What follows belongs to an exercise in optimizing a design on an open flow for small area and a short achievable clock period; a production flow would make more cautious choices.
At most, simulation tests tie the RTL to the original design; equivalence was not proved.
Not every run is shown, and edits may drop behaviour that the tests do not exercise.
Function not checked in runs 2 to 8: the RTL went through the layout flow alone.
In runs 9 to 11 the design's own scripts or RTL, not TritonCTS, make the clock network.
The clock port is modelled as an ideal driver, which makes a skipped or thinned clock tree look cheaper than it is; a real chip needs a root buffer or a tree.

--- flow/config.mk ---
export PLATFORM = sky130hd
export DESIGN_NAME = fifo_top
export DESIGN_NICKNAME = fifo_top
export VERILOG_FILES = /design/flow/design.v
export SDC_FILE = /design/flow/constraint.sdc
export NUM_CORES = 4
export LEC_CHECK = 0
export CAP_MARGIN = 20
export CORE_MARGIN = 2
export CORE_UTILIZATION = 40
export SLEW_MARGIN = 20
--- flow/constraint.sdc ---
create_clock -name core_clock -period 4.5 [get_ports {clk}]
set_input_delay 0.9000 -clock core_clock [delete_from_list [all_inputs] [get_ports {clk}]]
set_output_delay 0.9000 -clock core_clock [all_outputs]
set_load 0.01 [all_outputs]
--- flow/design.v ---
module fifo_top (
    input         clk,
    input         rst,         
    input  [63:0] inputs,
    input         in_vld,
    output        fifo_rdy,
    output [63:0] outputs,
    output        fifo_vld,
    input         mac_rdy
  );
  fifo #(.WORD_L(8), .DEPTH(8), .PORT_L(8)) u_fifo (
    .clk      (clk),
    .rst      (rst),
    .inputs   (inputs),
    .in_vld   (in_vld),
    .fifo_rdy (fifo_rdy),
    .outputs  (outputs),
    .fifo_vld (fifo_vld),
    .mac_rdy  (mac_rdy)
  );
endmodule

module fifo #(parameter WORD_L= 8, DEPTH= 8, PORT_L= 8) (
    input                                   clk,
    input                                   rst,
    input [PORT_L - 1 : 0] [WORD_L -1 : 0]  inputs,
    input                                   in_vld,
    output                                  fifo_rdy,
    output [PORT_L - 1 : 0] [WORD_L -1 : 0] outputs,
    output                                  fifo_vld,
    input                                   mac_rdy
  ); 
  localparam ADR_L = $clog2(DEPTH);
  logic [DEPTH - 1 : 0] [PORT_L - 1 : 0] [WORD_L - 1 : 0] fifo_reg;
  logic [ADR_L : 0]                                       wr_adr;
  logic [ADR_L : 0]                                       rd_adr;
  logic                                                   full;
  logic                                                   empty;
  logic                                                   wr_en;
  logic                                                   rd_en;
  always_comb begin
    if ((wr_adr [ADR_L - 1 : 0] == rd_adr[ADR_L - 1 : 0]) && (wr_adr[ADR_L] != rd_adr[ADR_L])) begin
      full = 1;
    end else begin
      full = 0;
    end
    if (wr_adr == rd_adr) begin
      empty = 1;
    end else begin
      empty = 0;
    end
  end
  assign fifo_rdy = ~full;
  assign fifo_vld = ~empty;
  assign wr_en    = fifo_rdy && in_vld;
  assign rd_en    = fifo_vld && mac_rdy;
  always_ff @(posedge clk) begin
    if (rst== 0) begin
      wr_adr <= '0;
      rd_adr <= '0;
    end else begin
      if (wr_en) begin
        wr_adr <= wr_adr + 1;
      end
      if (rd_en) begin
        rd_adr <= rd_adr + 1;
      end      
    end
  end
  always_ff @(posedge clk) begin
    if (rst== 0) begin
      fifo_reg <= '0;
    end else begin
      if (wr_en) begin
        fifo_reg[wr_adr[ADR_L-1 : 0]] <= inputs;
      end
    end
  end
  assign outputs = fifo_reg[rd_adr[ADR_L-1 : 0]];
endmodule
--- flow/run.sh ---
#!/bin/bash
# synth_recipe.tcl (not shown) runs the flow's synth.tcl, then flattens the netlist and writes it again
# the make line also repeats each setting of config.mk as NAME=value (left out here)
make -C /OpenROAD-flow-scripts/flow DESIGN_CONFIG=/design/flow/config.mk WORK_HOME=/design/flow/orfs CLKGATE_MAP_FILE= SYNTH_SCRIPT=/design/flow/synth_recipe.tcl finish
run_1/layout.png
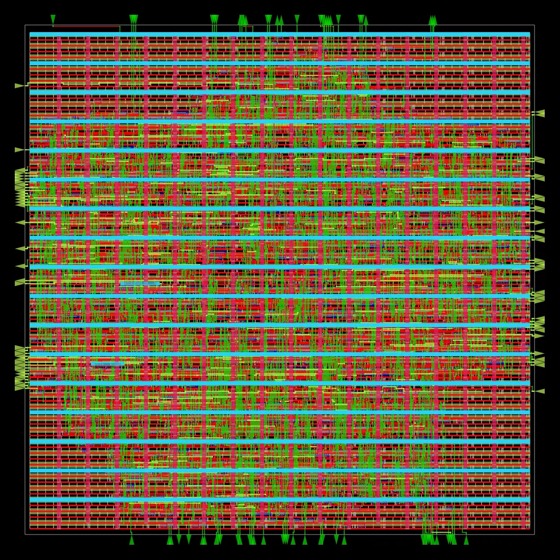
final std cell area, no fill: 25000 um^2
number of placed I/O pins: 134
floorplan die width: 238 um
Die Footprint: 56700 um^2
sum of routed wire length over all layers: 64100 um

run_1/clk_routes.png
Scale bar: 50 um.
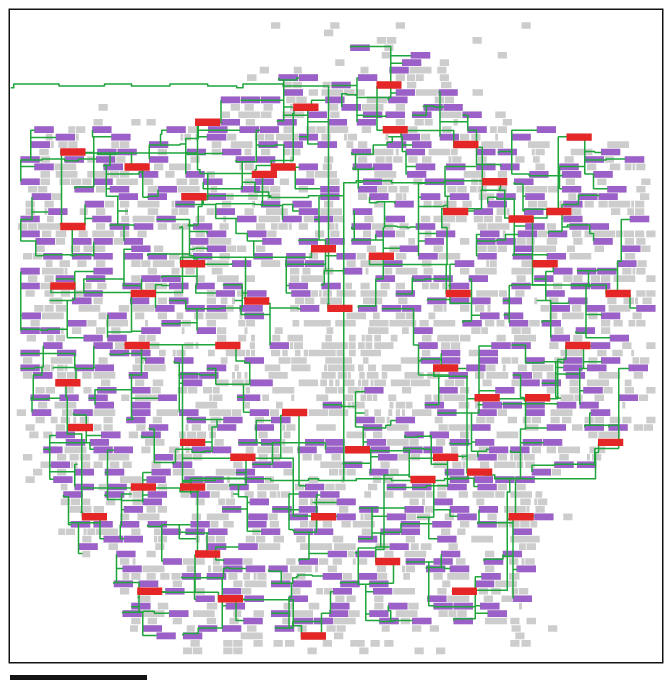
[green] clock wires | length: 6260 um
[purple] flip-flops | count: 520
[red] clock drivers | count: 53
flops lie: widely spread

run_1/power_grid.png
Scale bar: 50 um. Pins as bars on the die edge.
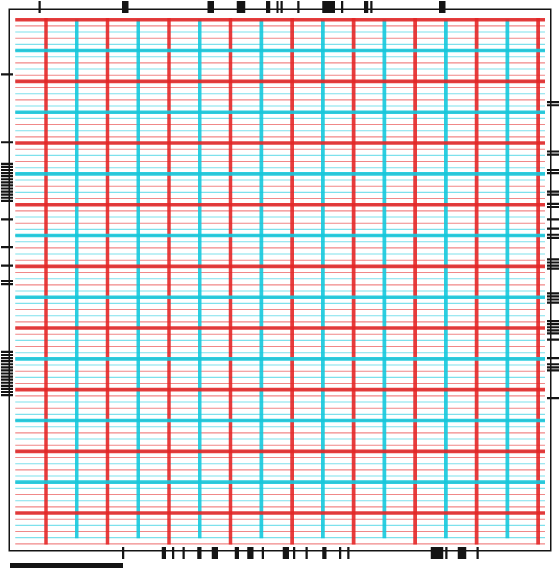
[red] VSS
[cyan] VDD
signal pins: 134
met5 straps: 17
vertical extent of the die: 238 um
core area: 54000 um^2

==> summary.txt, run 1 <==
- **run status** no timing/DRC/antenna violations
- **initial antenna violation count** 2
- **top cell type's share of synthesized area** 0.474
- **post-synthesis cell area** 21900 um^2
- **top_reg_cell synth** sky130_fd_sc_hd__dfxtp_1
- **tapcell count** 696
- **Max Slew Vio Count** 0
- **hold crit path type** flip-flop to flip-flop
- **drt wl/cell** 26.7 um
- **DRC errors left** 0
- **largest driver fanout on the critical path** 22
- **CTS tree** done
- **flip-flop count of the largest register, all copies and words added** 512
- **number of clock sinks** 520
- **sequential cell area fraction in the yosys report** 0.474
- **slowest stage delay, CP** 620 ps
- **share of final layout cell area taken by clock buffers and inverters** 0.0658
- **accumulated negative setup slack** 0 ps
- **post-placement setup slack** 1070 ps
- **count of flip-flops with a built-in enable after synthesis** 0
- **share of the final layout cell area in multi-input gates** 0.401
- **Final Hold Fails** 0
- **RSZ-0062 raised after global routing** no
[run 1: routing by layer]
| metal | routed length [um] | share of wire | vias up |
|---|---|---|---|
| met5 | 30 | 0.00047 | - |
| met4 | 1120 | 0.017 | 4 |
| met3 | 4340 | 0.068 | 104 |
| met2 | 30800 | 0.48 | 556 |
| met1 | 27800 | 0.43 | 8216 |
| li1 | - | - | 6774 |
[run 1: synthesized netlist by cell type, drive strengths merged (3+ instances only)]
library cell / count
and2: 3
a32o: 384
a41oi: 4
buf: 178
nand4: 3
xnor2: 4
ha: 6
a31oi: 3
mux2i: 65
mux2: 64
mux4: 128
nand2: 70
dfxtp: 520
and3: 9
clkbuf: 91
a22o: 64
nand3b: 63
nand3: 5
o21ai: 4
a21oi: 3
inv: 8
[run 1: worst reg2reg max path, cell delays in order (launching register included)]
cell	delay, ps
sky130_fd_sc_hd__dfxtp_4	820
sky130_fd_sc_hd__xnor2_2	210
sky130_fd_sc_hd__nand4_2	330
sky130_fd_sc_hd__buf_4	300
sky130_fd_sc_hd__a41oi_4	790
sky130_fd_sc_hd__buf_4	440
sky130_fd_sc_hd__a32o_1	190
[run 1: cells in the final DEF (no fill, tap or decap), drive strengths merged, types with 3 or more instances in the layout]
cell / instances
nand3b: 63
o21ai: 4
nand4: 3
a31oi: 3
dfxtp: 520
inv: 10
buf: 48
mux2i: 65
nand2: 70
a21oi: 3
a22o: 64
clkbuf: 82
clkdlybuf4s50: 132
a41oi: 4
and3: 9
and2: 3
ha: 6
a32o: 384
mux2: 64
xnor2: 4
mux4: 128
clkinv: 6
nand3: 5
[run 1: path summary, 6_finish.rpt]
path | startpoint | endpoint | slack [ps] | cells past startpoint
max | u_fifo.rd_adr[0] | outputs[22] | 480 | 4
min reg2reg | u_fifo.fifo_reg[50] | u_fifo.fifo_reg[50] | 460 | 2
min | u_fifo.fifo_reg[50] | u_fifo.fifo_reg[50] | 460 | 2
max reg2reg | u_fifo.rd_adr[1] | u_fifo.fifo_reg[234] | 1330 | 6
run_1/logic_types.png
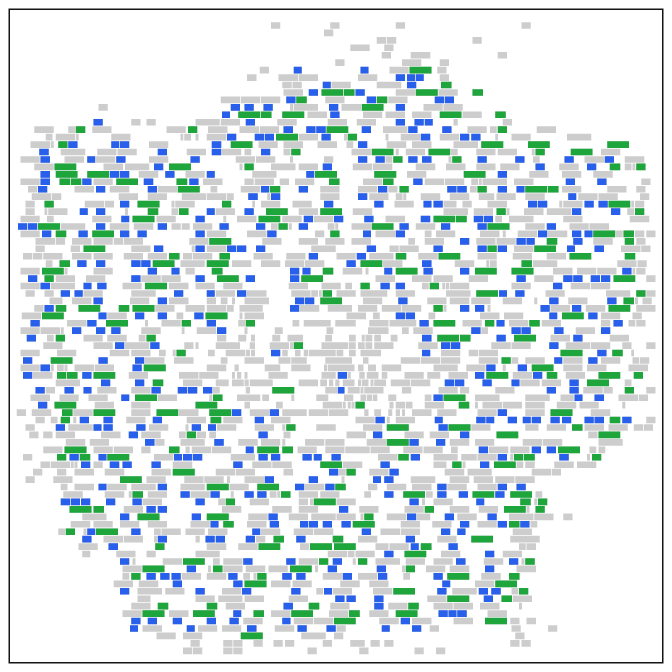

==> run 2: changes to the inputs <==
==> flow/design.v (replaced) <==
module fifo_top (
    input         clk,
    input         rst,         
    input  [63:0] inputs,
    input         in_vld,
    output        fifo_rdy,
    output [63:0] outputs,
    output        fifo_vld,
    input         mac_rdy
  );
  fifo #(.WORD_L(8), .DEPTH(8), .PORT_L(8)) u_fifo (
    .clk      (clk),
    .rst      (rst),
    .inputs   (inputs),
    .in_vld   (in_vld),
    .fifo_rdy (fifo_rdy),
    .outputs  (outputs),
    .fifo_vld (fifo_vld),
    .mac_rdy  (mac_rdy)
  );
endmodule

module fifo #(parameter WORD_L= 8, DEPTH= 8, PORT_L= 8) (
    input                                   clk,
    input                                   rst,
    input [PORT_L - 1 : 0] [WORD_L -1 : 0]  inputs,
    input                                   in_vld,
    output                                  fifo_rdy,
    output [PORT_L - 1 : 0] [WORD_L -1 : 0] outputs,
    output                                  fifo_vld,
    input                                   mac_rdy
  );
  localparam W   = PORT_L * WORD_L;
  localparam M   = DEPTH - 1;               
  localparam CNT = $clog2(DEPTH + 1);
  logic [M-1:0][W-1:0] mem;
  logic [W-1:0]        out_q;
  logic [M-1:0]        wr_oh;               
  logic [M-1:0]        rd_oh;               
  logic [M-1:0]        we_q;                
  logic [CNT-1:0]      count;
  logic                vld_q;               
  logic                rdy_q;               
  logic                two_q;               
  logic                wr_en, rd_en, load, to_mem, from_mem;
  logic [CNT-1:0]      count_n;
  logic [M-1:0]        wr_oh_n, rd_oh_n;
  logic [W-1:0]        head;
  assign fifo_rdy = rdy_q;
  assign fifo_vld = vld_q;
  assign outputs  = out_q;
  assign wr_en    = in_vld  & rdy_q;
  assign rd_en    = mac_rdy & vld_q;
  assign load     = mac_rdy | ~vld_q;
  assign from_mem = load & two_q;           
  assign to_mem   = wr_en & (two_q | (vld_q & ~mac_rdy));
  assign count_n  = count + CNT'(wr_en) - CNT'(rd_en);
  assign wr_oh_n  = to_mem   ? {wr_oh[M-2:0], wr_oh[M-1]} : wr_oh;
  assign rd_oh_n  = from_mem ? {rd_oh[M-2:0], rd_oh[M-1]} : rd_oh;
  always_ff @(posedge clk) begin
    if (!rst) begin
      count <= '0;
      vld_q <= 1'b0;
      rdy_q <= 1'b1;
      two_q <= 1'b0;
      wr_oh <= M'(1);
      rd_oh <= M'(1);
      we_q  <= M'(1);
    end else begin
      count <= count_n;
      vld_q <= count_n != 0;
      rdy_q <= count_n != CNT'(DEPTH);
      two_q <= count_n > 1;
      wr_oh <= wr_oh_n;
      rd_oh <= rd_oh_n;
      we_q  <= (count_n != CNT'(DEPTH)) ? wr_oh_n : '0;
    end
  end
  always_comb begin
    head = '0;
    for (int k = 0; k < M; k++)
      head = head | (mem[k] & {W{rd_oh[k]}});
  end
  always_ff @(posedge clk) begin
    for (int k = 0; k < M; k++)
      if (we_q[k]) mem[k] <= inputs;
    if (load) out_q <= two_q ? head : inputs;
  end
endmodule
run_2/logic_types.png
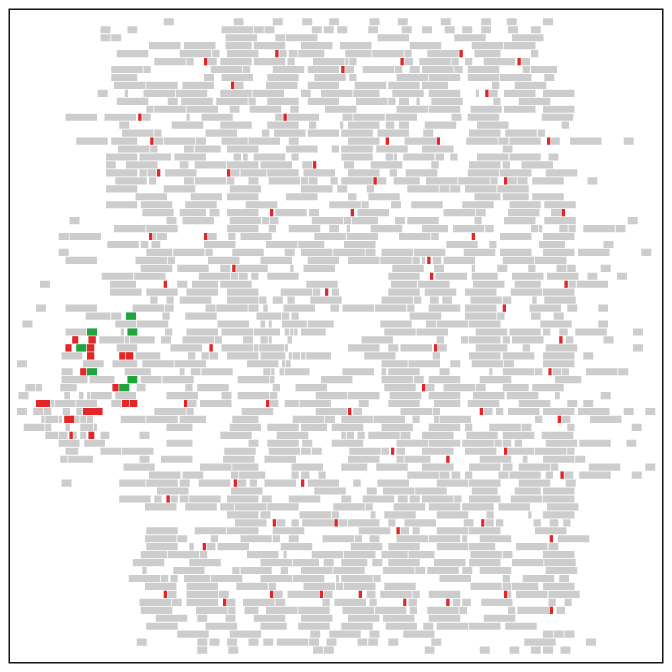
[green] multiplexers | cells: 7 | most used: mux2i_1 | where: left middle
[red] NOR gates | cells: 80 | most used: nor2_1 | where: widely spread
most common cell after layout, fill and taps aside: sky130_fd_sc_hd__edfxtp_1
filler-free cell count of the finished design: 1799
share of the final layout cell area in multi-input gates: 0.127

run_2/power_grid.png
Scale bar: 50 um. Pins as bars on the die edge.
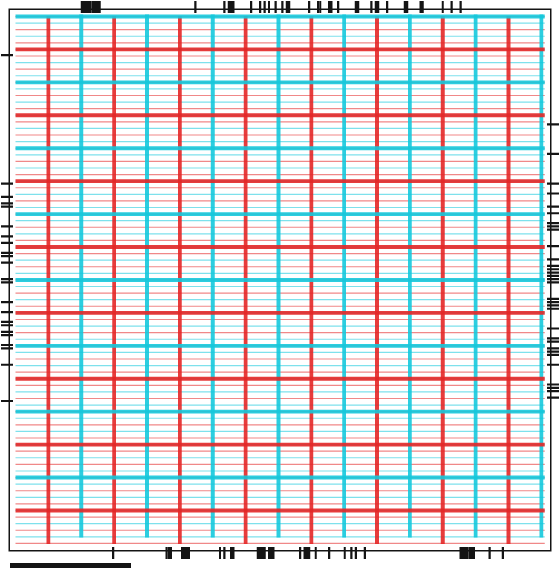
[cyan] VDD
[red] VSS
met4 straps: 16
met1 rails: 81
signal pins: 134
met5 straps: 16
core area: 47500 um^2
floorplan die width: 223 um

==> summary.txt, run 2 <==
- **share of the clock period used by the worst path** 0.642
- **drt wl/cell** 24.4 um
- **largest cells by area after synthesis** sky130_fd_sc_hd__edfxtp_1 80%, sky130_fd_sc_hd__a22oi_1 5.0%, sky130_fd_sc_hd__a222oi_1 3.3%
- **HPWL after detailed placement** 20800 um
- **initial antenna violation count** 6
- **met1 layer wirelength in the final routing** 18800 um
- **standard-cell row count** 80
- **Final Hold Fails** 0
- **post-synthesis cell area** 19200 um^2
- **share of cells above drive strength 1** 0.0998
- **CTS tree** done
- **Met2 Wirelength** 20400 um
- **net count of the finished layout** 1210
- **met3 wire len** 3920 um
- **Max Clk Rate** 0.346 GHz
- **sequential cell area fraction in the yosys report** 0.831
- **CP Data Arrival Time** 3320 ps
- **remaining antenna violation count after routing** 0
- **Final setup violation count** 0
- **RSZ-0062 raised after global routing** no
- **post-CTS clock slew at the launch and capture registers of the worst setup and hold paths** 60 ps
- **flip-flop count of the largest register, all copies and words added** 448
- **First-pass DRT Iterations** 5
- **number of setup buffers added after CTS** 0
- **DRC errors left** 0
- **synthesis-stage register bit count** 540
- **Setup Skew** 14.7 ps
- **highest layer used for signal routing** met5
- **number of global-route vias before repair** 10.4k
- **dominant cell by count in the synthesized netlist** sky130_fd_sc_hd__edfxtp_1
- **Clock Path Buffers** 3
- **slowest stage delay, CP** 460 ps
- **hold crit path type** flip-flop to flip-flop
- **most frequent cells in the layout** 512 x sky130_fd_sc_hd__edfxtp_1, 133 x sky130_fd_sc_hd__clkdlybuf4s50_1, 128 x sky130_fd_sc_hd__a22oi_1, 65 x sky130_fd_sc_hd__nor2_1
- **critical-path cell with the highest stage delay** sky130_fd_sc_hd__clkdlybuf4s50_1
- **top_reg_cell synth** sky130_fd_sc_hd__edfxtp_1
- **Die Footprint** 49700 um^2
- **accumulated negative setup slack** 0 ps
- **final std cell area, no fill** 23000 um^2
- **Net Count, Synth** 1074
- **run status** no timing/DRC/antenna violations
- **number of clock sinks** 540
- **Max Slew Vio Count** 0
- **top cell type's share of synthesized area** 0.801
- **count of flip-flops with a built-in enable after synthesis** 512
- **number of placed I/O pins** 134
- **largest driver fanout on the critical path** 8
- **number of violations reported at the end of detailed-routing iteration 0** 984
- **most common library cells after synthesis** 512 x sky130_fd_sc_hd__edfxtp_1, 128 x sky130_fd_sc_hd__a22oi_1, 65 x sky130_fd_sc_hd__nor2_1
- **first-pass GRT wire length** 66000 um
- **Post-Syn Instances** 1001
run_2/wires.png
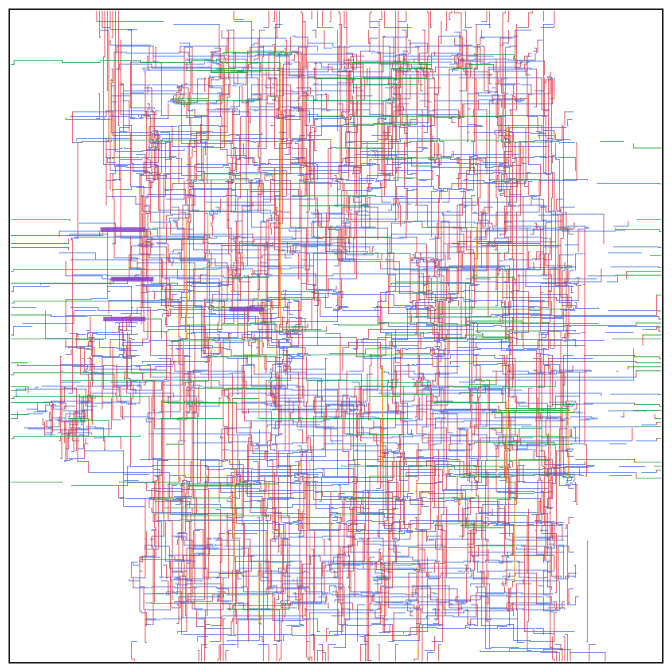
[blue] metal 1 | wire length: 18800 um
[purple] metal 5 | wire length: 49.7 um
[orange] metal 4 | wire length: 727 um
[red] metal 2 | wire length: 20.4 mm
[green] metal 3 | wire length: 3920 um
total routing resource utilization after global routing: 0.177
sum of routed wire length over all layers: 44000 um

## run 2: changes by cell type after synthesis, moves of 64 or more
cell / previous run / this run
sky130_fd_sc_hd__edfxtp_1: 0 / 512
sky130_fd_sc_hd__dfxtp_1: 520 / 28
sky130_fd_sc_hd__a32o_1: 384 / 0
sky130_fd_sc_hd__a22oi_1: 0 / 128
sky130_fd_sc_hd__mux4_2: 128 / 0
sky130_fd_sc_hd__clkbuf_1: 90 / 16
sky130_fd_sc_hd__buf_1: 69 / 1
sky130_fd_sc_hd__a222oi_1: 0 / 64
sky130_fd_sc_hd__a22o_1: 64 / 0
sky130_fd_sc_hd__a41oi_1: 0 / 64
sky130_fd_sc_hd__mux2_2: 64 / 0
## run 2: worst paths after layout
check	depth (start not counted)	from	to	slack [ps]
worst max register to register	9	u_fifo.vld_q	u_fifo.we_q[0]	2110
worst min-delay path	2	u_fifo.wr_oh[6]	u_fifo.wr_oh[0]	530
worst min register to register	2	u_fifo.wr_oh[6]	u_fifo.wr_oh[0]	530
worst max-delay path	10	mac_rdy	u_fifo.we_q[0]	1610
## run 2: layout make-up
cell class | count | area, um^2
well taps | 615 | 769
repair buffers | 146 | 1440
inverters | 6 | 25.0
diodes | 2 | 5.00
multi-input cells | 389 | 2920
clock inverters | 33 | 389
clock buffers | 68 | 1480
flip-flops and latches | 540 | 16000
fillers | 3883 | 24500
## run 2: logic make-up (layout without fill, tap and decap cells)
logic type,Yosys count,count (layout),share of synthesized area
compound gates,268,268,0.117
fa+ha+maj,5,5,0.00365
flops,540,540,0.831
buf+inv,72,253,0.0173
simple gates,107,107,0.0264
mux,7,7,0.00365
other cells,0,2,0
xor+xnor,2,2,0.000913
## run 2: worst max-delay path, delay by kind of cell
kind / cells / cell delay, ps
AND/OR/NAND/NOR: 3 / 760
XOR/XNOR: 1 / 180
AO/OA/AOI/OAI: 1 / 110
adder cells (fa/ha/maj): 3 / 880
buffers and inverters: 2 / 500
## run 2: per-stage QoR
stage	hold slack [ps]	cells	setup WS, ps
6_report	529	1799	1610
2_1_floorplan	463	1001	1710
3_3_place_gp	493	1695	1030
3_5_place_dp	505	1695	1010
4_1_cts	533	1796	1640
5_1_grt	572	1797	1410
run_2/layout.png
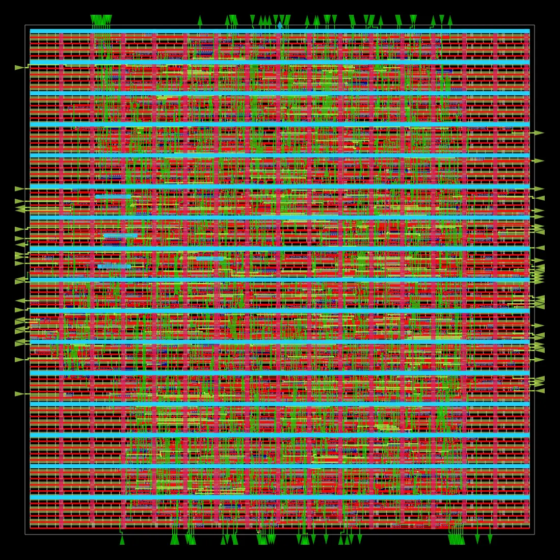

==> run 3: changes to the inputs <==
==> flow/design.v (replaced) <==
module fifo_top (
    input         clk,
    input         rst,         
    input  [63:0] inputs,
    input         in_vld,
    output        fifo_rdy,
    output [63:0] outputs,
    output        fifo_vld,
    input         mac_rdy
  );
  fifo #(.WORD_L(8), .DEPTH(8), .PORT_L(8)) u_fifo (
    .clk      (clk),
    .rst      (rst),
    .inputs   (inputs),
    .in_vld   (in_vld),
    .fifo_rdy (fifo_rdy),
    .outputs  (outputs),
    .fifo_vld (fifo_vld),
    .mac_rdy  (mac_rdy)
  );
endmodule

module fifo #(parameter WORD_L= 8, DEPTH= 8, PORT_L= 8) (
    input                                   clk,
    input                                   rst,
    input [PORT_L - 1 : 0] [WORD_L -1 : 0]  inputs,
    input                                   in_vld,
    output                                  fifo_rdy,
    output [PORT_L - 1 : 0] [WORD_L -1 : 0] outputs,
    output                                  fifo_vld,
    input                                   mac_rdy
  );
  localparam W = PORT_L * WORD_L;
  localparam M = DEPTH - 1;                 
  logic [M-1:0][W-1:0] mem;
  logic [W-1:0]        out_q;
  logic [M-1:0]        wr_oh;               
  logic [M-1:0]        rd_oh;               
  logic [DEPTH-1:0]    lvl;                 
  logic                rdy_q;               
  logic                wr_en, rd_en, inc, dec, load, to_mem, from_mem;
  logic [DEPTH-1:0]    lvl_n;
  logic [W-1:0]        head;
  assign fifo_rdy = rdy_q;
  assign fifo_vld = lvl[0];
  assign outputs  = out_q;
  assign wr_en    = in_vld  & rdy_q;
  assign rd_en    = mac_rdy & lvl[0];
  assign inc      = wr_en & ~rd_en;
  assign dec      = rd_en & ~wr_en;
  assign load     = mac_rdy | ~lvl[0];
  assign from_mem = mac_rdy & lvl[1];       
  assign to_mem   = wr_en & (lvl[1] | (lvl[0] & ~mac_rdy));
  always_comb begin
    for (int i = 0; i < DEPTH; i++) begin
      if (inc)      lvl_n[i] = (i == 0) ? 1'b1 : lvl[i-1];
      else if (dec) lvl_n[i] = (i == DEPTH-1) ? 1'b0 : lvl[i+1];
      else          lvl_n[i] = lvl[i];
    end
  end
  always_ff @(posedge clk) begin
    if (!rst) begin
      lvl   <= '0;
      rdy_q <= 1'b1;
      wr_oh <= M'(1);
      rd_oh <= M'(1);
    end else begin
      lvl   <= lvl_n;
      rdy_q <= ~lvl_n[DEPTH-1];
      if (to_mem)   wr_oh <= {wr_oh[M-2:0], wr_oh[M-1]};
      if (from_mem) rd_oh <= {rd_oh[M-2:0], rd_oh[M-1]};
    end
  end
  always_comb begin
    head = '0;
    for (int k = 0; k < M; k++)
      head = head | (mem[k] & {W{rd_oh[k]}});
  end
  always_ff @(posedge clk) begin
    for (int k = 0; k < M; k++)
      if (wr_oh[k] & rdy_q) mem[k] <= inputs;
    if (load) out_q <= lvl[1] ? head : inputs;
  end
endmodule
--- a/flow/config.mk
+++ b/flow/config.mk
@@ -7,5 +7,7 @@
 export LEC_CHECK = 0
 export CAP_MARGIN = 20
 export CORE_MARGIN = 2
-export CORE_UTILIZATION = 40
+export CORE_UTILIZATION = 60
+export CTS_BUF_LIST = sky130_fd_sc_hd__clkbuf_8
+export SETUP_SLACK_MARGIN = 2.8
 export SLEW_MARGIN = 20
run_3/layout.png
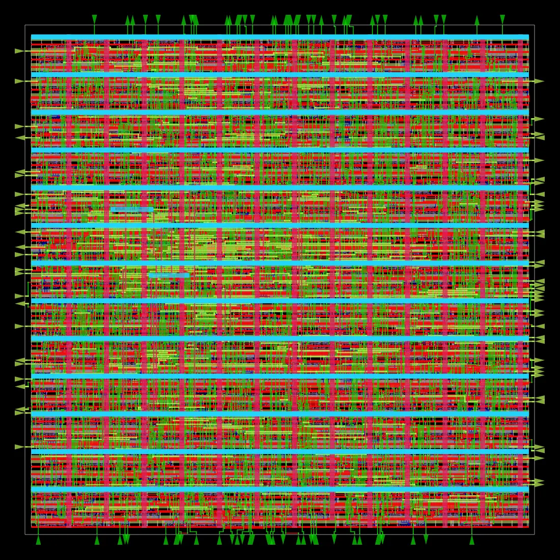
floorplan die width: 184 um
Die Footprint: 33800 um^2
sum of routed wire length over all layers: 51000 um
vertical extent of the die: 184 um
filler-free cell count of the finished design: 1680

run_3/logic_types.png
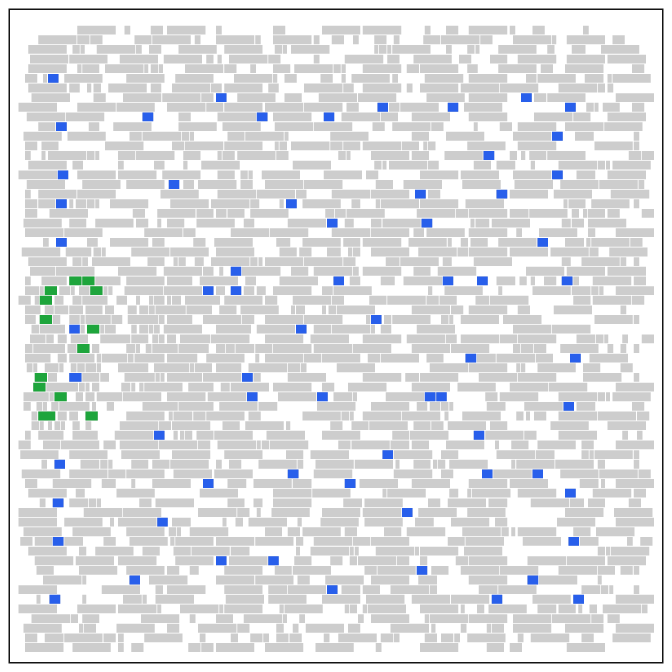
[green] multiplexers | cells: 13 | most used: mux2i_1 | where: left middle
[blue] AND-OR and OR-AND gates | cells: 66 | most used: a22o_1 | where: widely spread
share of the final layout cell area in multi-input gates: 0.146

run_3/wires.png
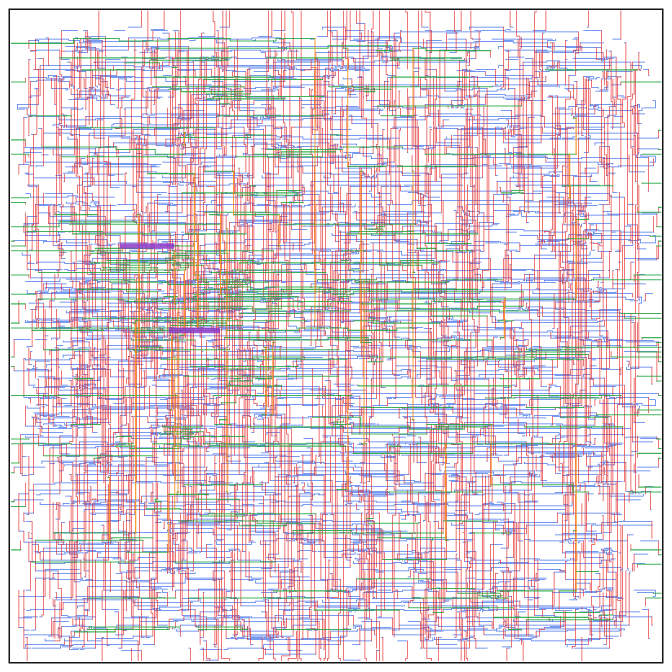
[blue] metal 1 | wire length: 20.4 mm
[green] metal 3 | wire length: 5500 um
[red] metal 2 | wire length: 24.1 mm
[purple] metal 5 | wire length: 26.7 um
[orange] metal 4 | wire length: 963 um
drt wl/cell: 30.4 um
vias after detailed routing: 11.2k
total routing resource utilization after global routing: 0.298

==> summary.txt, run 3 <==
- **CP Data Arrival Time** 1190 ps
- **Net Count, Synth** 1080
- **accumulated negative setup slack** 0 ps
- **critical-path cell with the highest stage delay** sky130_fd_sc_hd__edfxtp_1
- **Clock Path Buffers** 3
- **Max Clk Rate** 0.478 GHz
- **most common cell after layout, fill and taps aside** sky130_fd_sc_hd__edfxtp_1
- **cell family with the largest share of critical-path delay** flip-flops
- **standard-cell row count** 65
- **run status** no timing/DRC/antenna violations
- **post-placement setup slack** 1500 ps
- **number of placed I/O pins** 134
- **CP Buf/Inv Count** 1
- **Critical R2R Launch** u_fifo.rdy_q
- **Final setup violation count** 0
- **Max Slew Vio Count** 0
- **top cell type's share of synthesized area** 0.792
- **dominant cell by count in the synthesized netlist** sky130_fd_sc_hd__edfxtp_1
- **number of clock sinks** 535
- **count of flip-flops with a built-in enable after synthesis** 512
- **top_reg_cell synth** sky130_fd_sc_hd__edfxtp_1
- **number of global-route vias before repair** 11.1k
- **start point of the worst min-delay path** u_fifo.lvl[7]
- **First-pass DRT Iterations** 6
- **hold crit path type** flip-flop to flip-flop
- **largest driver fanout on the critical path** 1
- **CTS tree** done
- **post-CTS clock slew at the launch and capture registers of the worst setup and hold paths** 60 ps
- **RSZ-0062 raised after global routing** yes
- **net count of the finished layout** 1285
- **smallest setup slack after layout** 2410 ps
- **flip-flop count of the largest register, all copies and words added** 448
- **Placed Cells incl. Taps** 1488
- **number of violations reported at the end of detailed-routing iteration 0** 1554
[run 3: logic make-up after synthesis]
kind of cell    count (synthesis)  share of synthesized area
flops                         535                      0.816
compound gates                271                      0.129
simple gates                  116                     0.0258
buf+inv                        73                     0.0214
mux                            13                    0.00671
fa+ha+maj                       2                    0.00129
[run 3: final cells by class]
cell class	count	area (um^2)	share of cell area
Clock buffer	86	1180	0.0520
Multi-Input combinational cell	416	3320	0.146
Tap cell	402	503	0.0221
Inverter	3	11.3	0.000495
Sequential cell	535	15900	0.698
Timing Repair Buffer	176	1600	0.0704
Clock inverter	62	260	0.0114
[run 3: worst max path at each step]
stage,start,end,slack [ps],depth (start not counted)
4_1_cts,u_fifo.out_q[2],outputs[2],2380,1
3_5_place_dp,mac_rdy,u_fifo.out_q[53],1500,3
5_1_grt,u_fifo.out_q[2],outputs[2],2380,1
2_1_floorplan,mac_rdy,u_fifo.wr_oh[4],2410,5
3_3_place_gp,mac_rdy,u_fifo.out_q[52],1550,3
6_report,u_fifo.out_q[2],outputs[2],2410,1
[run 3: timing repair]
action | 4_1_cts | 5_1_grt
resized for setup | 290 | 9
pin swaps | 1 | 2
buffers inserted | 21 | 9
hold buffers | 0 | 0
endpoints found under the setup margin | 566 | 175
cloned | 11 | 3
[run 3: tightest hold or removal path, cell delays in order, from the launching register on]
cell and delay (ps):
sky130_fd_sc_hd__dfxtp_1 310, sky130_fd_sc_hd__nand2b_1 80, sky130_fd_sc_hd__o21ai_2 50, sky130_fd_sc_hd__nand2_1 50
[run 3: per-stage QoR]
stage / area, um^2 / util
final: 22800 / 0.717
after global routing: 22800 / 0.717
after CTS: 22600 / 0.712
after detailed placement: 21000 / 0.662
after global placement: 21000 / 0.662
after floorplan: 19500 / -
[run 3: layer usage]
layer | vias up | track usage | routed length [um]
li1 | 4751 | - | -
met1 | 5660 | 0.436 | 20400
met2 | 690 | 0.474 | 24100
met3 | 77 | 0.0531 | 5500
met4 | 4 | 0.0797 | 962
met5 | - | 0 | 26
run_3/power_grid.png
Scale bar: 50 um. Pins as bars on the die edge.
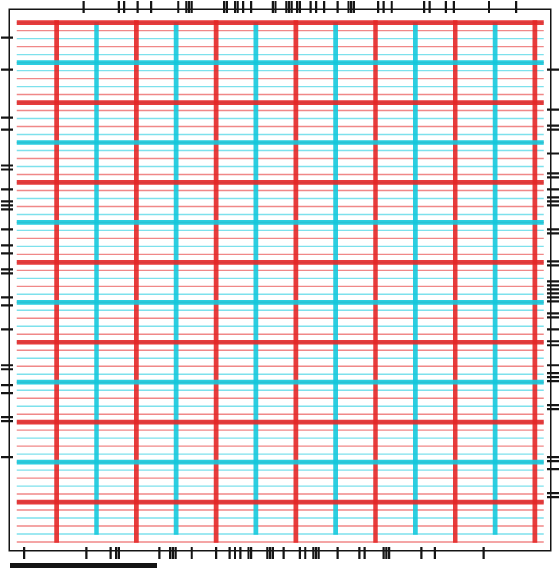

==> run 4: changes to the inputs <==
--- a/flow/config.mk
+++ b/flow/config.mk
@@ -7,7 +7,5 @@
 export LEC_CHECK = 0
 export CAP_MARGIN = 20
 export CORE_MARGIN = 2
-export CORE_UTILIZATION = 60
-export CTS_BUF_LIST = sky130_fd_sc_hd__clkbuf_8
-export SETUP_SLACK_MARGIN = 2.8
+export CORE_UTILIZATION = 40
 export SLEW_MARGIN = 20
run_4/power_grid.png
Scale bar: 50 um. Pins as bars on the die edge.
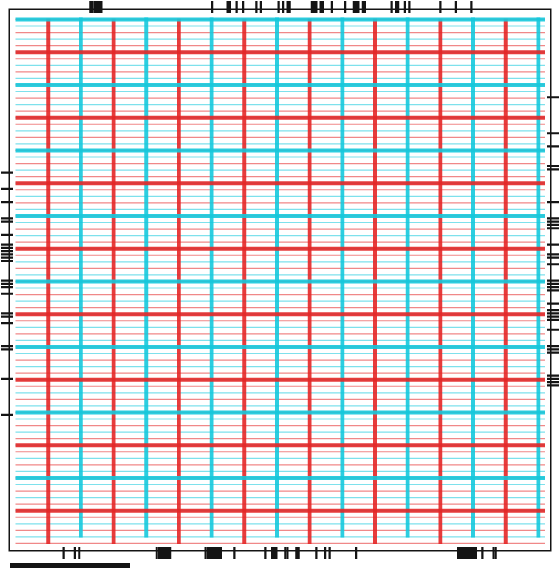
[cyan] VDD
[red] VSS
met1 rails: 81
rows: 80
met4 straps: 16
signal pins: 134
met5 straps: 16
vertical extent of the die: 224 um

run_4/wires.png
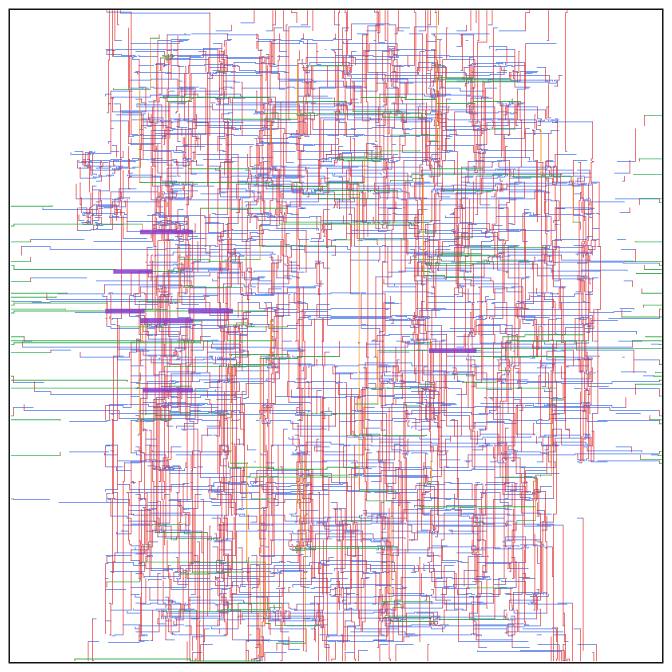
[purple] metal 5 | wire length: 101 um
[orange] metal 4 | wire length: 809 um
[red] metal 2 | wire length: 21.1 mm
[blue] metal 1 | wire length: 18900 um
[green] metal 3 | wire length: 3070 um
total routing resource utilization after global routing: 0.173
vias after detailed routing: 10.1k
sum of routed wire length over all layers: 44000 um
drt wl/cell: 24.5 um

run_4/logic_types.png
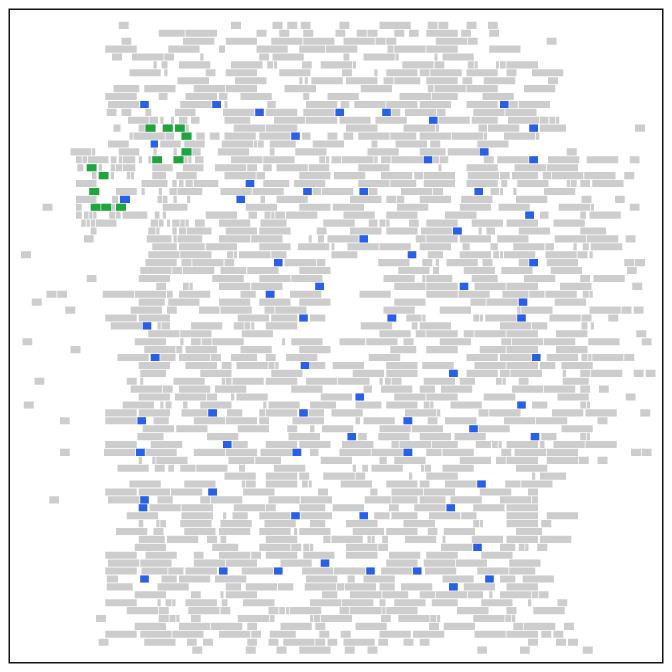
[green] multiplexers | cells: 13 | most used: mux2i_1 | where: top left
[blue] AND-OR and OR-AND gates | cells: 66 | most used: a22o_1
filler-free cell count of the finished design: 1793
share of the final layout cell area in multi-input gates: 0.139

==> summary.txt, run 4 <==
- **share of cells above drive strength 1** 0.113
- **accumulated negative setup slack** 0 ps
- **diodes inserted** 0
- **register-to-register setup slack** 2360 ps
- **Core Util, Final** 0.477
- **largest cells by area after synthesis** sky130_fd_sc_hd__edfxtp_1 79%, sky130_fd_sc_hd__a222oi_1 3.3%, sky130_fd_sc_hd__a221oi_2 2.9%
- **most common cell after layout, fill and taps aside** sky130_fd_sc_hd__edfxtp_1
- **Final setup violation count** 0
- **sequential cell area fraction in the yosys report** 0.816
- **number of placed I/O pins** 134
- **most common library cells after synthesis** 512 x sky130_fd_sc_hd__edfxtp_1, 64 x sky130_fd_sc_hd__a222oi_1, 64 x sky130_fd_sc_hd__a22o_1, 64 x sky130_fd_sc_hd__a31oi_1, 64 x sky130_fd_sc_hd__nor2_1
- **CP Data Arrival Time** 1710 ps
- **number of instances resized during post-cts repair** 0
- **run status** no timing/DRC/antenna violations
- **Die Footprint** 50300 um^2
- **synthesis-stage register bit count** 535
- **Cell variety after synth** 26
- **Post-Syn Instances** 1010
- **most frequent cells in the layout** 512 x sky130_fd_sc_hd__edfxtp_1, 133 x sky130_fd_sc_hd__clkdlybuf4s50_1
- **core area** 47800 um^2
- **number of setup buffers added after CTS** 0
- **number of stages on the worst hold path** 2
- **initial antenna violation count** 7
- **number of global-route vias before repair** 10.3k
- **remaining antenna violation count after routing** 0
- **cell family with the largest share of critical-path delay** buffers and inverters
- **Net Count, Synth** 1080
- **Max Clk Rate** 0.384 GHz
- **hold crit path type** flip-flop to flip-flop
- **post-synthesis cell area** 19400 um^2
- **top cell type's share of synthesized area** 0.792
- **Worst R2R Path Depth** 2
- **flip-flop count of the largest register, all copies and words added** 448
- **end of the worst register-to-register path** u_fifo.mem[105]
- **largest driver fanout on the critical path** 9
- **Critical R2R Launch** u_fifo.rdy_q
- **Setup Skew** 13.8 ps
- **net count of the finished layout** 1208
- **number of violations reported at the end of detailed-routing iteration 0** 1064
- **hold-critical path endpoint** u_fifo.wr_oh[1]
- **number of clock sinks** 535
- **floorplan die width** 224 um
- **Final Hold Fails** 0
- **HPWL after detailed placement** 21300 um
- **first-pass GRT wire length** 64700 um
- **Clock Path Buffers** 3
- **standard-cell row count** 80
- **worst skew pair latency** 570 ps
-- run 4: worst reg2reg max path: stages, from the launching register on --
cell	delay, ps
sky130_fd_sc_hd__dfxtp_1	500
sky130_fd_sc_hd__and2_4	860
sky130_fd_sc_hd__buf_4	470
-- run 4: cells by family after synthesis --
kind of cell    Yosys count  share of synthesized area
mux                      13                    0.00671
buf+inv                  73                     0.0214
flops                   535                      0.816
fa+ha+maj                 2                    0.00129
simple gates            116                     0.0258
compound gates          271                      0.129
-- run 4: cell type report --
class	count	area, um^2
inverters	3	11.3
clock inverters	26	208
fillers	3932	25000
well taps	615	769
repair buffers	144	1440
multi-input cells	402	3170
flip-flops and latches	535	15900
clock buffers	68	1380
-- run 4: how the worst max path moves through the flow --
stage | cells past startpoint | start | slack, ps | endpoint
finish | 1 | u_fifo.rdy_q | 1890 | fifo_rdy
global route | 1 | u_fifo.rdy_q | 1820 | fifo_rdy
CTS | 1 | u_fifo.rdy_q | 1850 | fifo_rdy
detailed placement | 3 | mac_rdy | 1750 | u_fifo.out_q[45]
global placement | 3 | mac_rdy | 1810 | u_fifo.out_q[35]
floorplan | 1 | u_fifo.rdy_q | 2080 | u_fifo.mem[0]
-- run 4: per-layer routing --
layer  global-route usage  part of all wire  up-vias
met5                    0            0.0023        -
met4               0.0442             0.018       14
met3               0.0371             0.070       79
met2                0.288              0.48      346
met1                0.233              0.43     5159
li1                     -                 -     4544
-- run 4: metrics by stage --
stage          setup WS, ps  hold slack (ps)  area, um^2
3_5_place_dp           1750              469       21300
4_1_cts                1850              478       22800
5_1_grt                1820              512       22800
6_report               1890              476       22800
2_1_floorplan          2080              444       19400
3_3_place_gp           1810              460       21300
run_4/layout.png
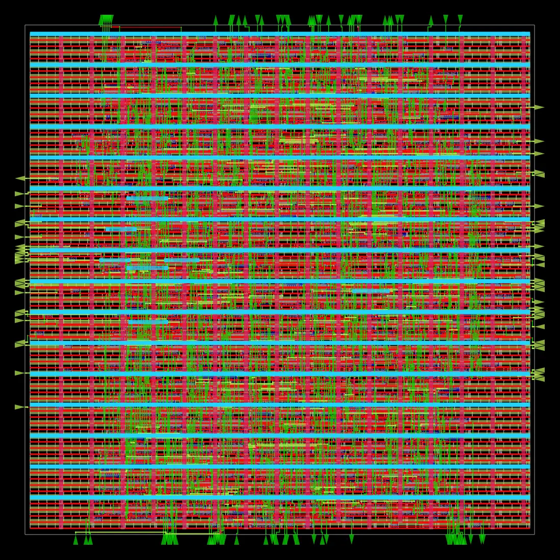

==> run 5: changes to the inputs <==
==> flow/flow/run.sh (new file) <==
#!/bin/bash
# Standard layout with two changes: port buffers are buf_2 cells (not the
# slow clkdlybuf4s50_1 buffer_ports picks by default) and the clock tree is
# built from fewer, larger sink clusters without dummy loads.
set -euo pipefail
bash standard.sh \
  "BUFFER_PORTS_ARGS=-buffer_cell sky130_fd_sc_hd__buf_2" \
  "CTS_ARGS=-sink_clustering_enable -repair_clock_nets -buf_list sky130_fd_sc_hd__clkbuf_16 -sink_clustering_size 20 -sink_clustering_max_diameter 50 -dont_use_dummy_load" \
  finish > standard.log 2>&1
==> flow/standard.sh (new file) <==
#!/bin/bash
# synth_recipe.tcl (not shown) runs the flow's synth.tcl, then flattens the netlist and writes it again
# the make line also repeats each setting of config.mk as NAME=value (left out here)
make -C /OpenROAD-flow-scripts/flow DESIGN_CONFIG=/design/flow/config.mk WORK_HOME=/design/flow/orfs CLKGATE_MAP_FILE= SYNTH_SCRIPT=/design/flow/synth_recipe.tcl "${@:-finish}"
--- a/flow/config.mk
+++ b/flow/config.mk
@@ -7,5 +7,6 @@
 export LEC_CHECK = 0
 export CAP_MARGIN = 20
 export CORE_MARGIN = 2
-export CORE_UTILIZATION = 40
+export CORE_UTILIZATION = 60
+export SETUP_SLACK_MARGIN = 2.8
 export SLEW_MARGIN = 20
removed: flow/run.sh
run_5/layout.png
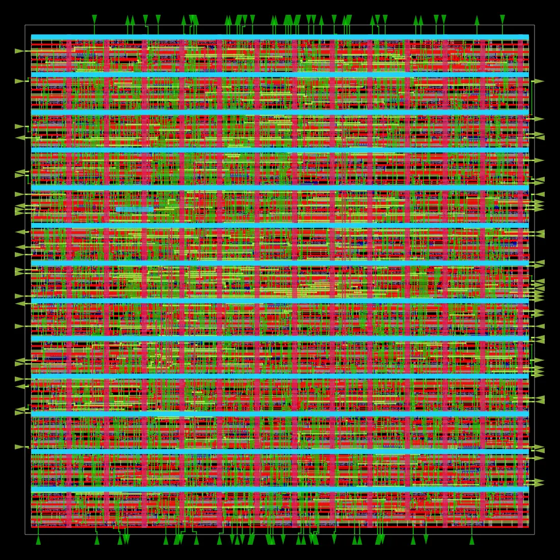
sum of routed wire length over all layers: 48200 um
Core Util, Final: 0.694
filler-free cell count of the finished design: 1576
final std cell area, no fill: 22000 um^2

run_5/wires.png
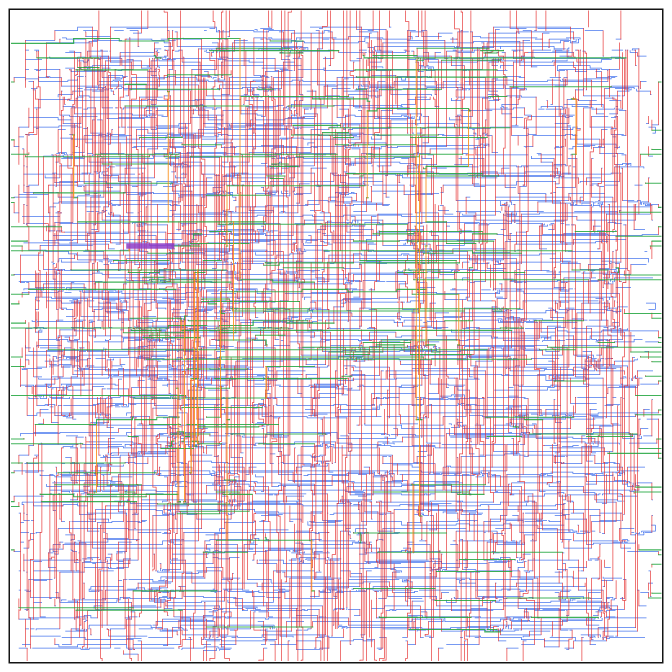
[blue] metal 1 | wire length: 19700 um
[green] metal 3 | wire length: 4470 um
[red] metal 2 | wire length: 23.2 mm
[purple] metal 5 | wire length: 12.0 um
[orange] metal 4 | wire length: 838 um
vias after detailed routing: 10.6k
total routing resource utilization after global routing: 0.282
drt wl/cell: 30.6 um

==> summary.txt, run 5 <==
- **Cell variety after synth** 26
- **dominant cell by count in the synthesized netlist** sky130_fd_sc_hd__edfxtp_1
- **CP Buf/Inv Count** 1
- **share of cells above drive strength 1** 0.250
- **Die Footprint** 33800 um^2
- **smallest setup slack after layout** 2420 ps
- **Clock Path Buffers** 3
- **run status** no timing/DRC/antenna violations
- **DRC errors left** 0
- **number of clock sinks** 535
- **Final setup violation count** 0
- **slowest stage delay, CP** 460 ps
- **share of the clock period used by the worst path** 0.463
- **net count of the finished layout** 1243
- **most common library cells after synthesis** 512 x sky130_fd_sc_hd__edfxtp_1, 64 x sky130_fd_sc_hd__a222oi_1, 64 x sky130_fd_sc_hd__a22o_1, 64 x sky130_fd_sc_hd__a31oi_1, 64 x sky130_fd_sc_hd__nor2_1
- **Max Clk Rate** 0.480 GHz
- **Net Count, Synth** 1080
- **Final Hold Fails** 0
- **post-CTS clock slew at the launch and capture registers of the worst setup and hold paths** 80 ps
- **cell family with the largest share of critical-path delay** flip-flops
- **Hold Slack** 535 ps
- **First-pass DRT Iterations** 7
- **RSZ-0062 raised after global routing** yes
- **HPWL after detailed placement** 19100 um
- **standard-cell row count** 65
- **first-pass GRT wire length** 68200 um
- **core area** 31700 um^2
- **vertical extent of the die** 184 um
- **remaining antenna violation count after routing** 0
- **critical-path cell with the highest stage delay** sky130_fd_sc_hd__edfxtp_1
run_5/logic_types.png
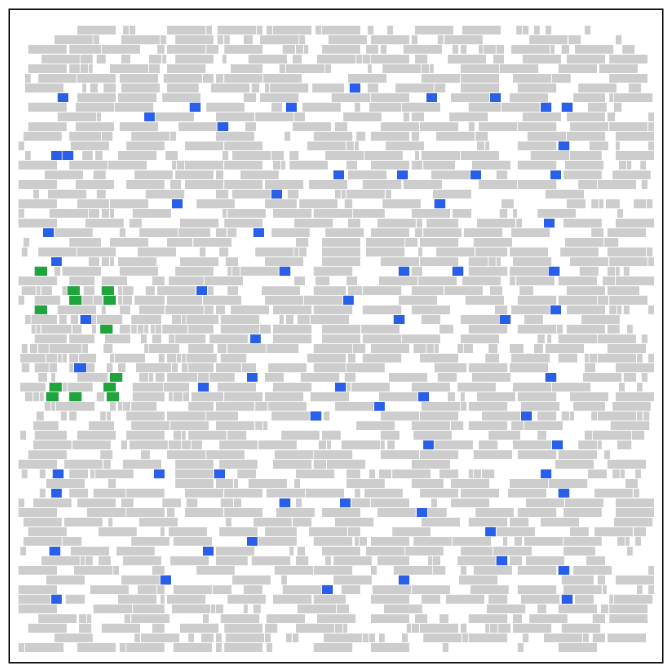
[green] multiplexers | cells: 13 | most used: mux2i_1 | where: left middle
[blue] AND-OR and OR-AND gates | cells: 66 | most used: a22o_1 | where: widely spread
share of the final layout cell area in multi-input gates: 0.151

==> run 5: cell count changes in the layout (fill, tap and decap cells not counted), moves of 8 or more <==
cell / change
sky130_fd_sc_hd__and2_2: +8
sky130_fd_sc_hd__clkbuf_1: -15
sky130_fd_sc_hd__buf_6: +13
sky130_fd_sc_hd__clkinv_2: -8
sky130_fd_sc_hd__buf_2: +127
sky130_fd_sc_hd__buf_4: +11
sky130_fd_sc_hd__clkdlybuf4s50_1: -133
sky130_fd_sc_hd__clkbuf_16: -12
sky130_fd_sc_hd__buf_12: +9
sky130_fd_sc_hd__clkinv_1: -11
==> run 5: routing by layer <==
metal  track usage  vias to the layer above  share of wire
li1              -                     4606              -
met1         0.412                     5431           0.41
met2         0.450                      519           0.48
met3        0.0497                       58          0.093
met4        0.0685                        2          0.017
met5             0                        -        0.00023
==> run 5: final timing paths <==
check                        from              end  cells past startpoint
setup / recovery  u_fifo.out_q[5]       outputs[5]                      1
hold reg to reg   u_fifo.wr_oh[6]  u_fifo.wr_oh[6]                      2
setup reg to reg     u_fifo.rdy_q  u_fifo.mem[205]                      3
hold / removal    u_fifo.wr_oh[6]  u_fifo.wr_oh[6]                      2
==> run 5: cells by family (layout without fill, tap and decap cells) <==
group           count (synthesis)  after routing  synth area share
simple gates                  116            129            0.0258
fa+ha+maj                       2              2           0.00129
compound gates                271            271             0.129
flops                         535            535             0.816
mux                            13             13           0.00671
buf+inv                        73            221            0.0214
other cells                     0              3                 0
==> run 5: layout make-up <==
| class | count | area, um^2 |
|---|---|---|
| sequential | 535 | 15900 |
| fill | 2066 | 9720 |
| multi-input combinational | 415 | 3310 |
| timing repair buffer | 177 | 1270 |
| clock buffer | 41 | 1030 |
| tap | 402 | 503 |
| inverter | 3 | 11.3 |
| antenna | 3 | 7.51 |
==> run 5: per-stage QoR <==
| step | cell area, um^2 | instances | util |
|---|---|---|---|
| finish | 22000 | 1576 | 0.694 |
| global route | 22000 | 1574 | 0.694 |
| CTS | 21700 | 1551 | 0.685 |
| detailed placement | 20300 | 1486 | 0.641 |
| global placement | 20300 | 1486 | 0.641 |
| floorplan | 19500 | 1010 | - |
==> run 5: what timing repair did <==
action / in CTS / in global routing
setup endpoints to repair: 384 / 208
buffers inserted: 13 / 20
pin swaps: 7 / 1
gates resized for setup: 16 / 13
cloned: 11 / 2
hold buffers: 0 / 0
run_5/clk_routes.png
Scale bar: 50 um.
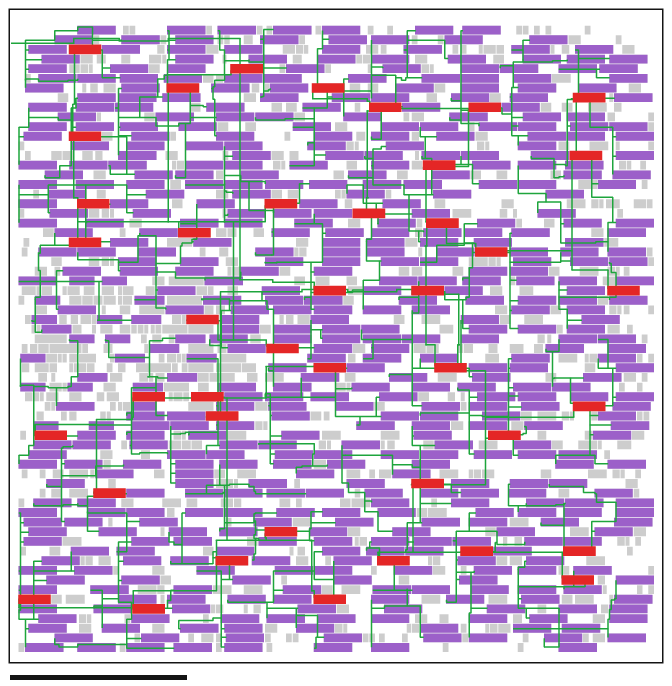

==> run 6: changes to the inputs <==
--- a/flow/design.v
+++ b/flow/design.v
@@ -74,11 +74,14 @@
   always_comb begin
     head = '0;
     for (int k = 0; k < M; k++)
-      head = head | (mem[k] & {W{rd_oh[k]}});
+      head = head | (mem[k] & {W{from_mem & rd_oh[k]}});
   end
   always_ff @(posedge clk) begin
     for (int k = 0; k < M; k++)
       if (wr_oh[k] & rdy_q) mem[k] <= inputs;
-    if (load) out_q <= lvl[1] ? head : inputs;
   end
+  always_ff @(posedge clk)
+    out_q <= (out_q  & {W{~load}})
+           | (inputs & {W{load & ~lvl[1]}})
+           | head;
 endmodule
run_6/clk_routes.png
Scale bar: 50 um.
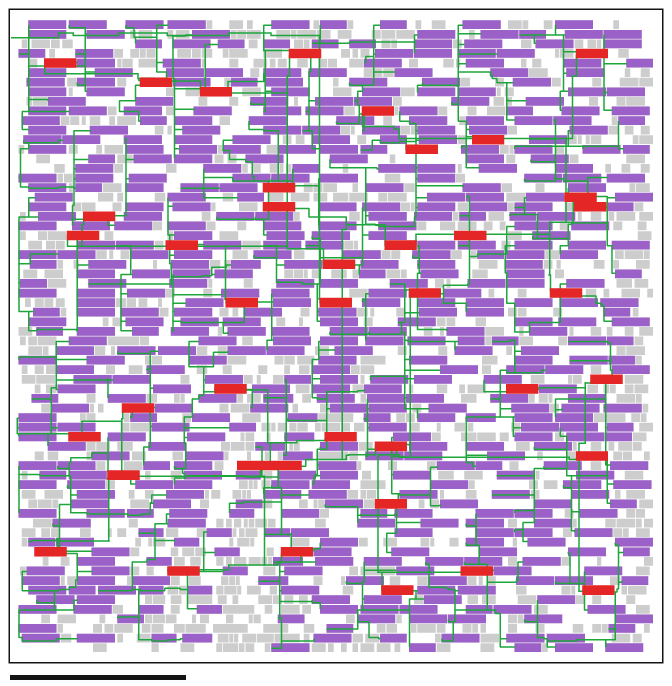
[purple] flip-flops | count: 535
[red] clock drivers | count: 40
[green] clock wires | length: 5130 um
flops lie: widely spread
routed clock nets: 41

run_6/logic_types.png
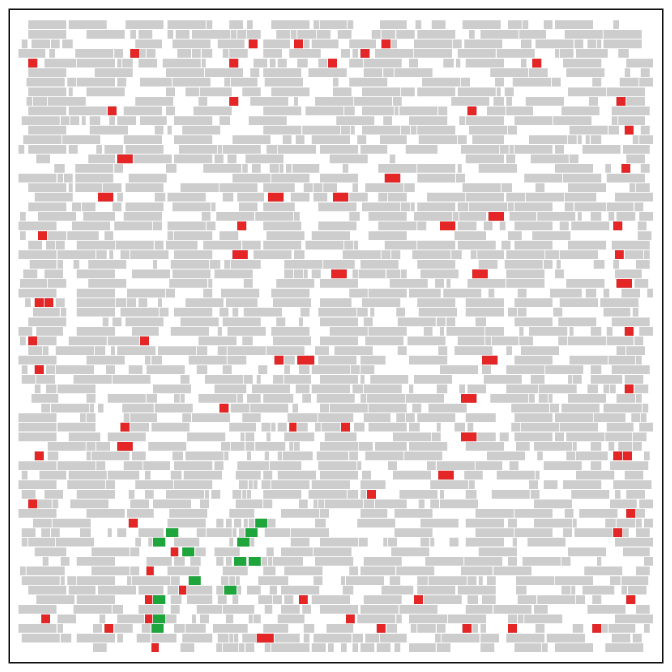
[red] NOR gates | cells: 73 | most used: nor3b_1 | where: widely spread
[green] multiplexers | cells: 13 | most used: mux2i_1 | where: bottom left
share of the final layout cell area in multi-input gates: 0.183
filler-free cell count of the finished design: 1786

==> summary.txt, run 6 <==
- **number of violations reported at the end of detailed-routing iteration 0** 1070
- **CTS tree** done
- **run status** no timing/DRC/antenna violations
- **top cell type's share of synthesized area** 0.684
- **Setup Skew** 33.8 ps
- **sequential cell area fraction in the yosys report** 0.773
- **largest cells by area after synthesis** sky130_fd_sc_hd__edfxtp_1 68%, sky130_fd_sc_hd__dfxtp_1 8.9%, sky130_fd_sc_hd__a22oi_1 4.9%
- **hold crit path type** flip-flop to flip-flop
- **most common library cells after synthesis** 448 x sky130_fd_sc_hd__edfxtp_1, 128 x sky130_fd_sc_hd__a22oi_1, 87 x sky130_fd_sc_hd__dfxtp_1
- **sum of routed wire length over all layers** 48200 um
- **Post-Syn Instances** 1148
- **Clock Path Buffers** 3
- **DRC errors left** 0
- **synthesis-stage register bit count** 535
- **core area** 32400 um^2
- **Placed Cells incl. Taps** 1662
- **end of the worst register-to-register path** u_fifo.mem[285]
- **Max Slew Vio Count** 0
- **endpoint of the worst setup timing path** outputs[43]
- **share of the clock period used by the worst path** 0.426
- **Max Clk Rate** 0.522 GHz
- **number of global-route vias before repair** 11.2k
- **Cell variety after synth** 27
- **share of cells above drive strength 1** 0.324
- **most frequent cells in the layout** 448 x sky130_fd_sc_hd__edfxtp_1, 128 x sky130_fd_sc_hd__a22oi_1, 84 x sky130_fd_sc_hd__nand2_1, 72 x sky130_fd_sc_hd__buf_6, 71 x sky130_fd_sc_hd__a221oi_1
- **standard-cell row count** 66
- **RSZ-0062 raised after global routing** yes
- **Final Hold Fails** 0
- **accumulated negative setup slack** 0 ps
- **final std cell area, no fill** 23100 um^2
- **number of stages on the worst hold path** 2
- **flip-flop count of the largest register, all copies and words added** 448
- **First-pass DRT Iterations** 5
- **post-synthesis cell area** 19700 um^2
- **Final setup violation count** 0
- **Critical path origin** u_fifo.out_q[43]
- **Net Count, Synth** 1218
- **most common cell after layout, fill and taps aside** sky130_fd_sc_hd__edfxtp_1
- **effective utilization at floorplan** 0.608
- **Critical R2R Launch** u_fifo.wr_oh[4]
- **first-pass GRT wire length** 68300 um
- **critical-path cell with the highest stage delay** sky130_fd_sc_hd__dfxtp_4
- **post-CTS clock slew at the launch and capture registers of the worst setup and hold paths** 70 ps
- **number of placed I/O pins** 134
- **Die Footprint** 34200 um^2
- **CP Buf/Inv Count** 1
- **cell family with the largest share of critical-path delay** flip-flops
- **worst skew pair latency** 530 ps
- **vias after detailed routing** 11.4k
- **number of fillers in the final layout** 2183
- **CP Data Arrival Time** 1020 ps
- **slowest stage delay, CP** 360 ps
- **register-to-register setup slack** 2820 ps
- **initial antenna violation count** 4
- **remaining antenna violation count after routing** 0
- **dominant cell by count in the synthesized netlist** sky130_fd_sc_hd__edfxtp_1
- **count of flip-flops with a built-in enable after synthesis** 448
run_6/wires.png
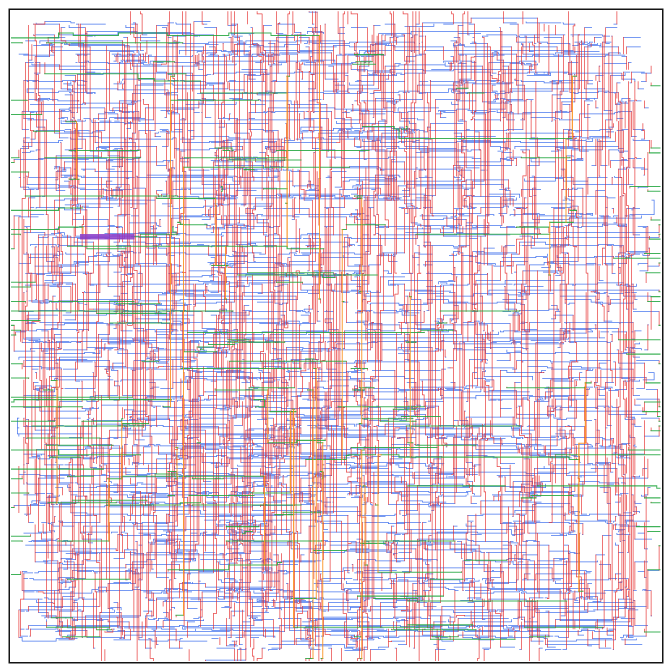
[purple] metal 5 | wire length: 13.8 um
[green] metal 3 | wire length: 2880 um
[blue] metal 1 | wire length: 19900 um
[orange] metal 4 | wire length: 1210 um
[red] metal 2 | wire length: 24.2 mm
total routing resource utilization after global routing: 0.272
drt wl/cell: 27.0 um

-- run 6: area by class of cell --
type | count | area [um^2] | share of cell area
Antenna cell | 3 | 7.51 | 0.000325
Clock buffer | 40 | 1000 | 0.0433
Inverter | 3 | 11.3 | 0.000487
Multi-Input combinational cell | 540 | 4240 | 0.183
Sequential cell | 535 | 15300 | 0.662
Tap cell | 442 | 553 | 0.0239
Timing Repair Buffer | 223 | 2000 | 0.0865
-- run 6: kinds of logic after synthesis --
family,count (synthesis),synth area share
AND/OR/NAND/NOR,177,0.0507
AO/OA/AOI/OAI,336,0.146
adder cells (fa/ha/maj),2,0.00127
buffers and inverters,85,0.0230
multiplexers,13,0.00662
flip-flops,535,0.773
-- run 6: layer usage --
metal,part of all wire,vias up,track usage
met3,0.060,69,0.0409
met1,0.41,5888,0.361
met5,0.00027,-,0
met2,0.50,394,0.474
met4,0.025,2,0.0695
li1,-,5055,-
-- run 6: how the worst min path moves through the flow --
stage,slack (ps),end,from
final,470,u_fifo.out_q[1],u_fifo.mem[385]
after CTS,460,u_fifo.out_q[1],u_fifo.mem[385]
after global placement,460,u_fifo.out_q[5],u_fifo.mem[261]
after floorplan,450,u_fifo.out_q[3],u_fifo.mem[387]
after global routing,480,u_fifo.out_q[1],u_fifo.mem[385]
after detailed placement,480,u_fifo.out_q[4],u_fifo.mem[260]
-- run 6: metrics by stage --
step | hold WS, ps | setup slack (ps)
2_1_floorplan | 453 | 2710
3_3_place_gp | 461 | 1810
3_5_place_dp | 478 | 1810
4_1_cts | 463 | 2560
5_1_grt | 482 | 2550
6_report | 470 | 2580
-- run 6: what timing repair did --
item,in CTS,in global routing
hold buffers,0,0
buffers inserted,60,7
cloned,8,6
endpoints found under the setup margin,436,246
gates resized for setup,165,14
pin swaps,8,1
run_6/layout.png
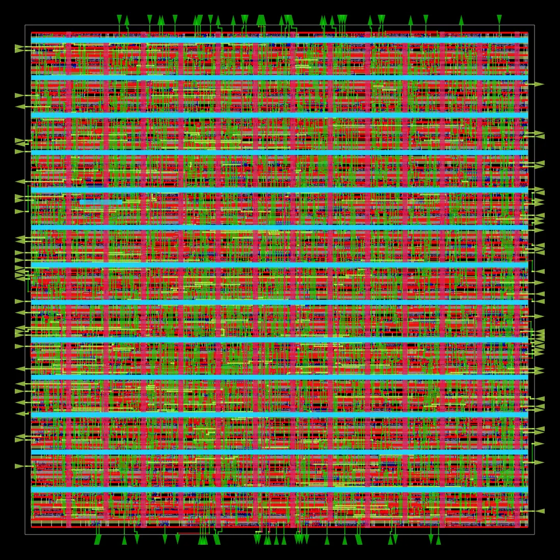

==> run 7: changes to the inputs <==
--- a/flow/design.v
+++ b/flow/design.v
@@ -74,14 +74,11 @@
   always_comb begin
     head = '0;
     for (int k = 0; k < M; k++)
-      head = head | (mem[k] & {W{from_mem & rd_oh[k]}});
+      head = head | (mem[k] & {W{rd_oh[k]}});
   end
   always_ff @(posedge clk) begin
     for (int k = 0; k < M; k++)
       if (wr_oh[k] & rdy_q) mem[k] <= inputs;
+    if (load) out_q <= lvl[1] ? head : inputs;
   end
-  always_ff @(posedge clk)
-    out_q <= (out_q  & {W{~load}})
-           | (inputs & {W{load & ~lvl[1]}})
-           | head;
 endmodule
==> flow/flow/run.sh (replaced) <==
#!/bin/bash
# Standard layout with two changes: port buffers are buf_2 cells (not the
# slow clkdlybuf4s50_1 buffer_ports picks by default) and the clock tree is
# built from fewer, larger sink clusters without dummy loads.
set -euo pipefail
bash standard.sh \
  "BUFFER_PORTS_ARGS=-buffer_cell sky130_fd_sc_hd__buf_2" \
  "CTS_ARGS=-sink_clustering_enable -repair_clock_nets -buf_list {sky130_fd_sc_hd__clkbuf_8 sky130_fd_sc_hd__clkbuf_16} -sink_clustering_size 12 -sink_clustering_max_diameter 40 -dont_use_dummy_load" \
  finish > standard.log 2>&1
run_7/layout.png
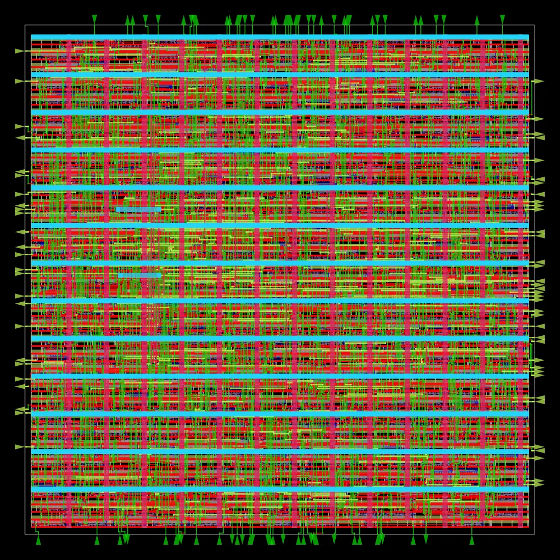
sum of routed wire length over all layers: 48600 um
filler-free cell count of the finished design: 1584
Core Util, Final: 0.705
final std cell area, no fill: 22400 um^2
vertical extent of the die: 184 um

run_7/clk_routes.png
Scale bar: 50 um.
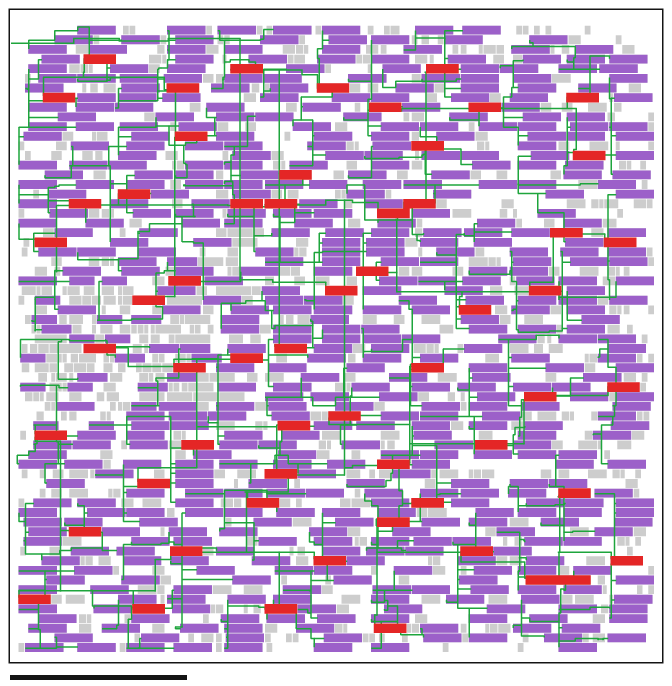
[purple] flip-flops | count: 535
[green] clock wires | length: 5350 um
[red] clock drivers | count: 58
flops lie: widely spread
routed clock nets: 59
Setup Skew: 50.3 ps
worst skew pair latency: 580 ps

==> summary.txt, run 7 <==
- **run status** no timing/DRC/antenna violations
- **Cell variety after synth** 26
- **GRT met3 Usage** 0.0489
- **Critical R2R Launch** u_fifo.rdy_q
- **GR met2 Demand/Resource** 0.437
- **flip-flop count of the largest register, all copies and words added** 448
- **most frequent cells in the layout** 512 x sky130_fd_sc_hd__edfxtp_1, 127 x sky130_fd_sc_hd__buf_2
- **CTS tree** done
- **number of violations reported at the end of detailed-routing iteration 0** 1374
- **hold-critical path endpoint** u_fifo.wr_oh[4]
- **First-pass DRT Iterations** 7
- **start point of the worst min-delay path** u_fifo.wr_oh[3]
- **post-placement setup slack** 1810 ps
- **count of flip-flops with a built-in enable after synthesis** 512
- **slowest stage delay, CP** 450 ps
- **CP Data Arrival Time** 1170 ps
- **smallest setup slack after layout** 2430 ps
- **Clock Path Buffers** 3
- **top cell type's share of synthesized area** 0.792
- **floorplan die width** 184 um
- **hold-fix buffers at CTS** 0
- **drt wl/cell** 30.7 um
- **largest cells by area after synthesis** sky130_fd_sc_hd__edfxtp_1 79%, sky130_fd_sc_hd__a222oi_1 3.3%, sky130_fd_sc_hd__a221oi_2 2.9%
- **Final setup violation count** 0
- **remaining antenna violation count after routing** 0
- **most common library cells after synthesis** 512 x sky130_fd_sc_hd__edfxtp_1, 64 x sky130_fd_sc_hd__a222oi_1, 64 x sky130_fd_sc_hd__a22o_1, 64 x sky130_fd_sc_hd__a31oi_1, 64 x sky130_fd_sc_hd__nor2_1
- **Worst R2R Path Depth** 3
- **DRC errors left** 0
- **number of placed I/O pins** 134
- **first-pass GRT wire length** 67200 um
- **share of the clock period used by the worst path** 0.460
- **sequential cell area fraction in the yosys report** 0.816
- **vias after detailed routing** 10.8k
- **CP Buf/Inv Count** 1
- **post-synthesis cell area** 19400 um^2
- **critical-path cell with the highest stage delay** sky130_fd_sc_hd__edfxtp_1
- **dominant cell by count in the synthesized netlist** sky130_fd_sc_hd__edfxtp_1
- **GRT busiest layer** met2
- **hold crit path type** flip-flop to flip-flop
- **most common cell after layout, fill and taps aside** sky130_fd_sc_hd__edfxtp_1
- **end of the worst register-to-register path** u_fifo.mem[220]
run_7/logic_types.png
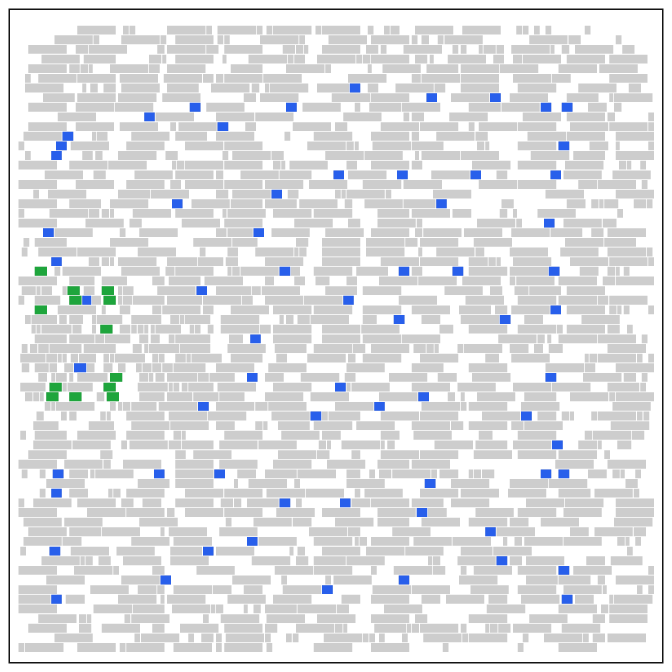
[green] multiplexers | cells: 13 | most used: mux2i_1 | where: left middle
[blue] AND-OR and OR-AND gates | cells: 66 | most used: a22o_1 | where: widely spread
share of the final layout cell area in multi-input gates: 0.148

==> run 7: final cells by class <==
class                      instances  area, um^2
sequential                       535       15900
inverter                           3        11.3
timing repair buffer             170        1220
fill                            2020        9340
clock buffer                      58        1450
tap                              402         503
multi-input combinational        416        3320
==> run 7: worst min-delay path, stage by stage, from the launching register on <==
cell and delay [ps]:
sky130_fd_sc_hd__dfxtp_1 320, sky130_fd_sc_hd__nand2_1 90, sky130_fd_sc_hd__mux2i_1 70
==> run 7: logic make-up after synthesis <==
group	after synthesis	share of synthesized area
AOI/OAI and AO/OA	271	0.129
DFF	535	0.816
adders and majority gates	2	0.00129
muxes	13	0.00671
buffers and inverters	73	0.0214
and+or+nand+nor	116	0.0258
==> run 7: metal layers <==
layer	wire [um]	vias to the layer above
li1	-	4639
met1	20000	5469
met2	23000	586
met3	4600	77
met4	847	4
met5	28	-
==> run 7: worst max path at each step <==
| stage | endpoint | slack, ps | cells past startpoint |
|---|---|---|---|
| 2_1_floorplan | u_fifo.wr_oh[4] | 2410 | 5 |
| 3_3_place_gp | u_fifo.out_q[0] | 1840 | 3 |
| 3_5_place_dp | u_fifo.out_q[0] | 1810 | 3 |
| 4_1_cts | outputs[2] | 2420 | 1 |
| 5_1_grt | outputs[2] | 2380 | 1 |
| 6_report | outputs[5] | 2430 | 1 |
==> run 7: repair_timing <==
item / 4_1_cts / 5_1_grt
resized for setup: 16 / 20
buffers inserted: 12 / 14
setup endpoints to repair: 406 / 278
cloned: 12 / 2
hold endpoints to repair: 0 / 0
pin swaps: 7 / 0
==> run 7: through the flow <==
stage          hold WS, ps  area [um^2]   util  std cells
2_1_floorplan          449        19500      -       1010
3_3_place_gp           462        20300  0.641       1486
3_5_place_dp           466        20300  0.641       1486
4_1_cts                515        22100  0.697       1568
5_1_grt                540        22400  0.705       1584
6_report               517        22400  0.705       1584
run_7/wires.png
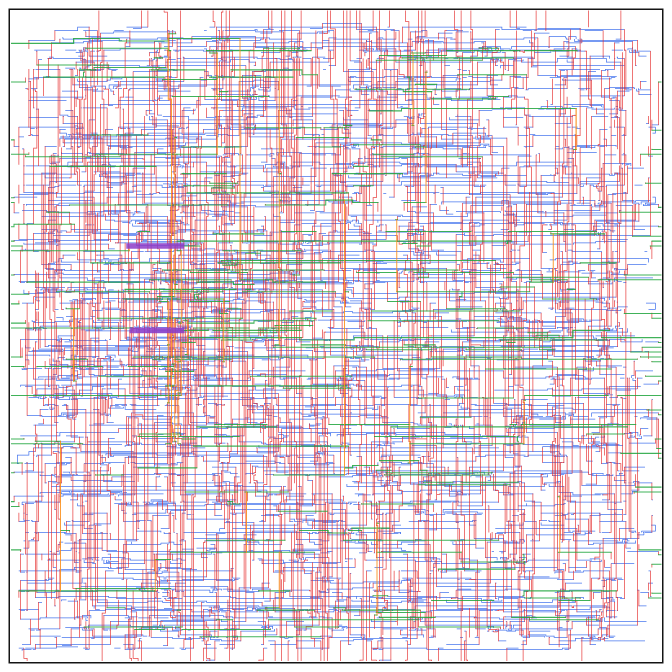

==> run 8: changes to the inputs <==
==> flow/flow/run.sh (replaced) <==
#!/bin/bash
# Standard layout with two changes: port buffers are buf_2 cells (not the
# slow clkdlybuf4s50_1 buffer_ports picks by default) and the clock tree is
# built from fewer, larger sink clusters without dummy loads.
set -euo pipefail
bash standard.sh \
  "BUFFER_PORTS_ARGS=-buffer_cell sky130_fd_sc_hd__buf_2" \
  "CTS_ARGS=-sink_clustering_enable -repair_clock_nets -buf_list sky130_fd_sc_hd__clkbuf_16 -sink_clustering_size 30 -sink_clustering_max_diameter 60 -dont_use_dummy_load" \
  finish > standard.log 2>&1
run_8/wires.png
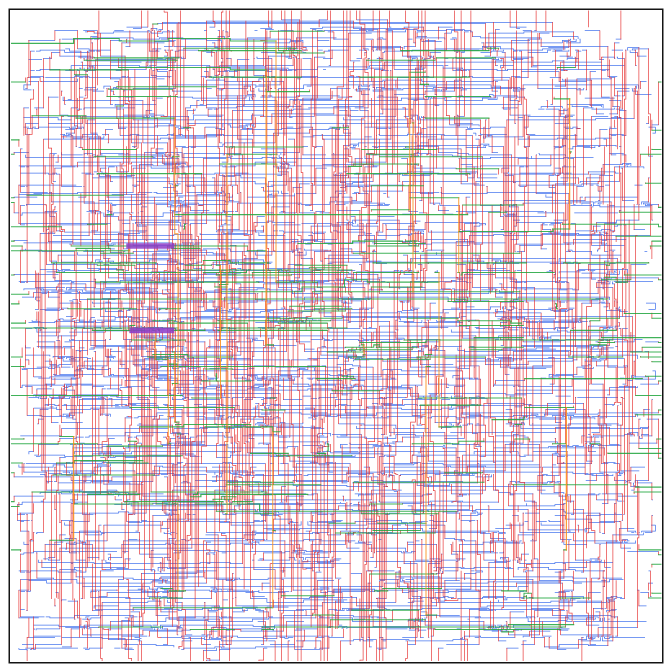
[green] metal 3 | wire length: 4400 um
[orange] metal 4 | wire length: 818 um
[blue] metal 1 | wire length: 20.7 mm
[purple] metal 5 | wire length: 23.0 um
[red] metal 2 | wire length: 23.2 mm
drt wl/cell: 31.4 um
vias after detailed routing: 10.6k
sum of routed wire length over all layers: 49200 um
total routing resource utilization after global routing: 0.281

run_8/layout.png
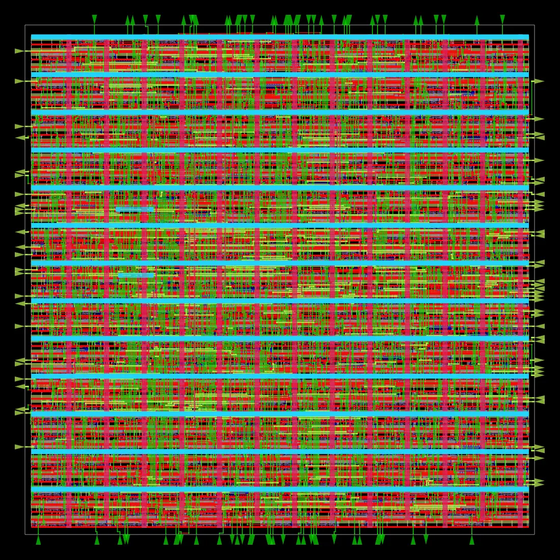
filler-free cell count of the finished design: 1569
final std cell area, no fill: 21900 um^2

==> summary.txt, run 8 <==
- **end of the worst register-to-register path** u_fifo.mem[200]
- **Max Slew Vio Count** 0
- **CP Buf/Inv Count** 1
- **start point of the worst min-delay path** u_fifo.wr_oh[0]
- **Max Clk Rate** 0.481 GHz
- **cell family with the largest share of critical-path delay** flip-flops
- **number of stages on the worst hold path** 2
- **Final Hold Fails** 0
- **number of clock sinks** 535
- **vertical extent of the die** 184 um
- **initial antenna violation count** 4
- **number of placed I/O pins** 134
- **largest cells by area after synthesis** sky130_fd_sc_hd__edfxtp_1 79%, sky130_fd_sc_hd__a222oi_1 3.3%, sky130_fd_sc_hd__a221oi_2 2.9%
- **DRC errors left** 0
- **sequential cell area fraction in the yosys report** 0.816
- **remaining antenna violation count after routing** 0
- **first-pass GRT wire length** 67600 um
- **met3 wire len** 4390 um
- **number of violations reported at the end of detailed-routing iteration 0** 1498
- **share of the clock period used by the worst path** 0.462
- **hold-critical path endpoint** u_fifo.wr_oh[1]
- **number of global-route vias before repair** 10.2k
- **Post-Syn Instances** 1010
- **count of flip-flops with a built-in enable after synthesis** 512
- **post-synthesis cell area** 19400 um^2
- **run status** no timing/DRC/antenna violations
- **register-to-register setup slack** 2720 ps
- **effective utilization at floorplan** 0.612
- **top_reg_cell synth** sky130_fd_sc_hd__edfxtp_1
- **standard-cell row count** 65
- **Met2 Wirelength** 23200 um
- **most common cell after layout, fill and taps aside** sky130_fd_sc_hd__edfxtp_1
- **Critical R2R Launch** u_fifo.rdy_q
- **CTS tree** done
- **hold crit path type** flip-flop to flip-flop
- **HPWL after detailed placement** 19100 um
- **Setup Skew** 43.7 ps
- **Placed Cells incl. Taps** 1486
- **slowest stage delay, CP** 480 ps
- **highest layer used for signal routing** met5
- **largest driver fanout on the critical path** 1
- **Net Count, Synth** 1080
- **most common library cells after synthesis** 512 x sky130_fd_sc_hd__edfxtp_1, 64 x sky130_fd_sc_hd__a222oi_1, 64 x sky130_fd_sc_hd__a22o_1, 64 x sky130_fd_sc_hd__a31oi_1, 64 x sky130_fd_sc_hd__nor2_1
- **Worst R2R Path Depth** 3
- **floorplan die width** 184 um
- **dominant cell by count in the synthesized netlist** sky130_fd_sc_hd__edfxtp_1
- **synthesis-stage register bit count** 535
- **flip-flop count of the largest register, all copies and words added** 448
- **CP Data Arrival Time** 1180 ps
- **accumulated negative setup slack** 0 ps
- **met1 layer wirelength in the final routing** 20700 um
run_8/logic_types.png
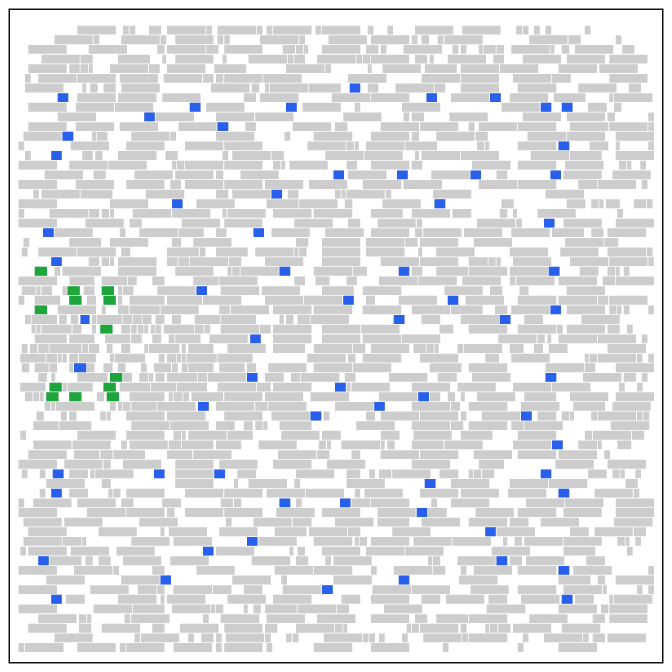
[blue] AND-OR and OR-AND gates | cells: 66 | most used: a22o_1 | where: widely spread
[green] multiplexers | cells: 13 | most used: mux2i_1 | where: left middle
share of the final layout cell area in multi-input gates: 0.151

run 8: cell count changes in the layout (fill, tap and decap cells not counted), moves of 2 or more:
cell / delta
sky130_fd_sc_hd__buf_6: -3
sky130_fd_sc_hd__clkbuf_16: -22
sky130_fd_sc_hd__buf_4: +5
sky130_fd_sc_hd__buf_16: +2
sky130_fd_sc_hd__and2_4: -3
sky130_fd_sc_hd__diode_2: +2
sky130_fd_sc_hd__and2_2: +2
run 8: how the worst max path moves through the flow:
stage	start	end	slack, ps	cells past startpoint
2_1_floorplan	mac_rdy	u_fifo.wr_oh[4]	2410	5
3_3_place_gp	mac_rdy	u_fifo.out_q[0]	1840	3
3_5_place_dp	mac_rdy	u_fifo.out_q[0]	1810	3
4_1_cts	u_fifo.out_q[5]	outputs[5]	2440	1
5_1_grt	u_fifo.out_q[5]	outputs[5]	2420	1
6_report	u_fifo.out_q[5]	outputs[5]	2420	1
run 8: timing repair:
action,in CTS,in global routing
gates cloned,10,3
endpoints found under the setup margin,411,259
pin swaps,7,0
endpoints found under the hold margin,0,0
setup buffers,14,18
resized for setup,15,12
run 8: per-stage QoR:
stage          worst slack [ps]  cell area [um^2]  hold WS, ps
6_report                   2420             21900          486
5_1_grt                    2420             21900          500
4_1_cts                    2440             21600          484
3_5_place_dp               1810             20300          466
3_3_place_gp               1840             20300          462
2_1_floorplan              2410             19500          449
run 8: layout make-up:
| cell class | instances | area, um^2 |
|---|---|---|
| flip-flops and latches | 535 | 15900 |
| fillers | 2063 | 9810 |
| multi-input cells | 415 | 3310 |
| repair buffers | 176 | 1300 |
| clock buffers | 36 | 901 |
| well taps | 402 | 503 |
| inverters | 3 | 11.3 |
| diodes | 2 | 5.00 |
run 8: cells by family (layout without fill, tap and decap cells):
kind of cell,count (synthesis),count (layout),synth area share
AOI/OAI and AO/OA,271,271,0.129
adders and majority gates,2,2,0.00129
buffers and inverters,73,215,0.0214
DFF,535,535,0.816
muxes,13,13,0.00671
other,0,2,0
and+or+nand+nor,116,129,0.0258
run 8: layer usage:
metal,vias up,global-route usage
li1,4589,-
met3,60,0.0440
met2,563,0.442
met5,-,0
met4,4,0.0736
met1,5413,0.419
run_8/clk_routes.png
Scale bar: 50 um.
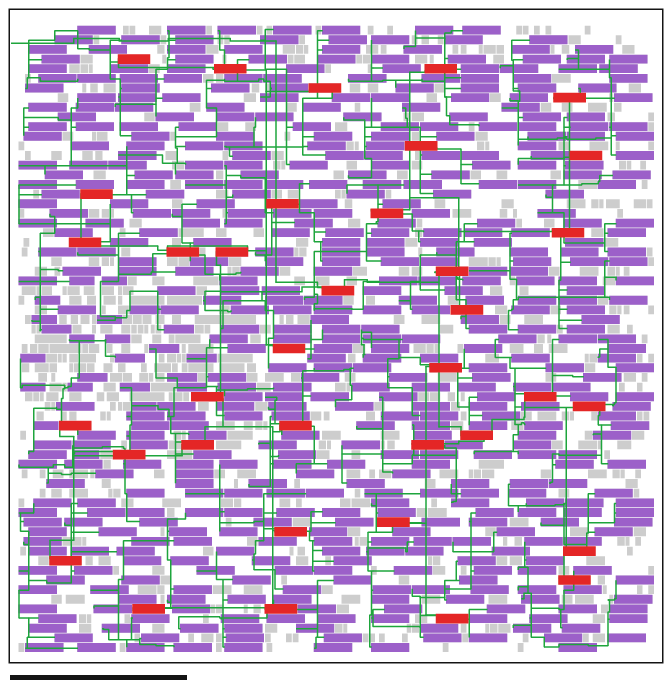

## Run 9: files that changed since run 8, shown whole
==> flow/design.v <==
module fifo_top (
    input         clk,
    input         rst,         
    input  [63:0] inputs,
    input         in_vld,
    output        fifo_rdy,
    output [63:0] outputs,
    output        fifo_vld,
    input         mac_rdy
  );
  fifo #(.WORD_L(8), .DEPTH(8), .PORT_L(8)) u_fifo (
    .clk      (clk),
    .rst      (rst),
    .inputs   (inputs),
    .in_vld   (in_vld),
    .fifo_rdy (fifo_rdy),
    .outputs  (outputs),
    .fifo_vld (fifo_vld),
    .mac_rdy  (mac_rdy)
  );
endmodule

module fifo #(parameter WORD_L= 8, DEPTH= 8, PORT_L= 8) (
    input                                   clk,
    input                                   rst,
    input [PORT_L - 1 : 0] [WORD_L -1 : 0]  inputs,
    input                                   in_vld,
    output                                  fifo_rdy,
    output [PORT_L - 1 : 0] [WORD_L -1 : 0] outputs,
    output                                  fifo_vld,
    input                                   mac_rdy
  );
  localparam W = PORT_L * WORD_L;
  localparam M = DEPTH - 1;                 
  logic [M-1:0][W-1:0] mem;
  logic [W-1:0]        out_q;
  logic [M-1:0]        wr_oh;               
  logic [M-1:0]        rd_oh;               
  logic [DEPTH-1:0]    lvl;                 
  logic                rdy_q;               
  logic [M-1:0]        we_q;                
  logic                wr_en, rd_en, inc, dec, load, to_mem, from_mem;
  logic [DEPTH-1:0]    lvl_n;
  logic [M-1:0]        wr_oh_n;
  logic [W-1:0]        head;
  assign fifo_rdy = rdy_q;
  assign fifo_vld = lvl[0];
  assign outputs  = out_q;
  assign wr_en    = in_vld  & rdy_q;
  assign rd_en    = mac_rdy & lvl[0];
  assign inc      = wr_en & ~rd_en;
  assign dec      = rd_en & ~wr_en;
  assign load     = mac_rdy | ~lvl[0];
  assign from_mem = mac_rdy & lvl[1];       
  assign to_mem   = wr_en & (lvl[1] | (lvl[0] & ~mac_rdy));
  always_comb begin
    for (int i = 0; i < DEPTH; i++) begin
      if (inc)      lvl_n[i] = (i == 0) ? 1'b1 : lvl[i-1];
      else if (dec) lvl_n[i] = (i == DEPTH-1) ? 1'b0 : lvl[i+1];
      else          lvl_n[i] = lvl[i];
    end
  end
  assign wr_oh_n = to_mem ? {wr_oh[M-2:0], wr_oh[M-1]} : wr_oh;
  always_ff @(posedge clk) begin
    if (!rst) begin
      lvl   <= '0;
      rdy_q <= 1'b1;
      wr_oh <= M'(1);
      we_q  <= M'(1);
      rd_oh <= M'(1);
    end else begin
      lvl   <= lvl_n;
      rdy_q <= ~lvl_n[DEPTH-1];
      wr_oh <= wr_oh_n;
      we_q  <= lvl_n[DEPTH-1] ? '0 : wr_oh_n;
      if (from_mem) rd_oh <= {rd_oh[M-2:0], rd_oh[M-1]};
    end
  end
  always_comb begin
    head = '0;
    for (int k = 0; k < M; k++)
      head = head | (mem[k] & {W{from_mem & rd_oh[k]}});
  end
  always_ff @(posedge clk) begin
    for (int k = 0; k < M; k++)
      if (we_q[k]) mem[k] <= inputs;
  end
  always_ff @(posedge clk)
    out_q <= (out_q  & {W{~load}})
           | (inputs & {W{load & ~lvl[1]}})
           | head;
endmodule
==> flow/flow/run.sh <==
#!/bin/bash
# Standard layout (standard.sh, standard synthesis unchanged) with two
# changes: port buffers are buf_2 cells instead of the slow clkdlybuf4s50_1
# that buffer_ports picks by default, and the clock tree is a balanced
# two-level tree built by flow/mycts.tcl in place of clock_tree_synthesis.
set -euo pipefail
export MYCTS_LEAF_SIZE=20
export MYCTS_MID=4
bash standard.sh \
  "BUFFER_PORTS_ARGS=-buffer_cell sky130_fd_sc_hd__buf_2" \
  "PRE_CTS_TCL=$PWD/flow/mycts.tcl" \
  finish > standard.log 2>&1
==> flow/flow/mycts.tcl <==
# Two-level clock tree built by hand, used in place of clock_tree_synthesis.
# The clock port drives a few mid buffers; each drives leaf buffers placed at
# the centroids of k-means clusters of the flip-flops; every flip-flop is
# driven by a leaf buffer. All clock buffers are sky130_fd_sc_hd__clkbuf_16.

proc kmeans {pts k iters} {
  # pts: list of {x y}; returns list of cluster index per point
  set n [llength $pts]
  set cent {}
  # seed: points spread along sorted order
  set sorted [lsort -real -index 0 $pts]
  for {set i 0} {$i < $k} {incr i} {
    lappend cent [lindex $sorted [expr {int(($i + 0.5) * $n / $k)}]]
  }
  set asg [lrepeat $n 0]
  for {set it 0} {$it < $iters} {incr it} {
    set asg {}
    foreach p $pts {
      lassign $p x y
      set best 0; set bd 1e30
      set c 0
      foreach q $cent {
        lassign $q cx cy
        set d [expr {($x-$cx)*($x-$cx) + ($y-$cy)*($y-$cy)}]
        if {$d < $bd} { set bd $d; set best $c }
        incr c
      }
      lappend asg $best
    }
    set sx [lrepeat $k 0.0]; set sy [lrepeat $k 0.0]; set sn [lrepeat $k 0]
    foreach p $pts a $asg {
      lassign $p x y
      lset sx $a [expr {[lindex $sx $a] + $x}]
      lset sy $a [expr {[lindex $sy $a] + $y}]
      lset sn $a [expr {[lindex $sn $a] + 1}]
    }
    set new {}
    for {set c 0} {$c < $k} {incr c} {
      if {[lindex $sn $c] > 0} {
        lappend new [list [expr {[lindex $sx $c] / [lindex $sn $c]}] [expr {[lindex $sy $c] / [lindex $sn $c]}]]
      } else {
        lappend new [lindex $cent $c]
      }
    }
    set cent $new
  }
  return [list $asg $cent]
}

proc balance {pts cent cap} {
  # Assign each point to a cluster with room left, nearest pairs first.
  set pairs {}
  set i 0
  foreach p $pts {
    lassign $p x y
    set c 0
    foreach q $cent {
      lassign $q cx cy
      lappend pairs [list [expr {abs($x-$cx) + abs($y-$cy)}] $i $c]
      incr c
    }
    incr i
  }
  set asg [lrepeat [llength $pts] -1]
  set room [lrepeat [llength $cent] $cap]
  foreach pr [lsort -real -index 0 $pairs] {
    lassign $pr d i c
    if {[lindex $asg $i] >= 0 || [lindex $room $c] <= 0} continue
    lset asg $i $c
    lset room $c [expr {[lindex $room $c] - 1}]
  }
  return $asg
}

proc centroids {pts asg k} {
  set sx [lrepeat $k 0.0]; set sy [lrepeat $k 0.0]; set sn [lrepeat $k 0]
  foreach p $pts a $asg {
    lassign $p x y
    lset sx $a [expr {[lindex $sx $a] + $x}]
    lset sy $a [expr {[lindex $sy $a] + $y}]
    lset sn $a [expr {[lindex $sn $a] + 1}]
  }
  set cent {}
  for {set c 0} {$c < $k} {incr c} {
    set m [expr {max(1, [lindex $sn $c])}]
    lappend cent [list [expr {[lindex $sx $c] / $m}] [expr {[lindex $sy $c] / $m}]]
  }
  return $cent
}

proc inst_center {inst} {
  set b [$inst getBBox]
  return [list [expr {([$b xMin] + [$b xMax]) / 2.0}] [expr {([$b yMin] + [$b yMax]) / 2.0}]]
}

proc my_clock_tree {} {
  set leaf_size [expr {[info exists ::env(MYCTS_LEAF_SIZE)] ? $::env(MYCTS_LEAF_SIZE) : 32}]
  set nmid [expr {[info exists ::env(MYCTS_MID)] ? $::env(MYCTS_MID) : 4}]
  set bufname [expr {[info exists ::env(MYCTS_BUF)] ? $::env(MYCTS_BUF) : "sky130_fd_sc_hd__clkbuf_16"}]
  set block [ord::get_db_block]
  set master [[ord::get_db] findMaster $bufname]
  set clk [$block findNet clk]
  set sinks {}
  set pts {}
  foreach it [$clk getITerms] {
    lappend sinks $it
    lappend pts [inst_center [$it getInst]]
  }
  set n [llength $sinks]
  set k [expr {int(ceil(double($n) / $leaf_size))}]
  puts "mycts: $n sinks, $k leaf buffers, $nmid mid buffers"
  lassign [kmeans $pts $k 30] asg cent
  set cap [expr {int(ceil(double($n) / $k))}]
  for {set r 0} {$r < 8} {incr r} {
    set asg [balance $pts $cent $cap]
    set cent [centroids $pts $asg $k]
  }
  # leaves
  set leaves {}
  for {set c 0} {$c < $k} {incr c} {
    set inst [odb::dbInst_create $block $master "clkbuf_leaf_${c}_clk"]
    set net [odb::dbNet_create $block "clknet_leaf_${c}_clk"]
    $net setSigType CLOCK
    [$inst findITerm X] connect $net
    lassign [lindex $cent $c] x y
    $inst setLocation [expr {int($x)}] [expr {int($y)}]
    $inst setPlacementStatus PLACED
    lappend leaves $inst
  }
  foreach it $sinks a $asg {
    $it disconnect
    $it connect [$block findNet "clknet_leaf_${a}_clk"]
  }
  # mids
  lassign [kmeans $cent $nmid 30] masg mcent
  for {set m 0} {$m < $nmid} {incr m} {
    set inst [odb::dbInst_create $block $master "clkbuf_mid_${m}_clk"]
    set net [odb::dbNet_create $block "clknet_mid_${m}_clk"]
    $net setSigType CLOCK
    [$inst findITerm X] connect $net
    [$inst findITerm A] connect $clk
    lassign [lindex $mcent $m] x y
    $inst setLocation [expr {int($x)}] [expr {int($y)}]
    $inst setPlacementStatus PLACED
  }
  foreach leaf $leaves a $masg {
    [$leaf findITerm A] connect [$block findNet "clknet_mid_${a}_clk"]
  }
  $clk setSigType CLOCK
  catch {global_connect}
  set_propagated_clock [all_clocks]
  puts "mycts: done"
}

rename clock_tree_synthesis orig_clock_tree_synthesis
proc clock_tree_synthesis {args} { my_clock_tree }
run_9/clk_routes.png
Scale bar: 50 um.
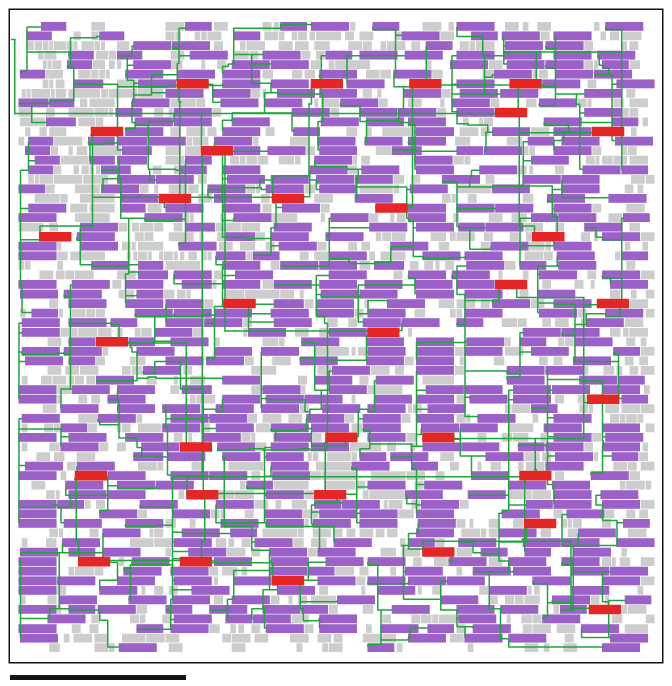
[purple] flip-flops | count: 542
[green] clock wires | length: 5320 um
[red] clock drivers | count: 32
flops lie: widely spread
Setup Skew: 59.6 ps

run_9/logic_types.png
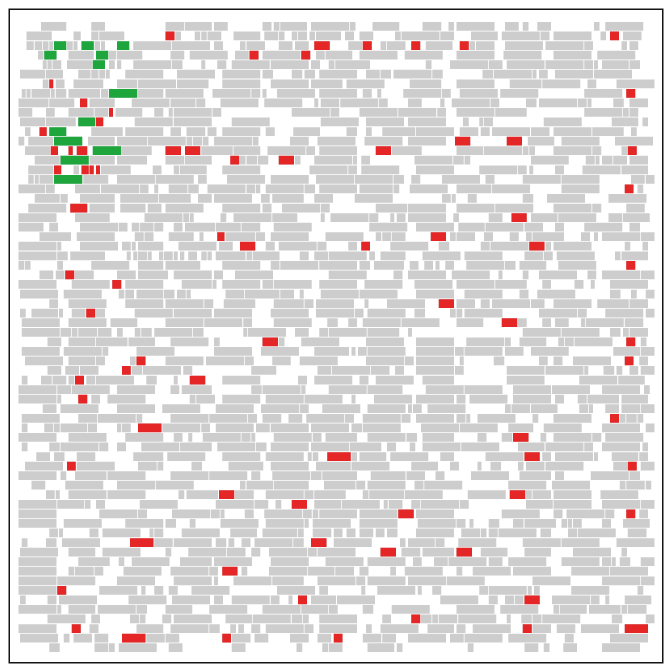
[red] NOR gates | cells: 78 | most used: nor3b_1 | where: widely spread
[green] multiplexers | cells: 13 | most used: mux2i_1 | where: top left
filler-free cell count of the finished design: 1812
share of the final layout cell area in multi-input gates: 0.185

==> summary.txt, run 9 <==
- **top cell type's share of synthesized area** 0.680
- **Core Util, Final** 0.734
- **total routing resource utilization after global routing** 0.295
- **compound-cell area share of the yosys netlist** 0.145
- **remaining antenna violation count after routing** 0
- **Max Slew Vio Count** 0
- **mux contribution to synthesized area** 0.00658
- **area share of and/or/nand/nor cells after synthesis** 0.0483
- **vias after detailed routing** 11.8k
- **most common library cells after synthesis** 448 x sky130_fd_sc_hd__edfxtp_1, 128 x sky130_fd_sc_hd__a22oi_1, 94 x sky130_fd_sc_hd__dfxtp_1
- **synthesis-stage register bit count** 542
- **DRC errors left** 0
- **largest cells by area after synthesis** sky130_fd_sc_hd__edfxtp_1 68%, sky130_fd_sc_hd__dfxtp_1 9.5%, sky130_fd_sc_hd__a22oi_1 4.9%
- **hold crit path type** flip-flop to flip-flop
- **run status** no timing/DRC/antenna violations
- **sum of routed wire length over all layers** 53100 um
- **flip-flop count of the largest register, all copies and words added** 448
- **Net Count, Synth** 1226
- **most common cell after layout, fill and taps aside** sky130_fd_sc_hd__edfxtp_1
- **accumulated negative setup slack** 0 ps
- **drt wl/cell** 29.3 um
- **HPWL after detailed placement** 22400 um
- **number of global-route vias before repair** 11.5k
- **Die Footprint** 34400 um^2
- **count of flip-flops with a built-in enable after synthesis** 448
- **largest driver fanout on the critical path** 7
- **dominant combinational cell family by area after synthesis** compound AO/OA/AOI/OAI gates
- **share of cells above drive strength 1** 0.354
- **hold-fix buffers at CTS** 0
- **sequential cell area fraction in the yosys report** 0.775
- **RSZ-0062 raised after global routing** yes
- **first-pass GRT wire length** 73200 um
- **post-CTS clock slew at the launch and capture registers of the worst setup and hold paths** 80 ps
- **First-pass DRT Iterations** 5
- **post-synthesis cell area** 19800 um^2
- **share of the clock period used by the worst path** 0.396
- **xor-xnor portion of the synthesized cell area** 0
- **start point of the worst min-delay path** u_fifo.mem[280]
- **standard-cell row count** 66
- **net count of the finished layout** 1438
- **number of placed I/O pins** 134
- **slowest stage delay, CP** 160 ps
- **adder-cell area share of the yosys netlist** 0.00127
- **initial antenna violation count** 6
- **number of violations reported at the end of detailed-routing iteration 0** 1451
run_9/power_grid.png
Scale bar: 50 um. Pins as bars on the die edge.
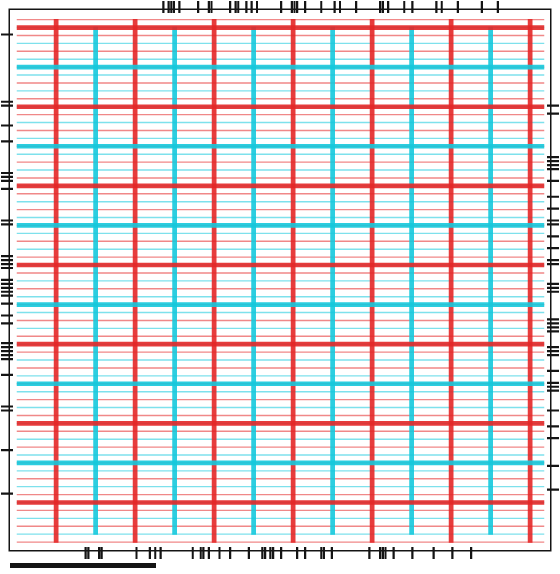
[cyan] VDD
[red] VSS
met4 straps: 13
signal pins: 134
met5 straps: 13
rows: 66
met1 rails: 67
core area: 32500 um^2
vertical extent of the die: 186 um
floorplan die width: 186 um

==> run 9: through the flow <==
step,instances,hold WS (ps),setup WS (ps),instance area [um^2]
floorplan,1156,453,2720,20000
global placement,1672,459,1990,21000
detailed placement,1672,474,1970,21000
CTS,1785,480,2730,23300
global route,1811,502,2690,23900
finish,1812,483,2720,23900
==> run 9: cells by family after synthesis <==
logic type / count (synthesis)
AO/OA/AOI/OAI: 338
adder cells (fa/ha/maj): 2
buffers and inverters: 85
flip-flops: 542
multiplexers: 13
AND/OR/NAND/NOR: 176
==> run 9: timing repair <==
action / in CTS / in global routing
setup endpoints to repair: 293 / 154
pin swaps: 7 / 8
resized for setup: 183 / 49
setup buffers: 67 / 18
gates cloned: 14 / 5
==> run 9: path summary, 6_finish.rpt <==
| kind | to | slack (ps) | cells after the start |
|---|---|---|---|
| worst min register to register | u_fifo.out_q[24] | 480 | 2 |
| worst min-delay path | u_fifo.out_q[24] | 480 | 2 |
| worst max-delay path | u_fifo.out_q[35] | 2720 | 9 |
| worst max register to register | u_fifo.we_q[0] | 2800 | 8 |
==> run 9: metal layers <==
metal / vias to the layer above / wire length [um] / track usage
met3: 72 / 4500 / 0.0417
met2: 542 / 26400 / 0.498
met4: 4 / 968 / 0.0743
met5: - / 27 / 0
li1: 5129 / - / -
met1: 6085 / 21200 / 0.411
==> run 9: worst max-delay path: cells and delay by family <==
kind                   cells  cell delay (ps)
buffers and inverters      5              650
and+or+nand+nor            2              200
AOI/OAI and AO/OA          2              240
==> run 9: final cells by class <==
type,instances,area (um^2)
Antenna cell,4,10.0
Buffer,32,801
Fill cell,2075,8640
Inverter,3,16.3
Multi-Input combinational cell,534,4410
Sequential cell,542,15500
Tap cell,442,553
Timing Repair Buffer,255,2630
run_9/wires.png
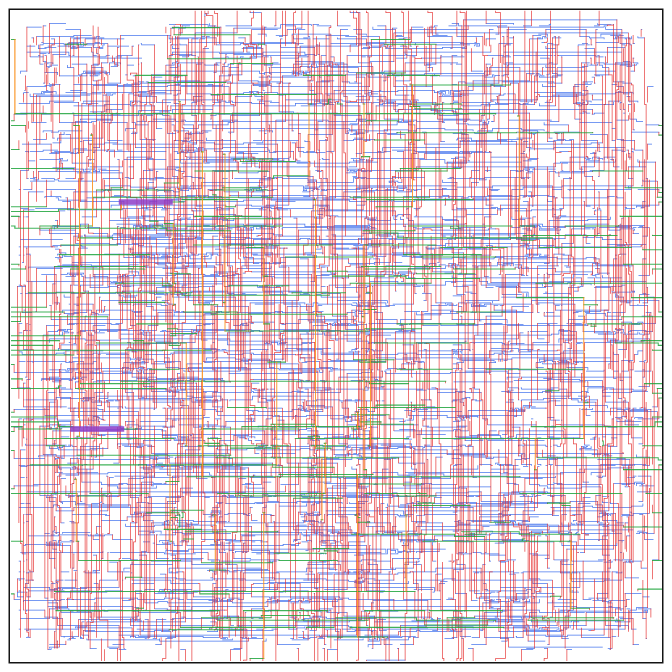

==> run 10: changes to the inputs <==
--- a/flow/config.mk
+++ b/flow/config.mk
@@ -8,5 +8,5 @@
 export CAP_MARGIN = 20
 export CORE_MARGIN = 2
 export CORE_UTILIZATION = 60
-export SETUP_SLACK_MARGIN = 2.8
+export SETUP_SLACK_MARGIN = 2.65
 export SLEW_MARGIN = 20
run_10/wires.png
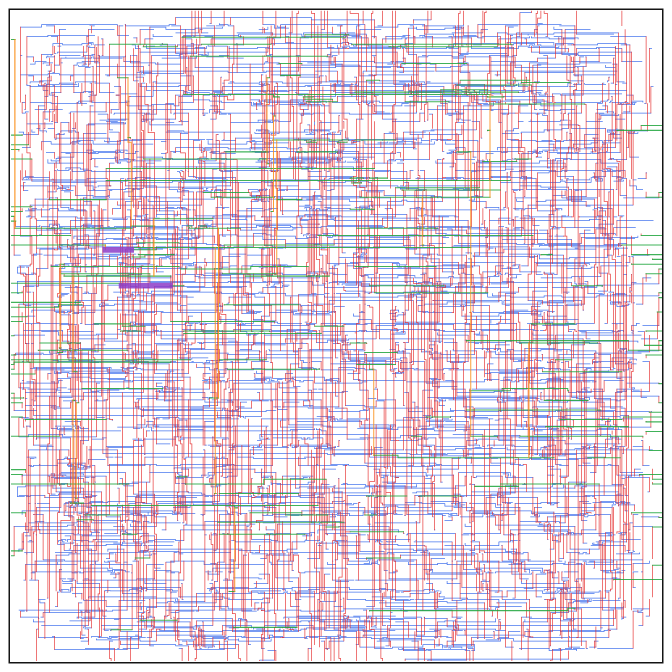
[blue] metal 1 | wire length: 21.0 mm
[red] metal 2 | wire length: 22.1 mm
[orange] metal 4 | wire length: 635 um
[purple] metal 5 | wire length: 21.2 um
[green] metal 3 | wire length: 3140 um
vias after detailed routing: 11.2k
drt wl/cell: 27.2 um

run_10/layout.png
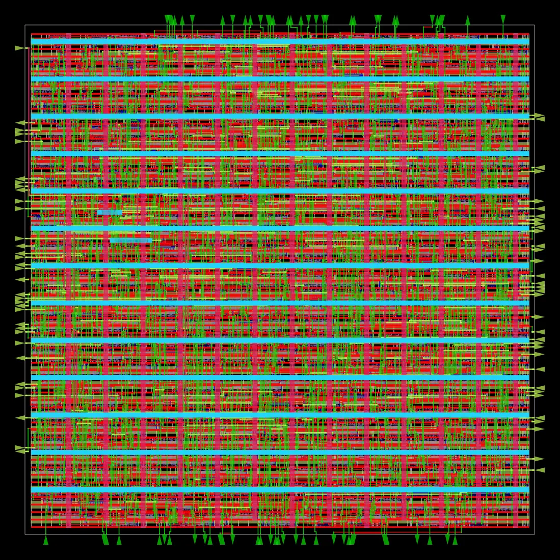
filler-free cell count of the finished design: 1723
Core Util, Final: 0.675
standard-cell row count: 66
Die Footprint: 34400 um^2
final std cell area, no fill: 22000 um^2

==> summary.txt, run 10 <==
- **number of placed I/O pins** 134
- **hold crit path type** flip-flop to flip-flop
- **run status** no timing/DRC/antenna violations
- **HPWL after detailed placement** 23300 um
- **CP Data Arrival Time** 930 ps
- **post-placement setup slack** 1840 ps
- **accumulated negative setup slack** 0 ps
- **Placed Cells incl. Taps** 1673
- **Hold Slack** 468 ps
- **vertical extent of the die** 186 um
- **slowest stage delay, CP** 410 ps
- **Final Hold Fails** 0
- **dominant cell by count in the synthesized netlist** sky130_fd_sc_hd__edfxtp_1
- **First-pass DRT Iterations** 5
- **most common library cells after synthesis** 448 x sky130_fd_sc_hd__edfxtp_1, 128 x sky130_fd_sc_hd__a22oi_1, 94 x sky130_fd_sc_hd__dfxtp_1
- **Max Slew Vio Count** 0
- **smallest setup slack after layout** 2670 ps
- **number of stages on the worst hold path** 2
- **sum of routed wire length over all layers** 46900 um
- **effective utilization at floorplan** 0.608
- **sequential cell area fraction in the yosys report** 0.775
- **core area** 32500 um^2
- **area taken by flip-flops and latches** 15400 um^2
- **number of fillers in the final layout** 2282
- **most frequent cells in the layout** 448 x sky130_fd_sc_hd__edfxtp_1, 132 x sky130_fd_sc_hd__buf_2, 128 x sky130_fd_sc_hd__a22oi_1, 85 x sky130_fd_sc_hd__nand2_1, 76 x sky130_fd_sc_hd__dfxtp_1
- **post-synthesis cell area** 19800 um^2
- **Post-Syn Instances** 1156
- **initial antenna violation count** 5
- **RSZ-0062 raised after global routing** no
- **total routing resource utilization after global routing** 0.263
- **top cell type's share of synthesized area** 0.680
- **net count of the finished layout** 1349
run_10/clk_routes.png
Scale bar: 50 um.
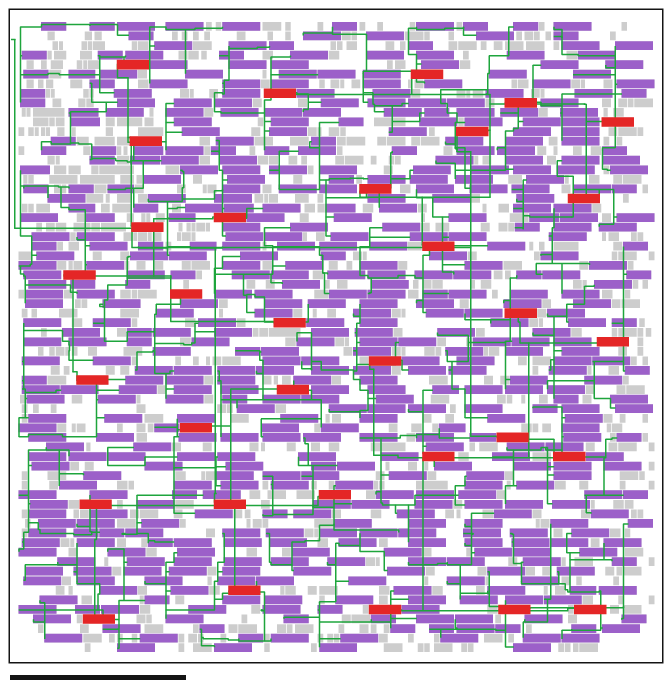
[green] clock wires | length: 5150 um
[purple] flip-flops | count: 542
[red] clock drivers | count: 32
routed clock nets: 33
flops lie: widely spread
Setup Skew: 37.8 ps
worst skew pair latency: 370 ps

run 10: cell counts after synthesis:
No cell type changed its count.
run 10: repair_timing:
action	in CTS	in global routing
pin swaps	2	2
gates cloned	2	3
setup buffers	5	4
gates resized for setup	24	13
hold buffers	0	0
setup endpoints to repair	174	83
run 10: path summary, 6_finish.rpt:
kind | slack [ps] | to | start
max | 2670 | outputs[60] | u_fifo.out_q[60]
min | 470 | u_fifo.out_q[46] | u_fifo.mem[430]
max reg2reg | 2730 | u_fifo.out_q[63] | u_fifo.rd_oh[3]
min reg2reg | 470 | u_fifo.out_q[46] | u_fifo.mem[430]
run 10: stage by stage:
stage                     area [um^2]   util
final                           22000  0.675
after global placement          20800  0.639
after detailed placement        20800  0.639
after floorplan                 19800      -
after CTS                       21800  0.670
after global routing            22000  0.675
run 10: final cells by class:
class,instances,area share
plain buffers,32,0.0365
well taps,442,0.0252
diodes,4,0.000456
flip-flops and latches,542,0.700
inverters,3,0.000513
repair buffers,170,0.0526
multi-input cells,530,0.184
run 10: layer usage:
metal	up-vias	routed length, um	track usage	share of wire
li1	4930	-	-	-
met1	5852	21000	0.401	0.45
met2	369	22100	0.422	0.47
met3	47	3140	0.0303	0.067
met4	4	635	0.0435	0.014
met5	-	21	0	0.00045
run 10: worst min-delay path, cell delays in order, from the launching register on:
cell and delay [ps]:
sky130_fd_sc_hd__edfxtp_1 350, sky130_fd_sc_hd__a221oi_2 60, sky130_fd_sc_hd__o21ai_1 60
run 10: logic make-up (layout without fill, tap and decap cells):
group                    Yosys count  count (layout)  share of synthesized area
multiplexers                      13              13                    0.00658
AND/OR/NAND/NOR                  176             177                     0.0483
AO/OA/AOI/OAI                    338             338                      0.145
adder cells (fa/ha/maj)            2               2                    0.00127
other                              0               4                          0
buffers and inverters             85             205                     0.0231
flip-flops                       542             542                      0.775
run_10/logic_types.png
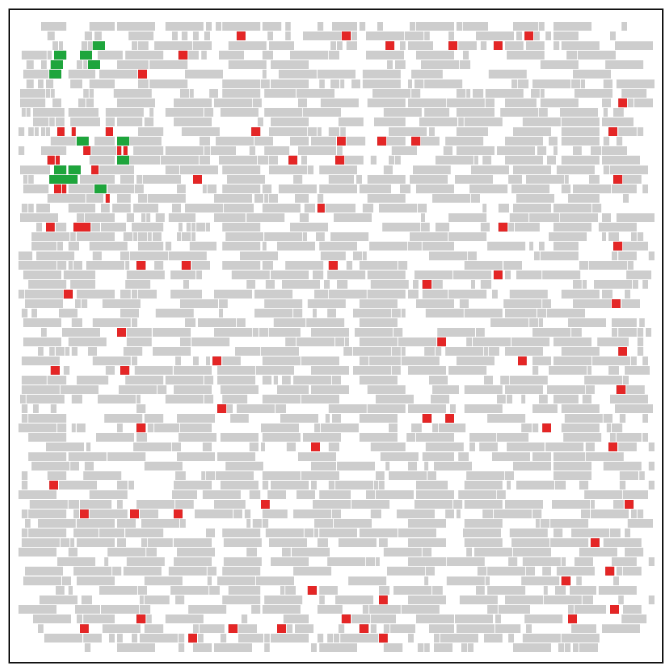

==> run 11: changes to the inputs <==
--- a/flow/flow/run.sh
+++ b/flow/flow/run.sh
@@ -4,7 +4,7 @@
 # that buffer_ports picks by default, and the clock tree is a balanced
 # two-level tree built by flow/mycts.tcl in place of clock_tree_synthesis.
 set -euo pipefail
-export MYCTS_LEAF_SIZE=20
+export MYCTS_LEAF_SIZE=24
 export MYCTS_MID=4
 bash standard.sh \
   "BUFFER_PORTS_ARGS=-buffer_cell sky130_fd_sc_hd__buf_2" \
--- a/flow/config.mk
+++ b/flow/config.mk
@@ -7,6 +7,6 @@
 export LEC_CHECK = 0
 export CAP_MARGIN = 20
 export CORE_MARGIN = 2
-export CORE_UTILIZATION = 60
+export CORE_UTILIZATION = 70
 export SETUP_SLACK_MARGIN = 2.65
 export SLEW_MARGIN = 20
run_11/logic_types.png
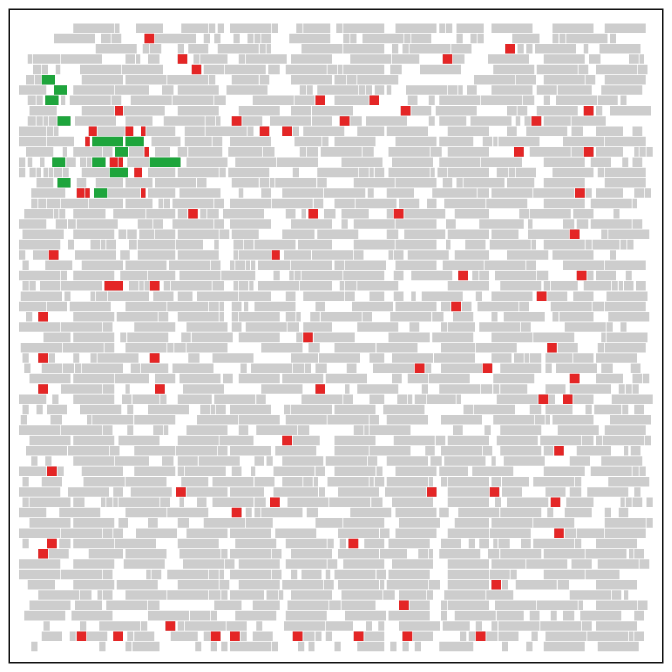
[green] multiplexers | cells: 13 | most used: mux2i_1 | where: top left
[red] NOR gates | cells: 78 | most used: nor3b_1 | where: widely spread
share of the final layout cell area in multi-input gates: 0.187
filler-free cell count of the finished design: 1651

run_11/clk_routes.png
Scale bar: 50 um.
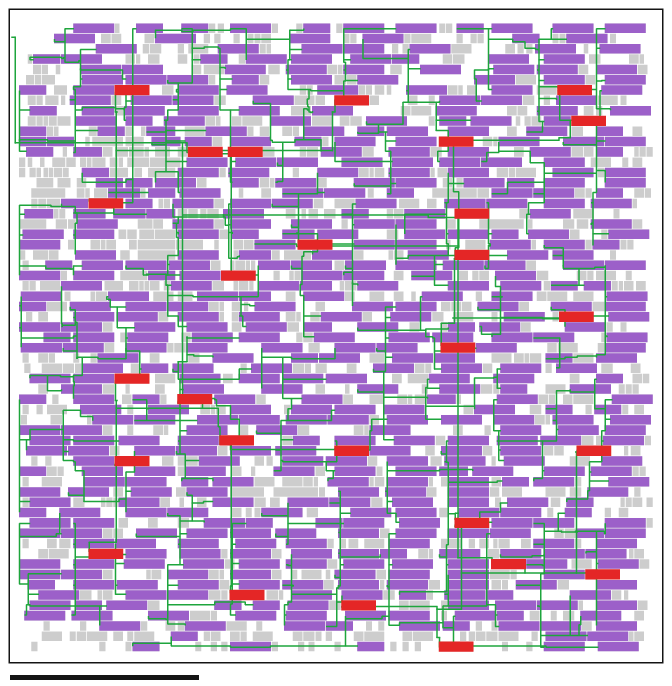
[red] clock drivers | count: 27
[green] clock wires | length: 4580 um
[purple] flip-flops | count: 542
flops lie: widely spread
routed clock nets: 28
Setup Skew: 38.2 ps

run_11/layout.png
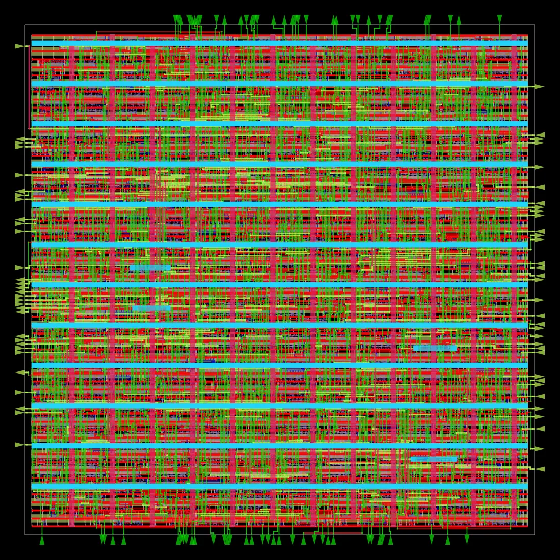
floorplan die width: 172 um
standard-cell row count: 61
Die Footprint: 29600 um^2
sum of routed wire length over all layers: 45400 um

==> summary.txt, run 11 <==
- **tapcell count** 378
- **run status** no timing/DRC/antenna violations
- **synthesis-stage register bit count** 542
- **CP Buf/Inv Count** 4
- **post-CTS clock slew at the launch and capture registers of the worst setup and hold paths** 90 ps
- **DRC errors left** 0
- **final std cell area, no fill** 21800 um^2
- **share of cells above drive strength 1** 0.223
- **#MultiIn Comb** 531
- **CP Data Arrival Time** 2050 ps
- **total routing resource utilization after global routing** 0.301
- **post-synthesis cell area** 19800 um^2
- **most common library cells after synthesis** 448 x sky130_fd_sc_hd__edfxtp_1, 128 x sky130_fd_sc_hd__a22oi_1, 94 x sky130_fd_sc_hd__dfxtp_1
- **cell family with the largest share of critical-path delay** buffers and inverters
- **number of placed I/O pins** 134
- **net count of the finished layout** 1343
[run 11: cell counts after synthesis]
No cell type changed its count.
[run 11: layer usage]
| layer | GRT usage | up-vias | routed length (um) |
|---|---|---|---|
| met5 | 0 | - | 49 |
| met2 | 0.517 | 572 | 22200 |
| li1 | - | 4921 | - |
| met3 | 0.0426 | 71 | 4070 |
| met1 | 0.424 | 5802 | 18300 |
| met4 | 0.0526 | 8 | 733 |
[run 11: final timing paths]
| check | start | cells past startpoint | slack [ps] | end |
|---|---|---|---|---|
| worst max-delay path | mac_rdy | 8 | 2660 | u_fifo.wr_oh[6] |
| worst min-delay path | u_fifo.mem[398] | 2 | 490 | u_fifo.out_q[14] |
| worst min register to register | u_fifo.mem[398] | 2 | 490 | u_fifo.out_q[14] |
| worst max register to register | u_fifo.we_q[2] | 1 | 2740 | u_fifo.mem[169] |
[run 11: cell families (layout without fill, tap and decap cells)]
| kind of cell | after synthesis | in the layout | share of synthesized area |
|---|---|---|---|
| other cells | 0 | 2 | 0 |
| compound gates | 338 | 338 | 0.145 |
| simple gates | 176 | 178 | 0.0483 |
| flops | 542 | 542 | 0.775 |
| buf+inv | 85 | 198 | 0.0231 |
| fa+ha+maj | 2 | 2 | 0.00127 |
| mux | 13 | 13 | 0.00658 |
[run 11: what timing repair did]
item,4_1_cts,5_1_grt
hold endpoints to repair,0,0
setup buffers,1,7
cloned,5,1
resized for setup,25,20
setup endpoints to repair,195,57
pin swaps,3,2

==> gallery <==
Clock distribution.
Scale bar: 50 um.
picture 1
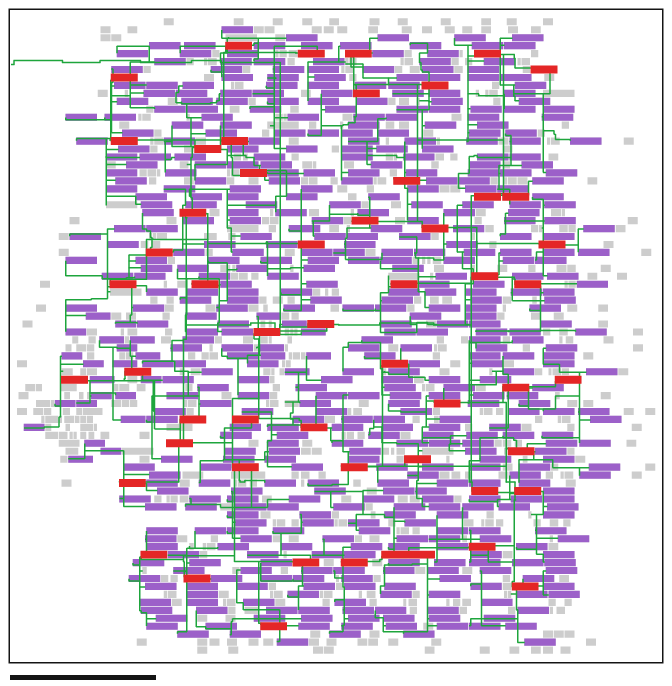
picture 2
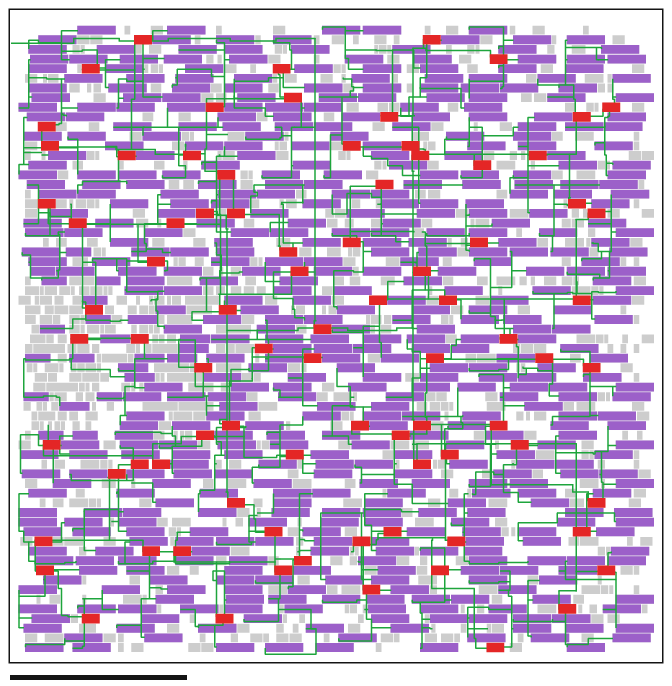
picture 3
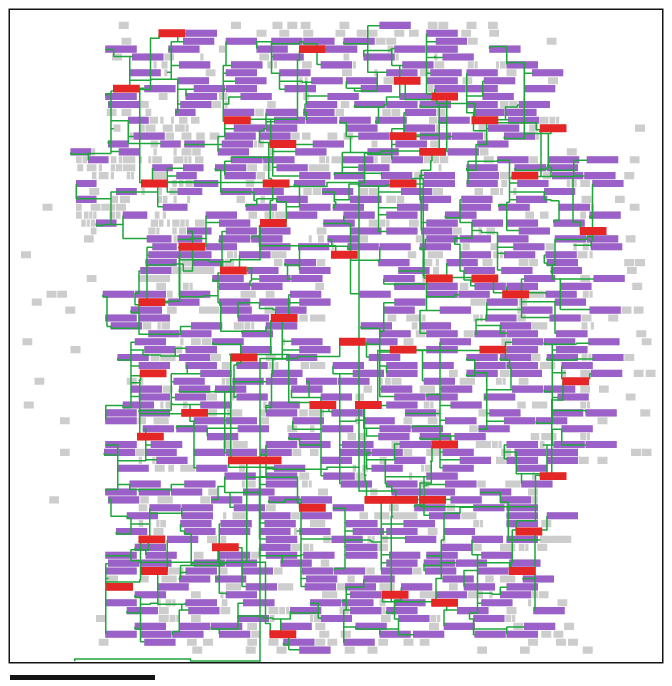
Picture 3 comes from run 4.
Picture 1 comes from run 2.
Picture 2 comes from run 3.

Key to picture 2:
[red] clock drivers | count: 83
[purple] flip-flops | count: 535
[green] clock wires | length: 6080 um
routed clock nets: 84


## Gallery

PDN straps and rails.
Scale bar: 50 um. Pins as bars on the die edge.
shot_01.png
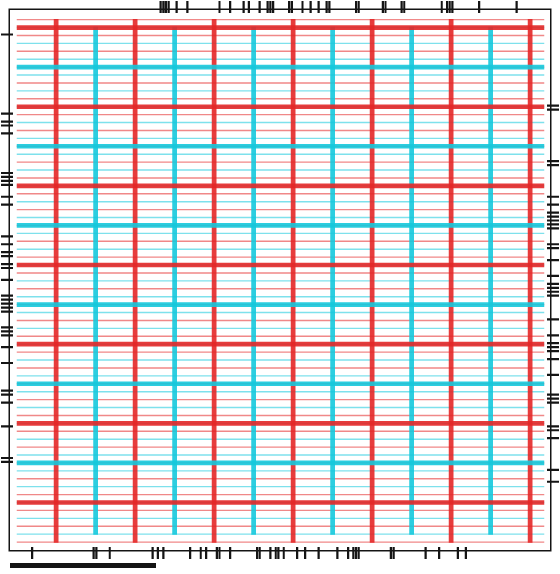
shot_02.png
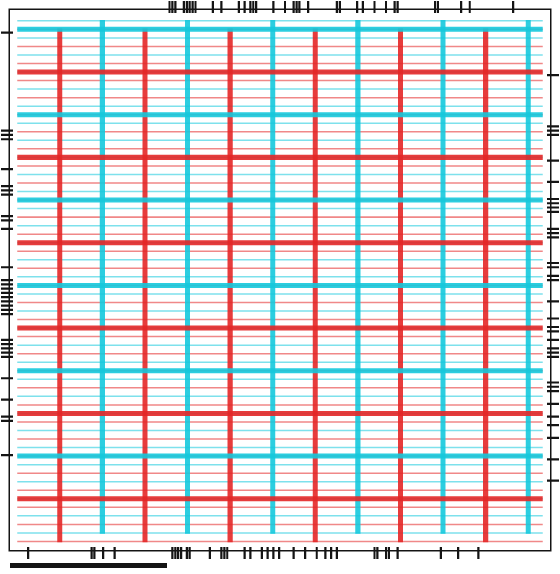
Run 10 is shot_01.png.
Run 11 is shot_02.png.
Of these, largest die: shot_01.png

Key to shot_02.png:
[red] VSS
[cyan] VDD
rows: 61
met1 rails: 62

==> afterwards: timing with drivers on the ports <==
No port has a modelled driver above. Below, the same layouts with a new extraction and two added sets of constraints.
Step 1 sets driving cells, clkbuf_16 on the clock port and buf_2 on the other inputs (assumed; they add their load-dependent delay and slew).
Step 2 also shifts input and output timing later by t, the mid clock arrival at the registers, as if the neighbouring blocks saw the same clock.
Slacks: ideal ports / drivers / drivers and shift; pairs: ideal ports / drivers.
| run | t (ns) | slack for setup (ns) | worst slew at a driven data input, ns |
|---|---|---|---|
| run 1 | 0.657 | 0.479 / 0.424 / 1.082 | 0.09 |
| run 2 | 0.638 | 1.610 / 1.646 / 1.008 | 0.09 |
| run 3 | 0.643 | 2.406 / 2.356 / 2.248 | 0.09 |
| run 4 | 0.624 | 1.895 / 1.839 / 1.731 | 0.09 |
| run 5 | 0.573 | 2.418 / 2.368 / 2.262 | 0.08 |
| run 6 | 0.575 | 2.583 / 2.529 / 2.330 | 0.08 |
| run 7 | 0.605 | 2.431 / 2.379 / 2.267 | 0.08 |
| run 8 | 0.571 | 2.421 / 2.370 / 2.276 | 0.07 |
| run 9 | 0.462 | 2.719 / 2.623 / 2.325 | 0.07 |
| run 10 | 0.466 | 2.674 / 2.560 / 2.317 | 0.08 |
| run 11 | 0.453 | 2.661 / 2.571 / 2.260 | 0.08 |
After both steps setup and hold are still met in every run listed. For run 2, which loses most, drivers alone change the setup slack by +0.036 ns; drivers and shift together by -0.602 ns.
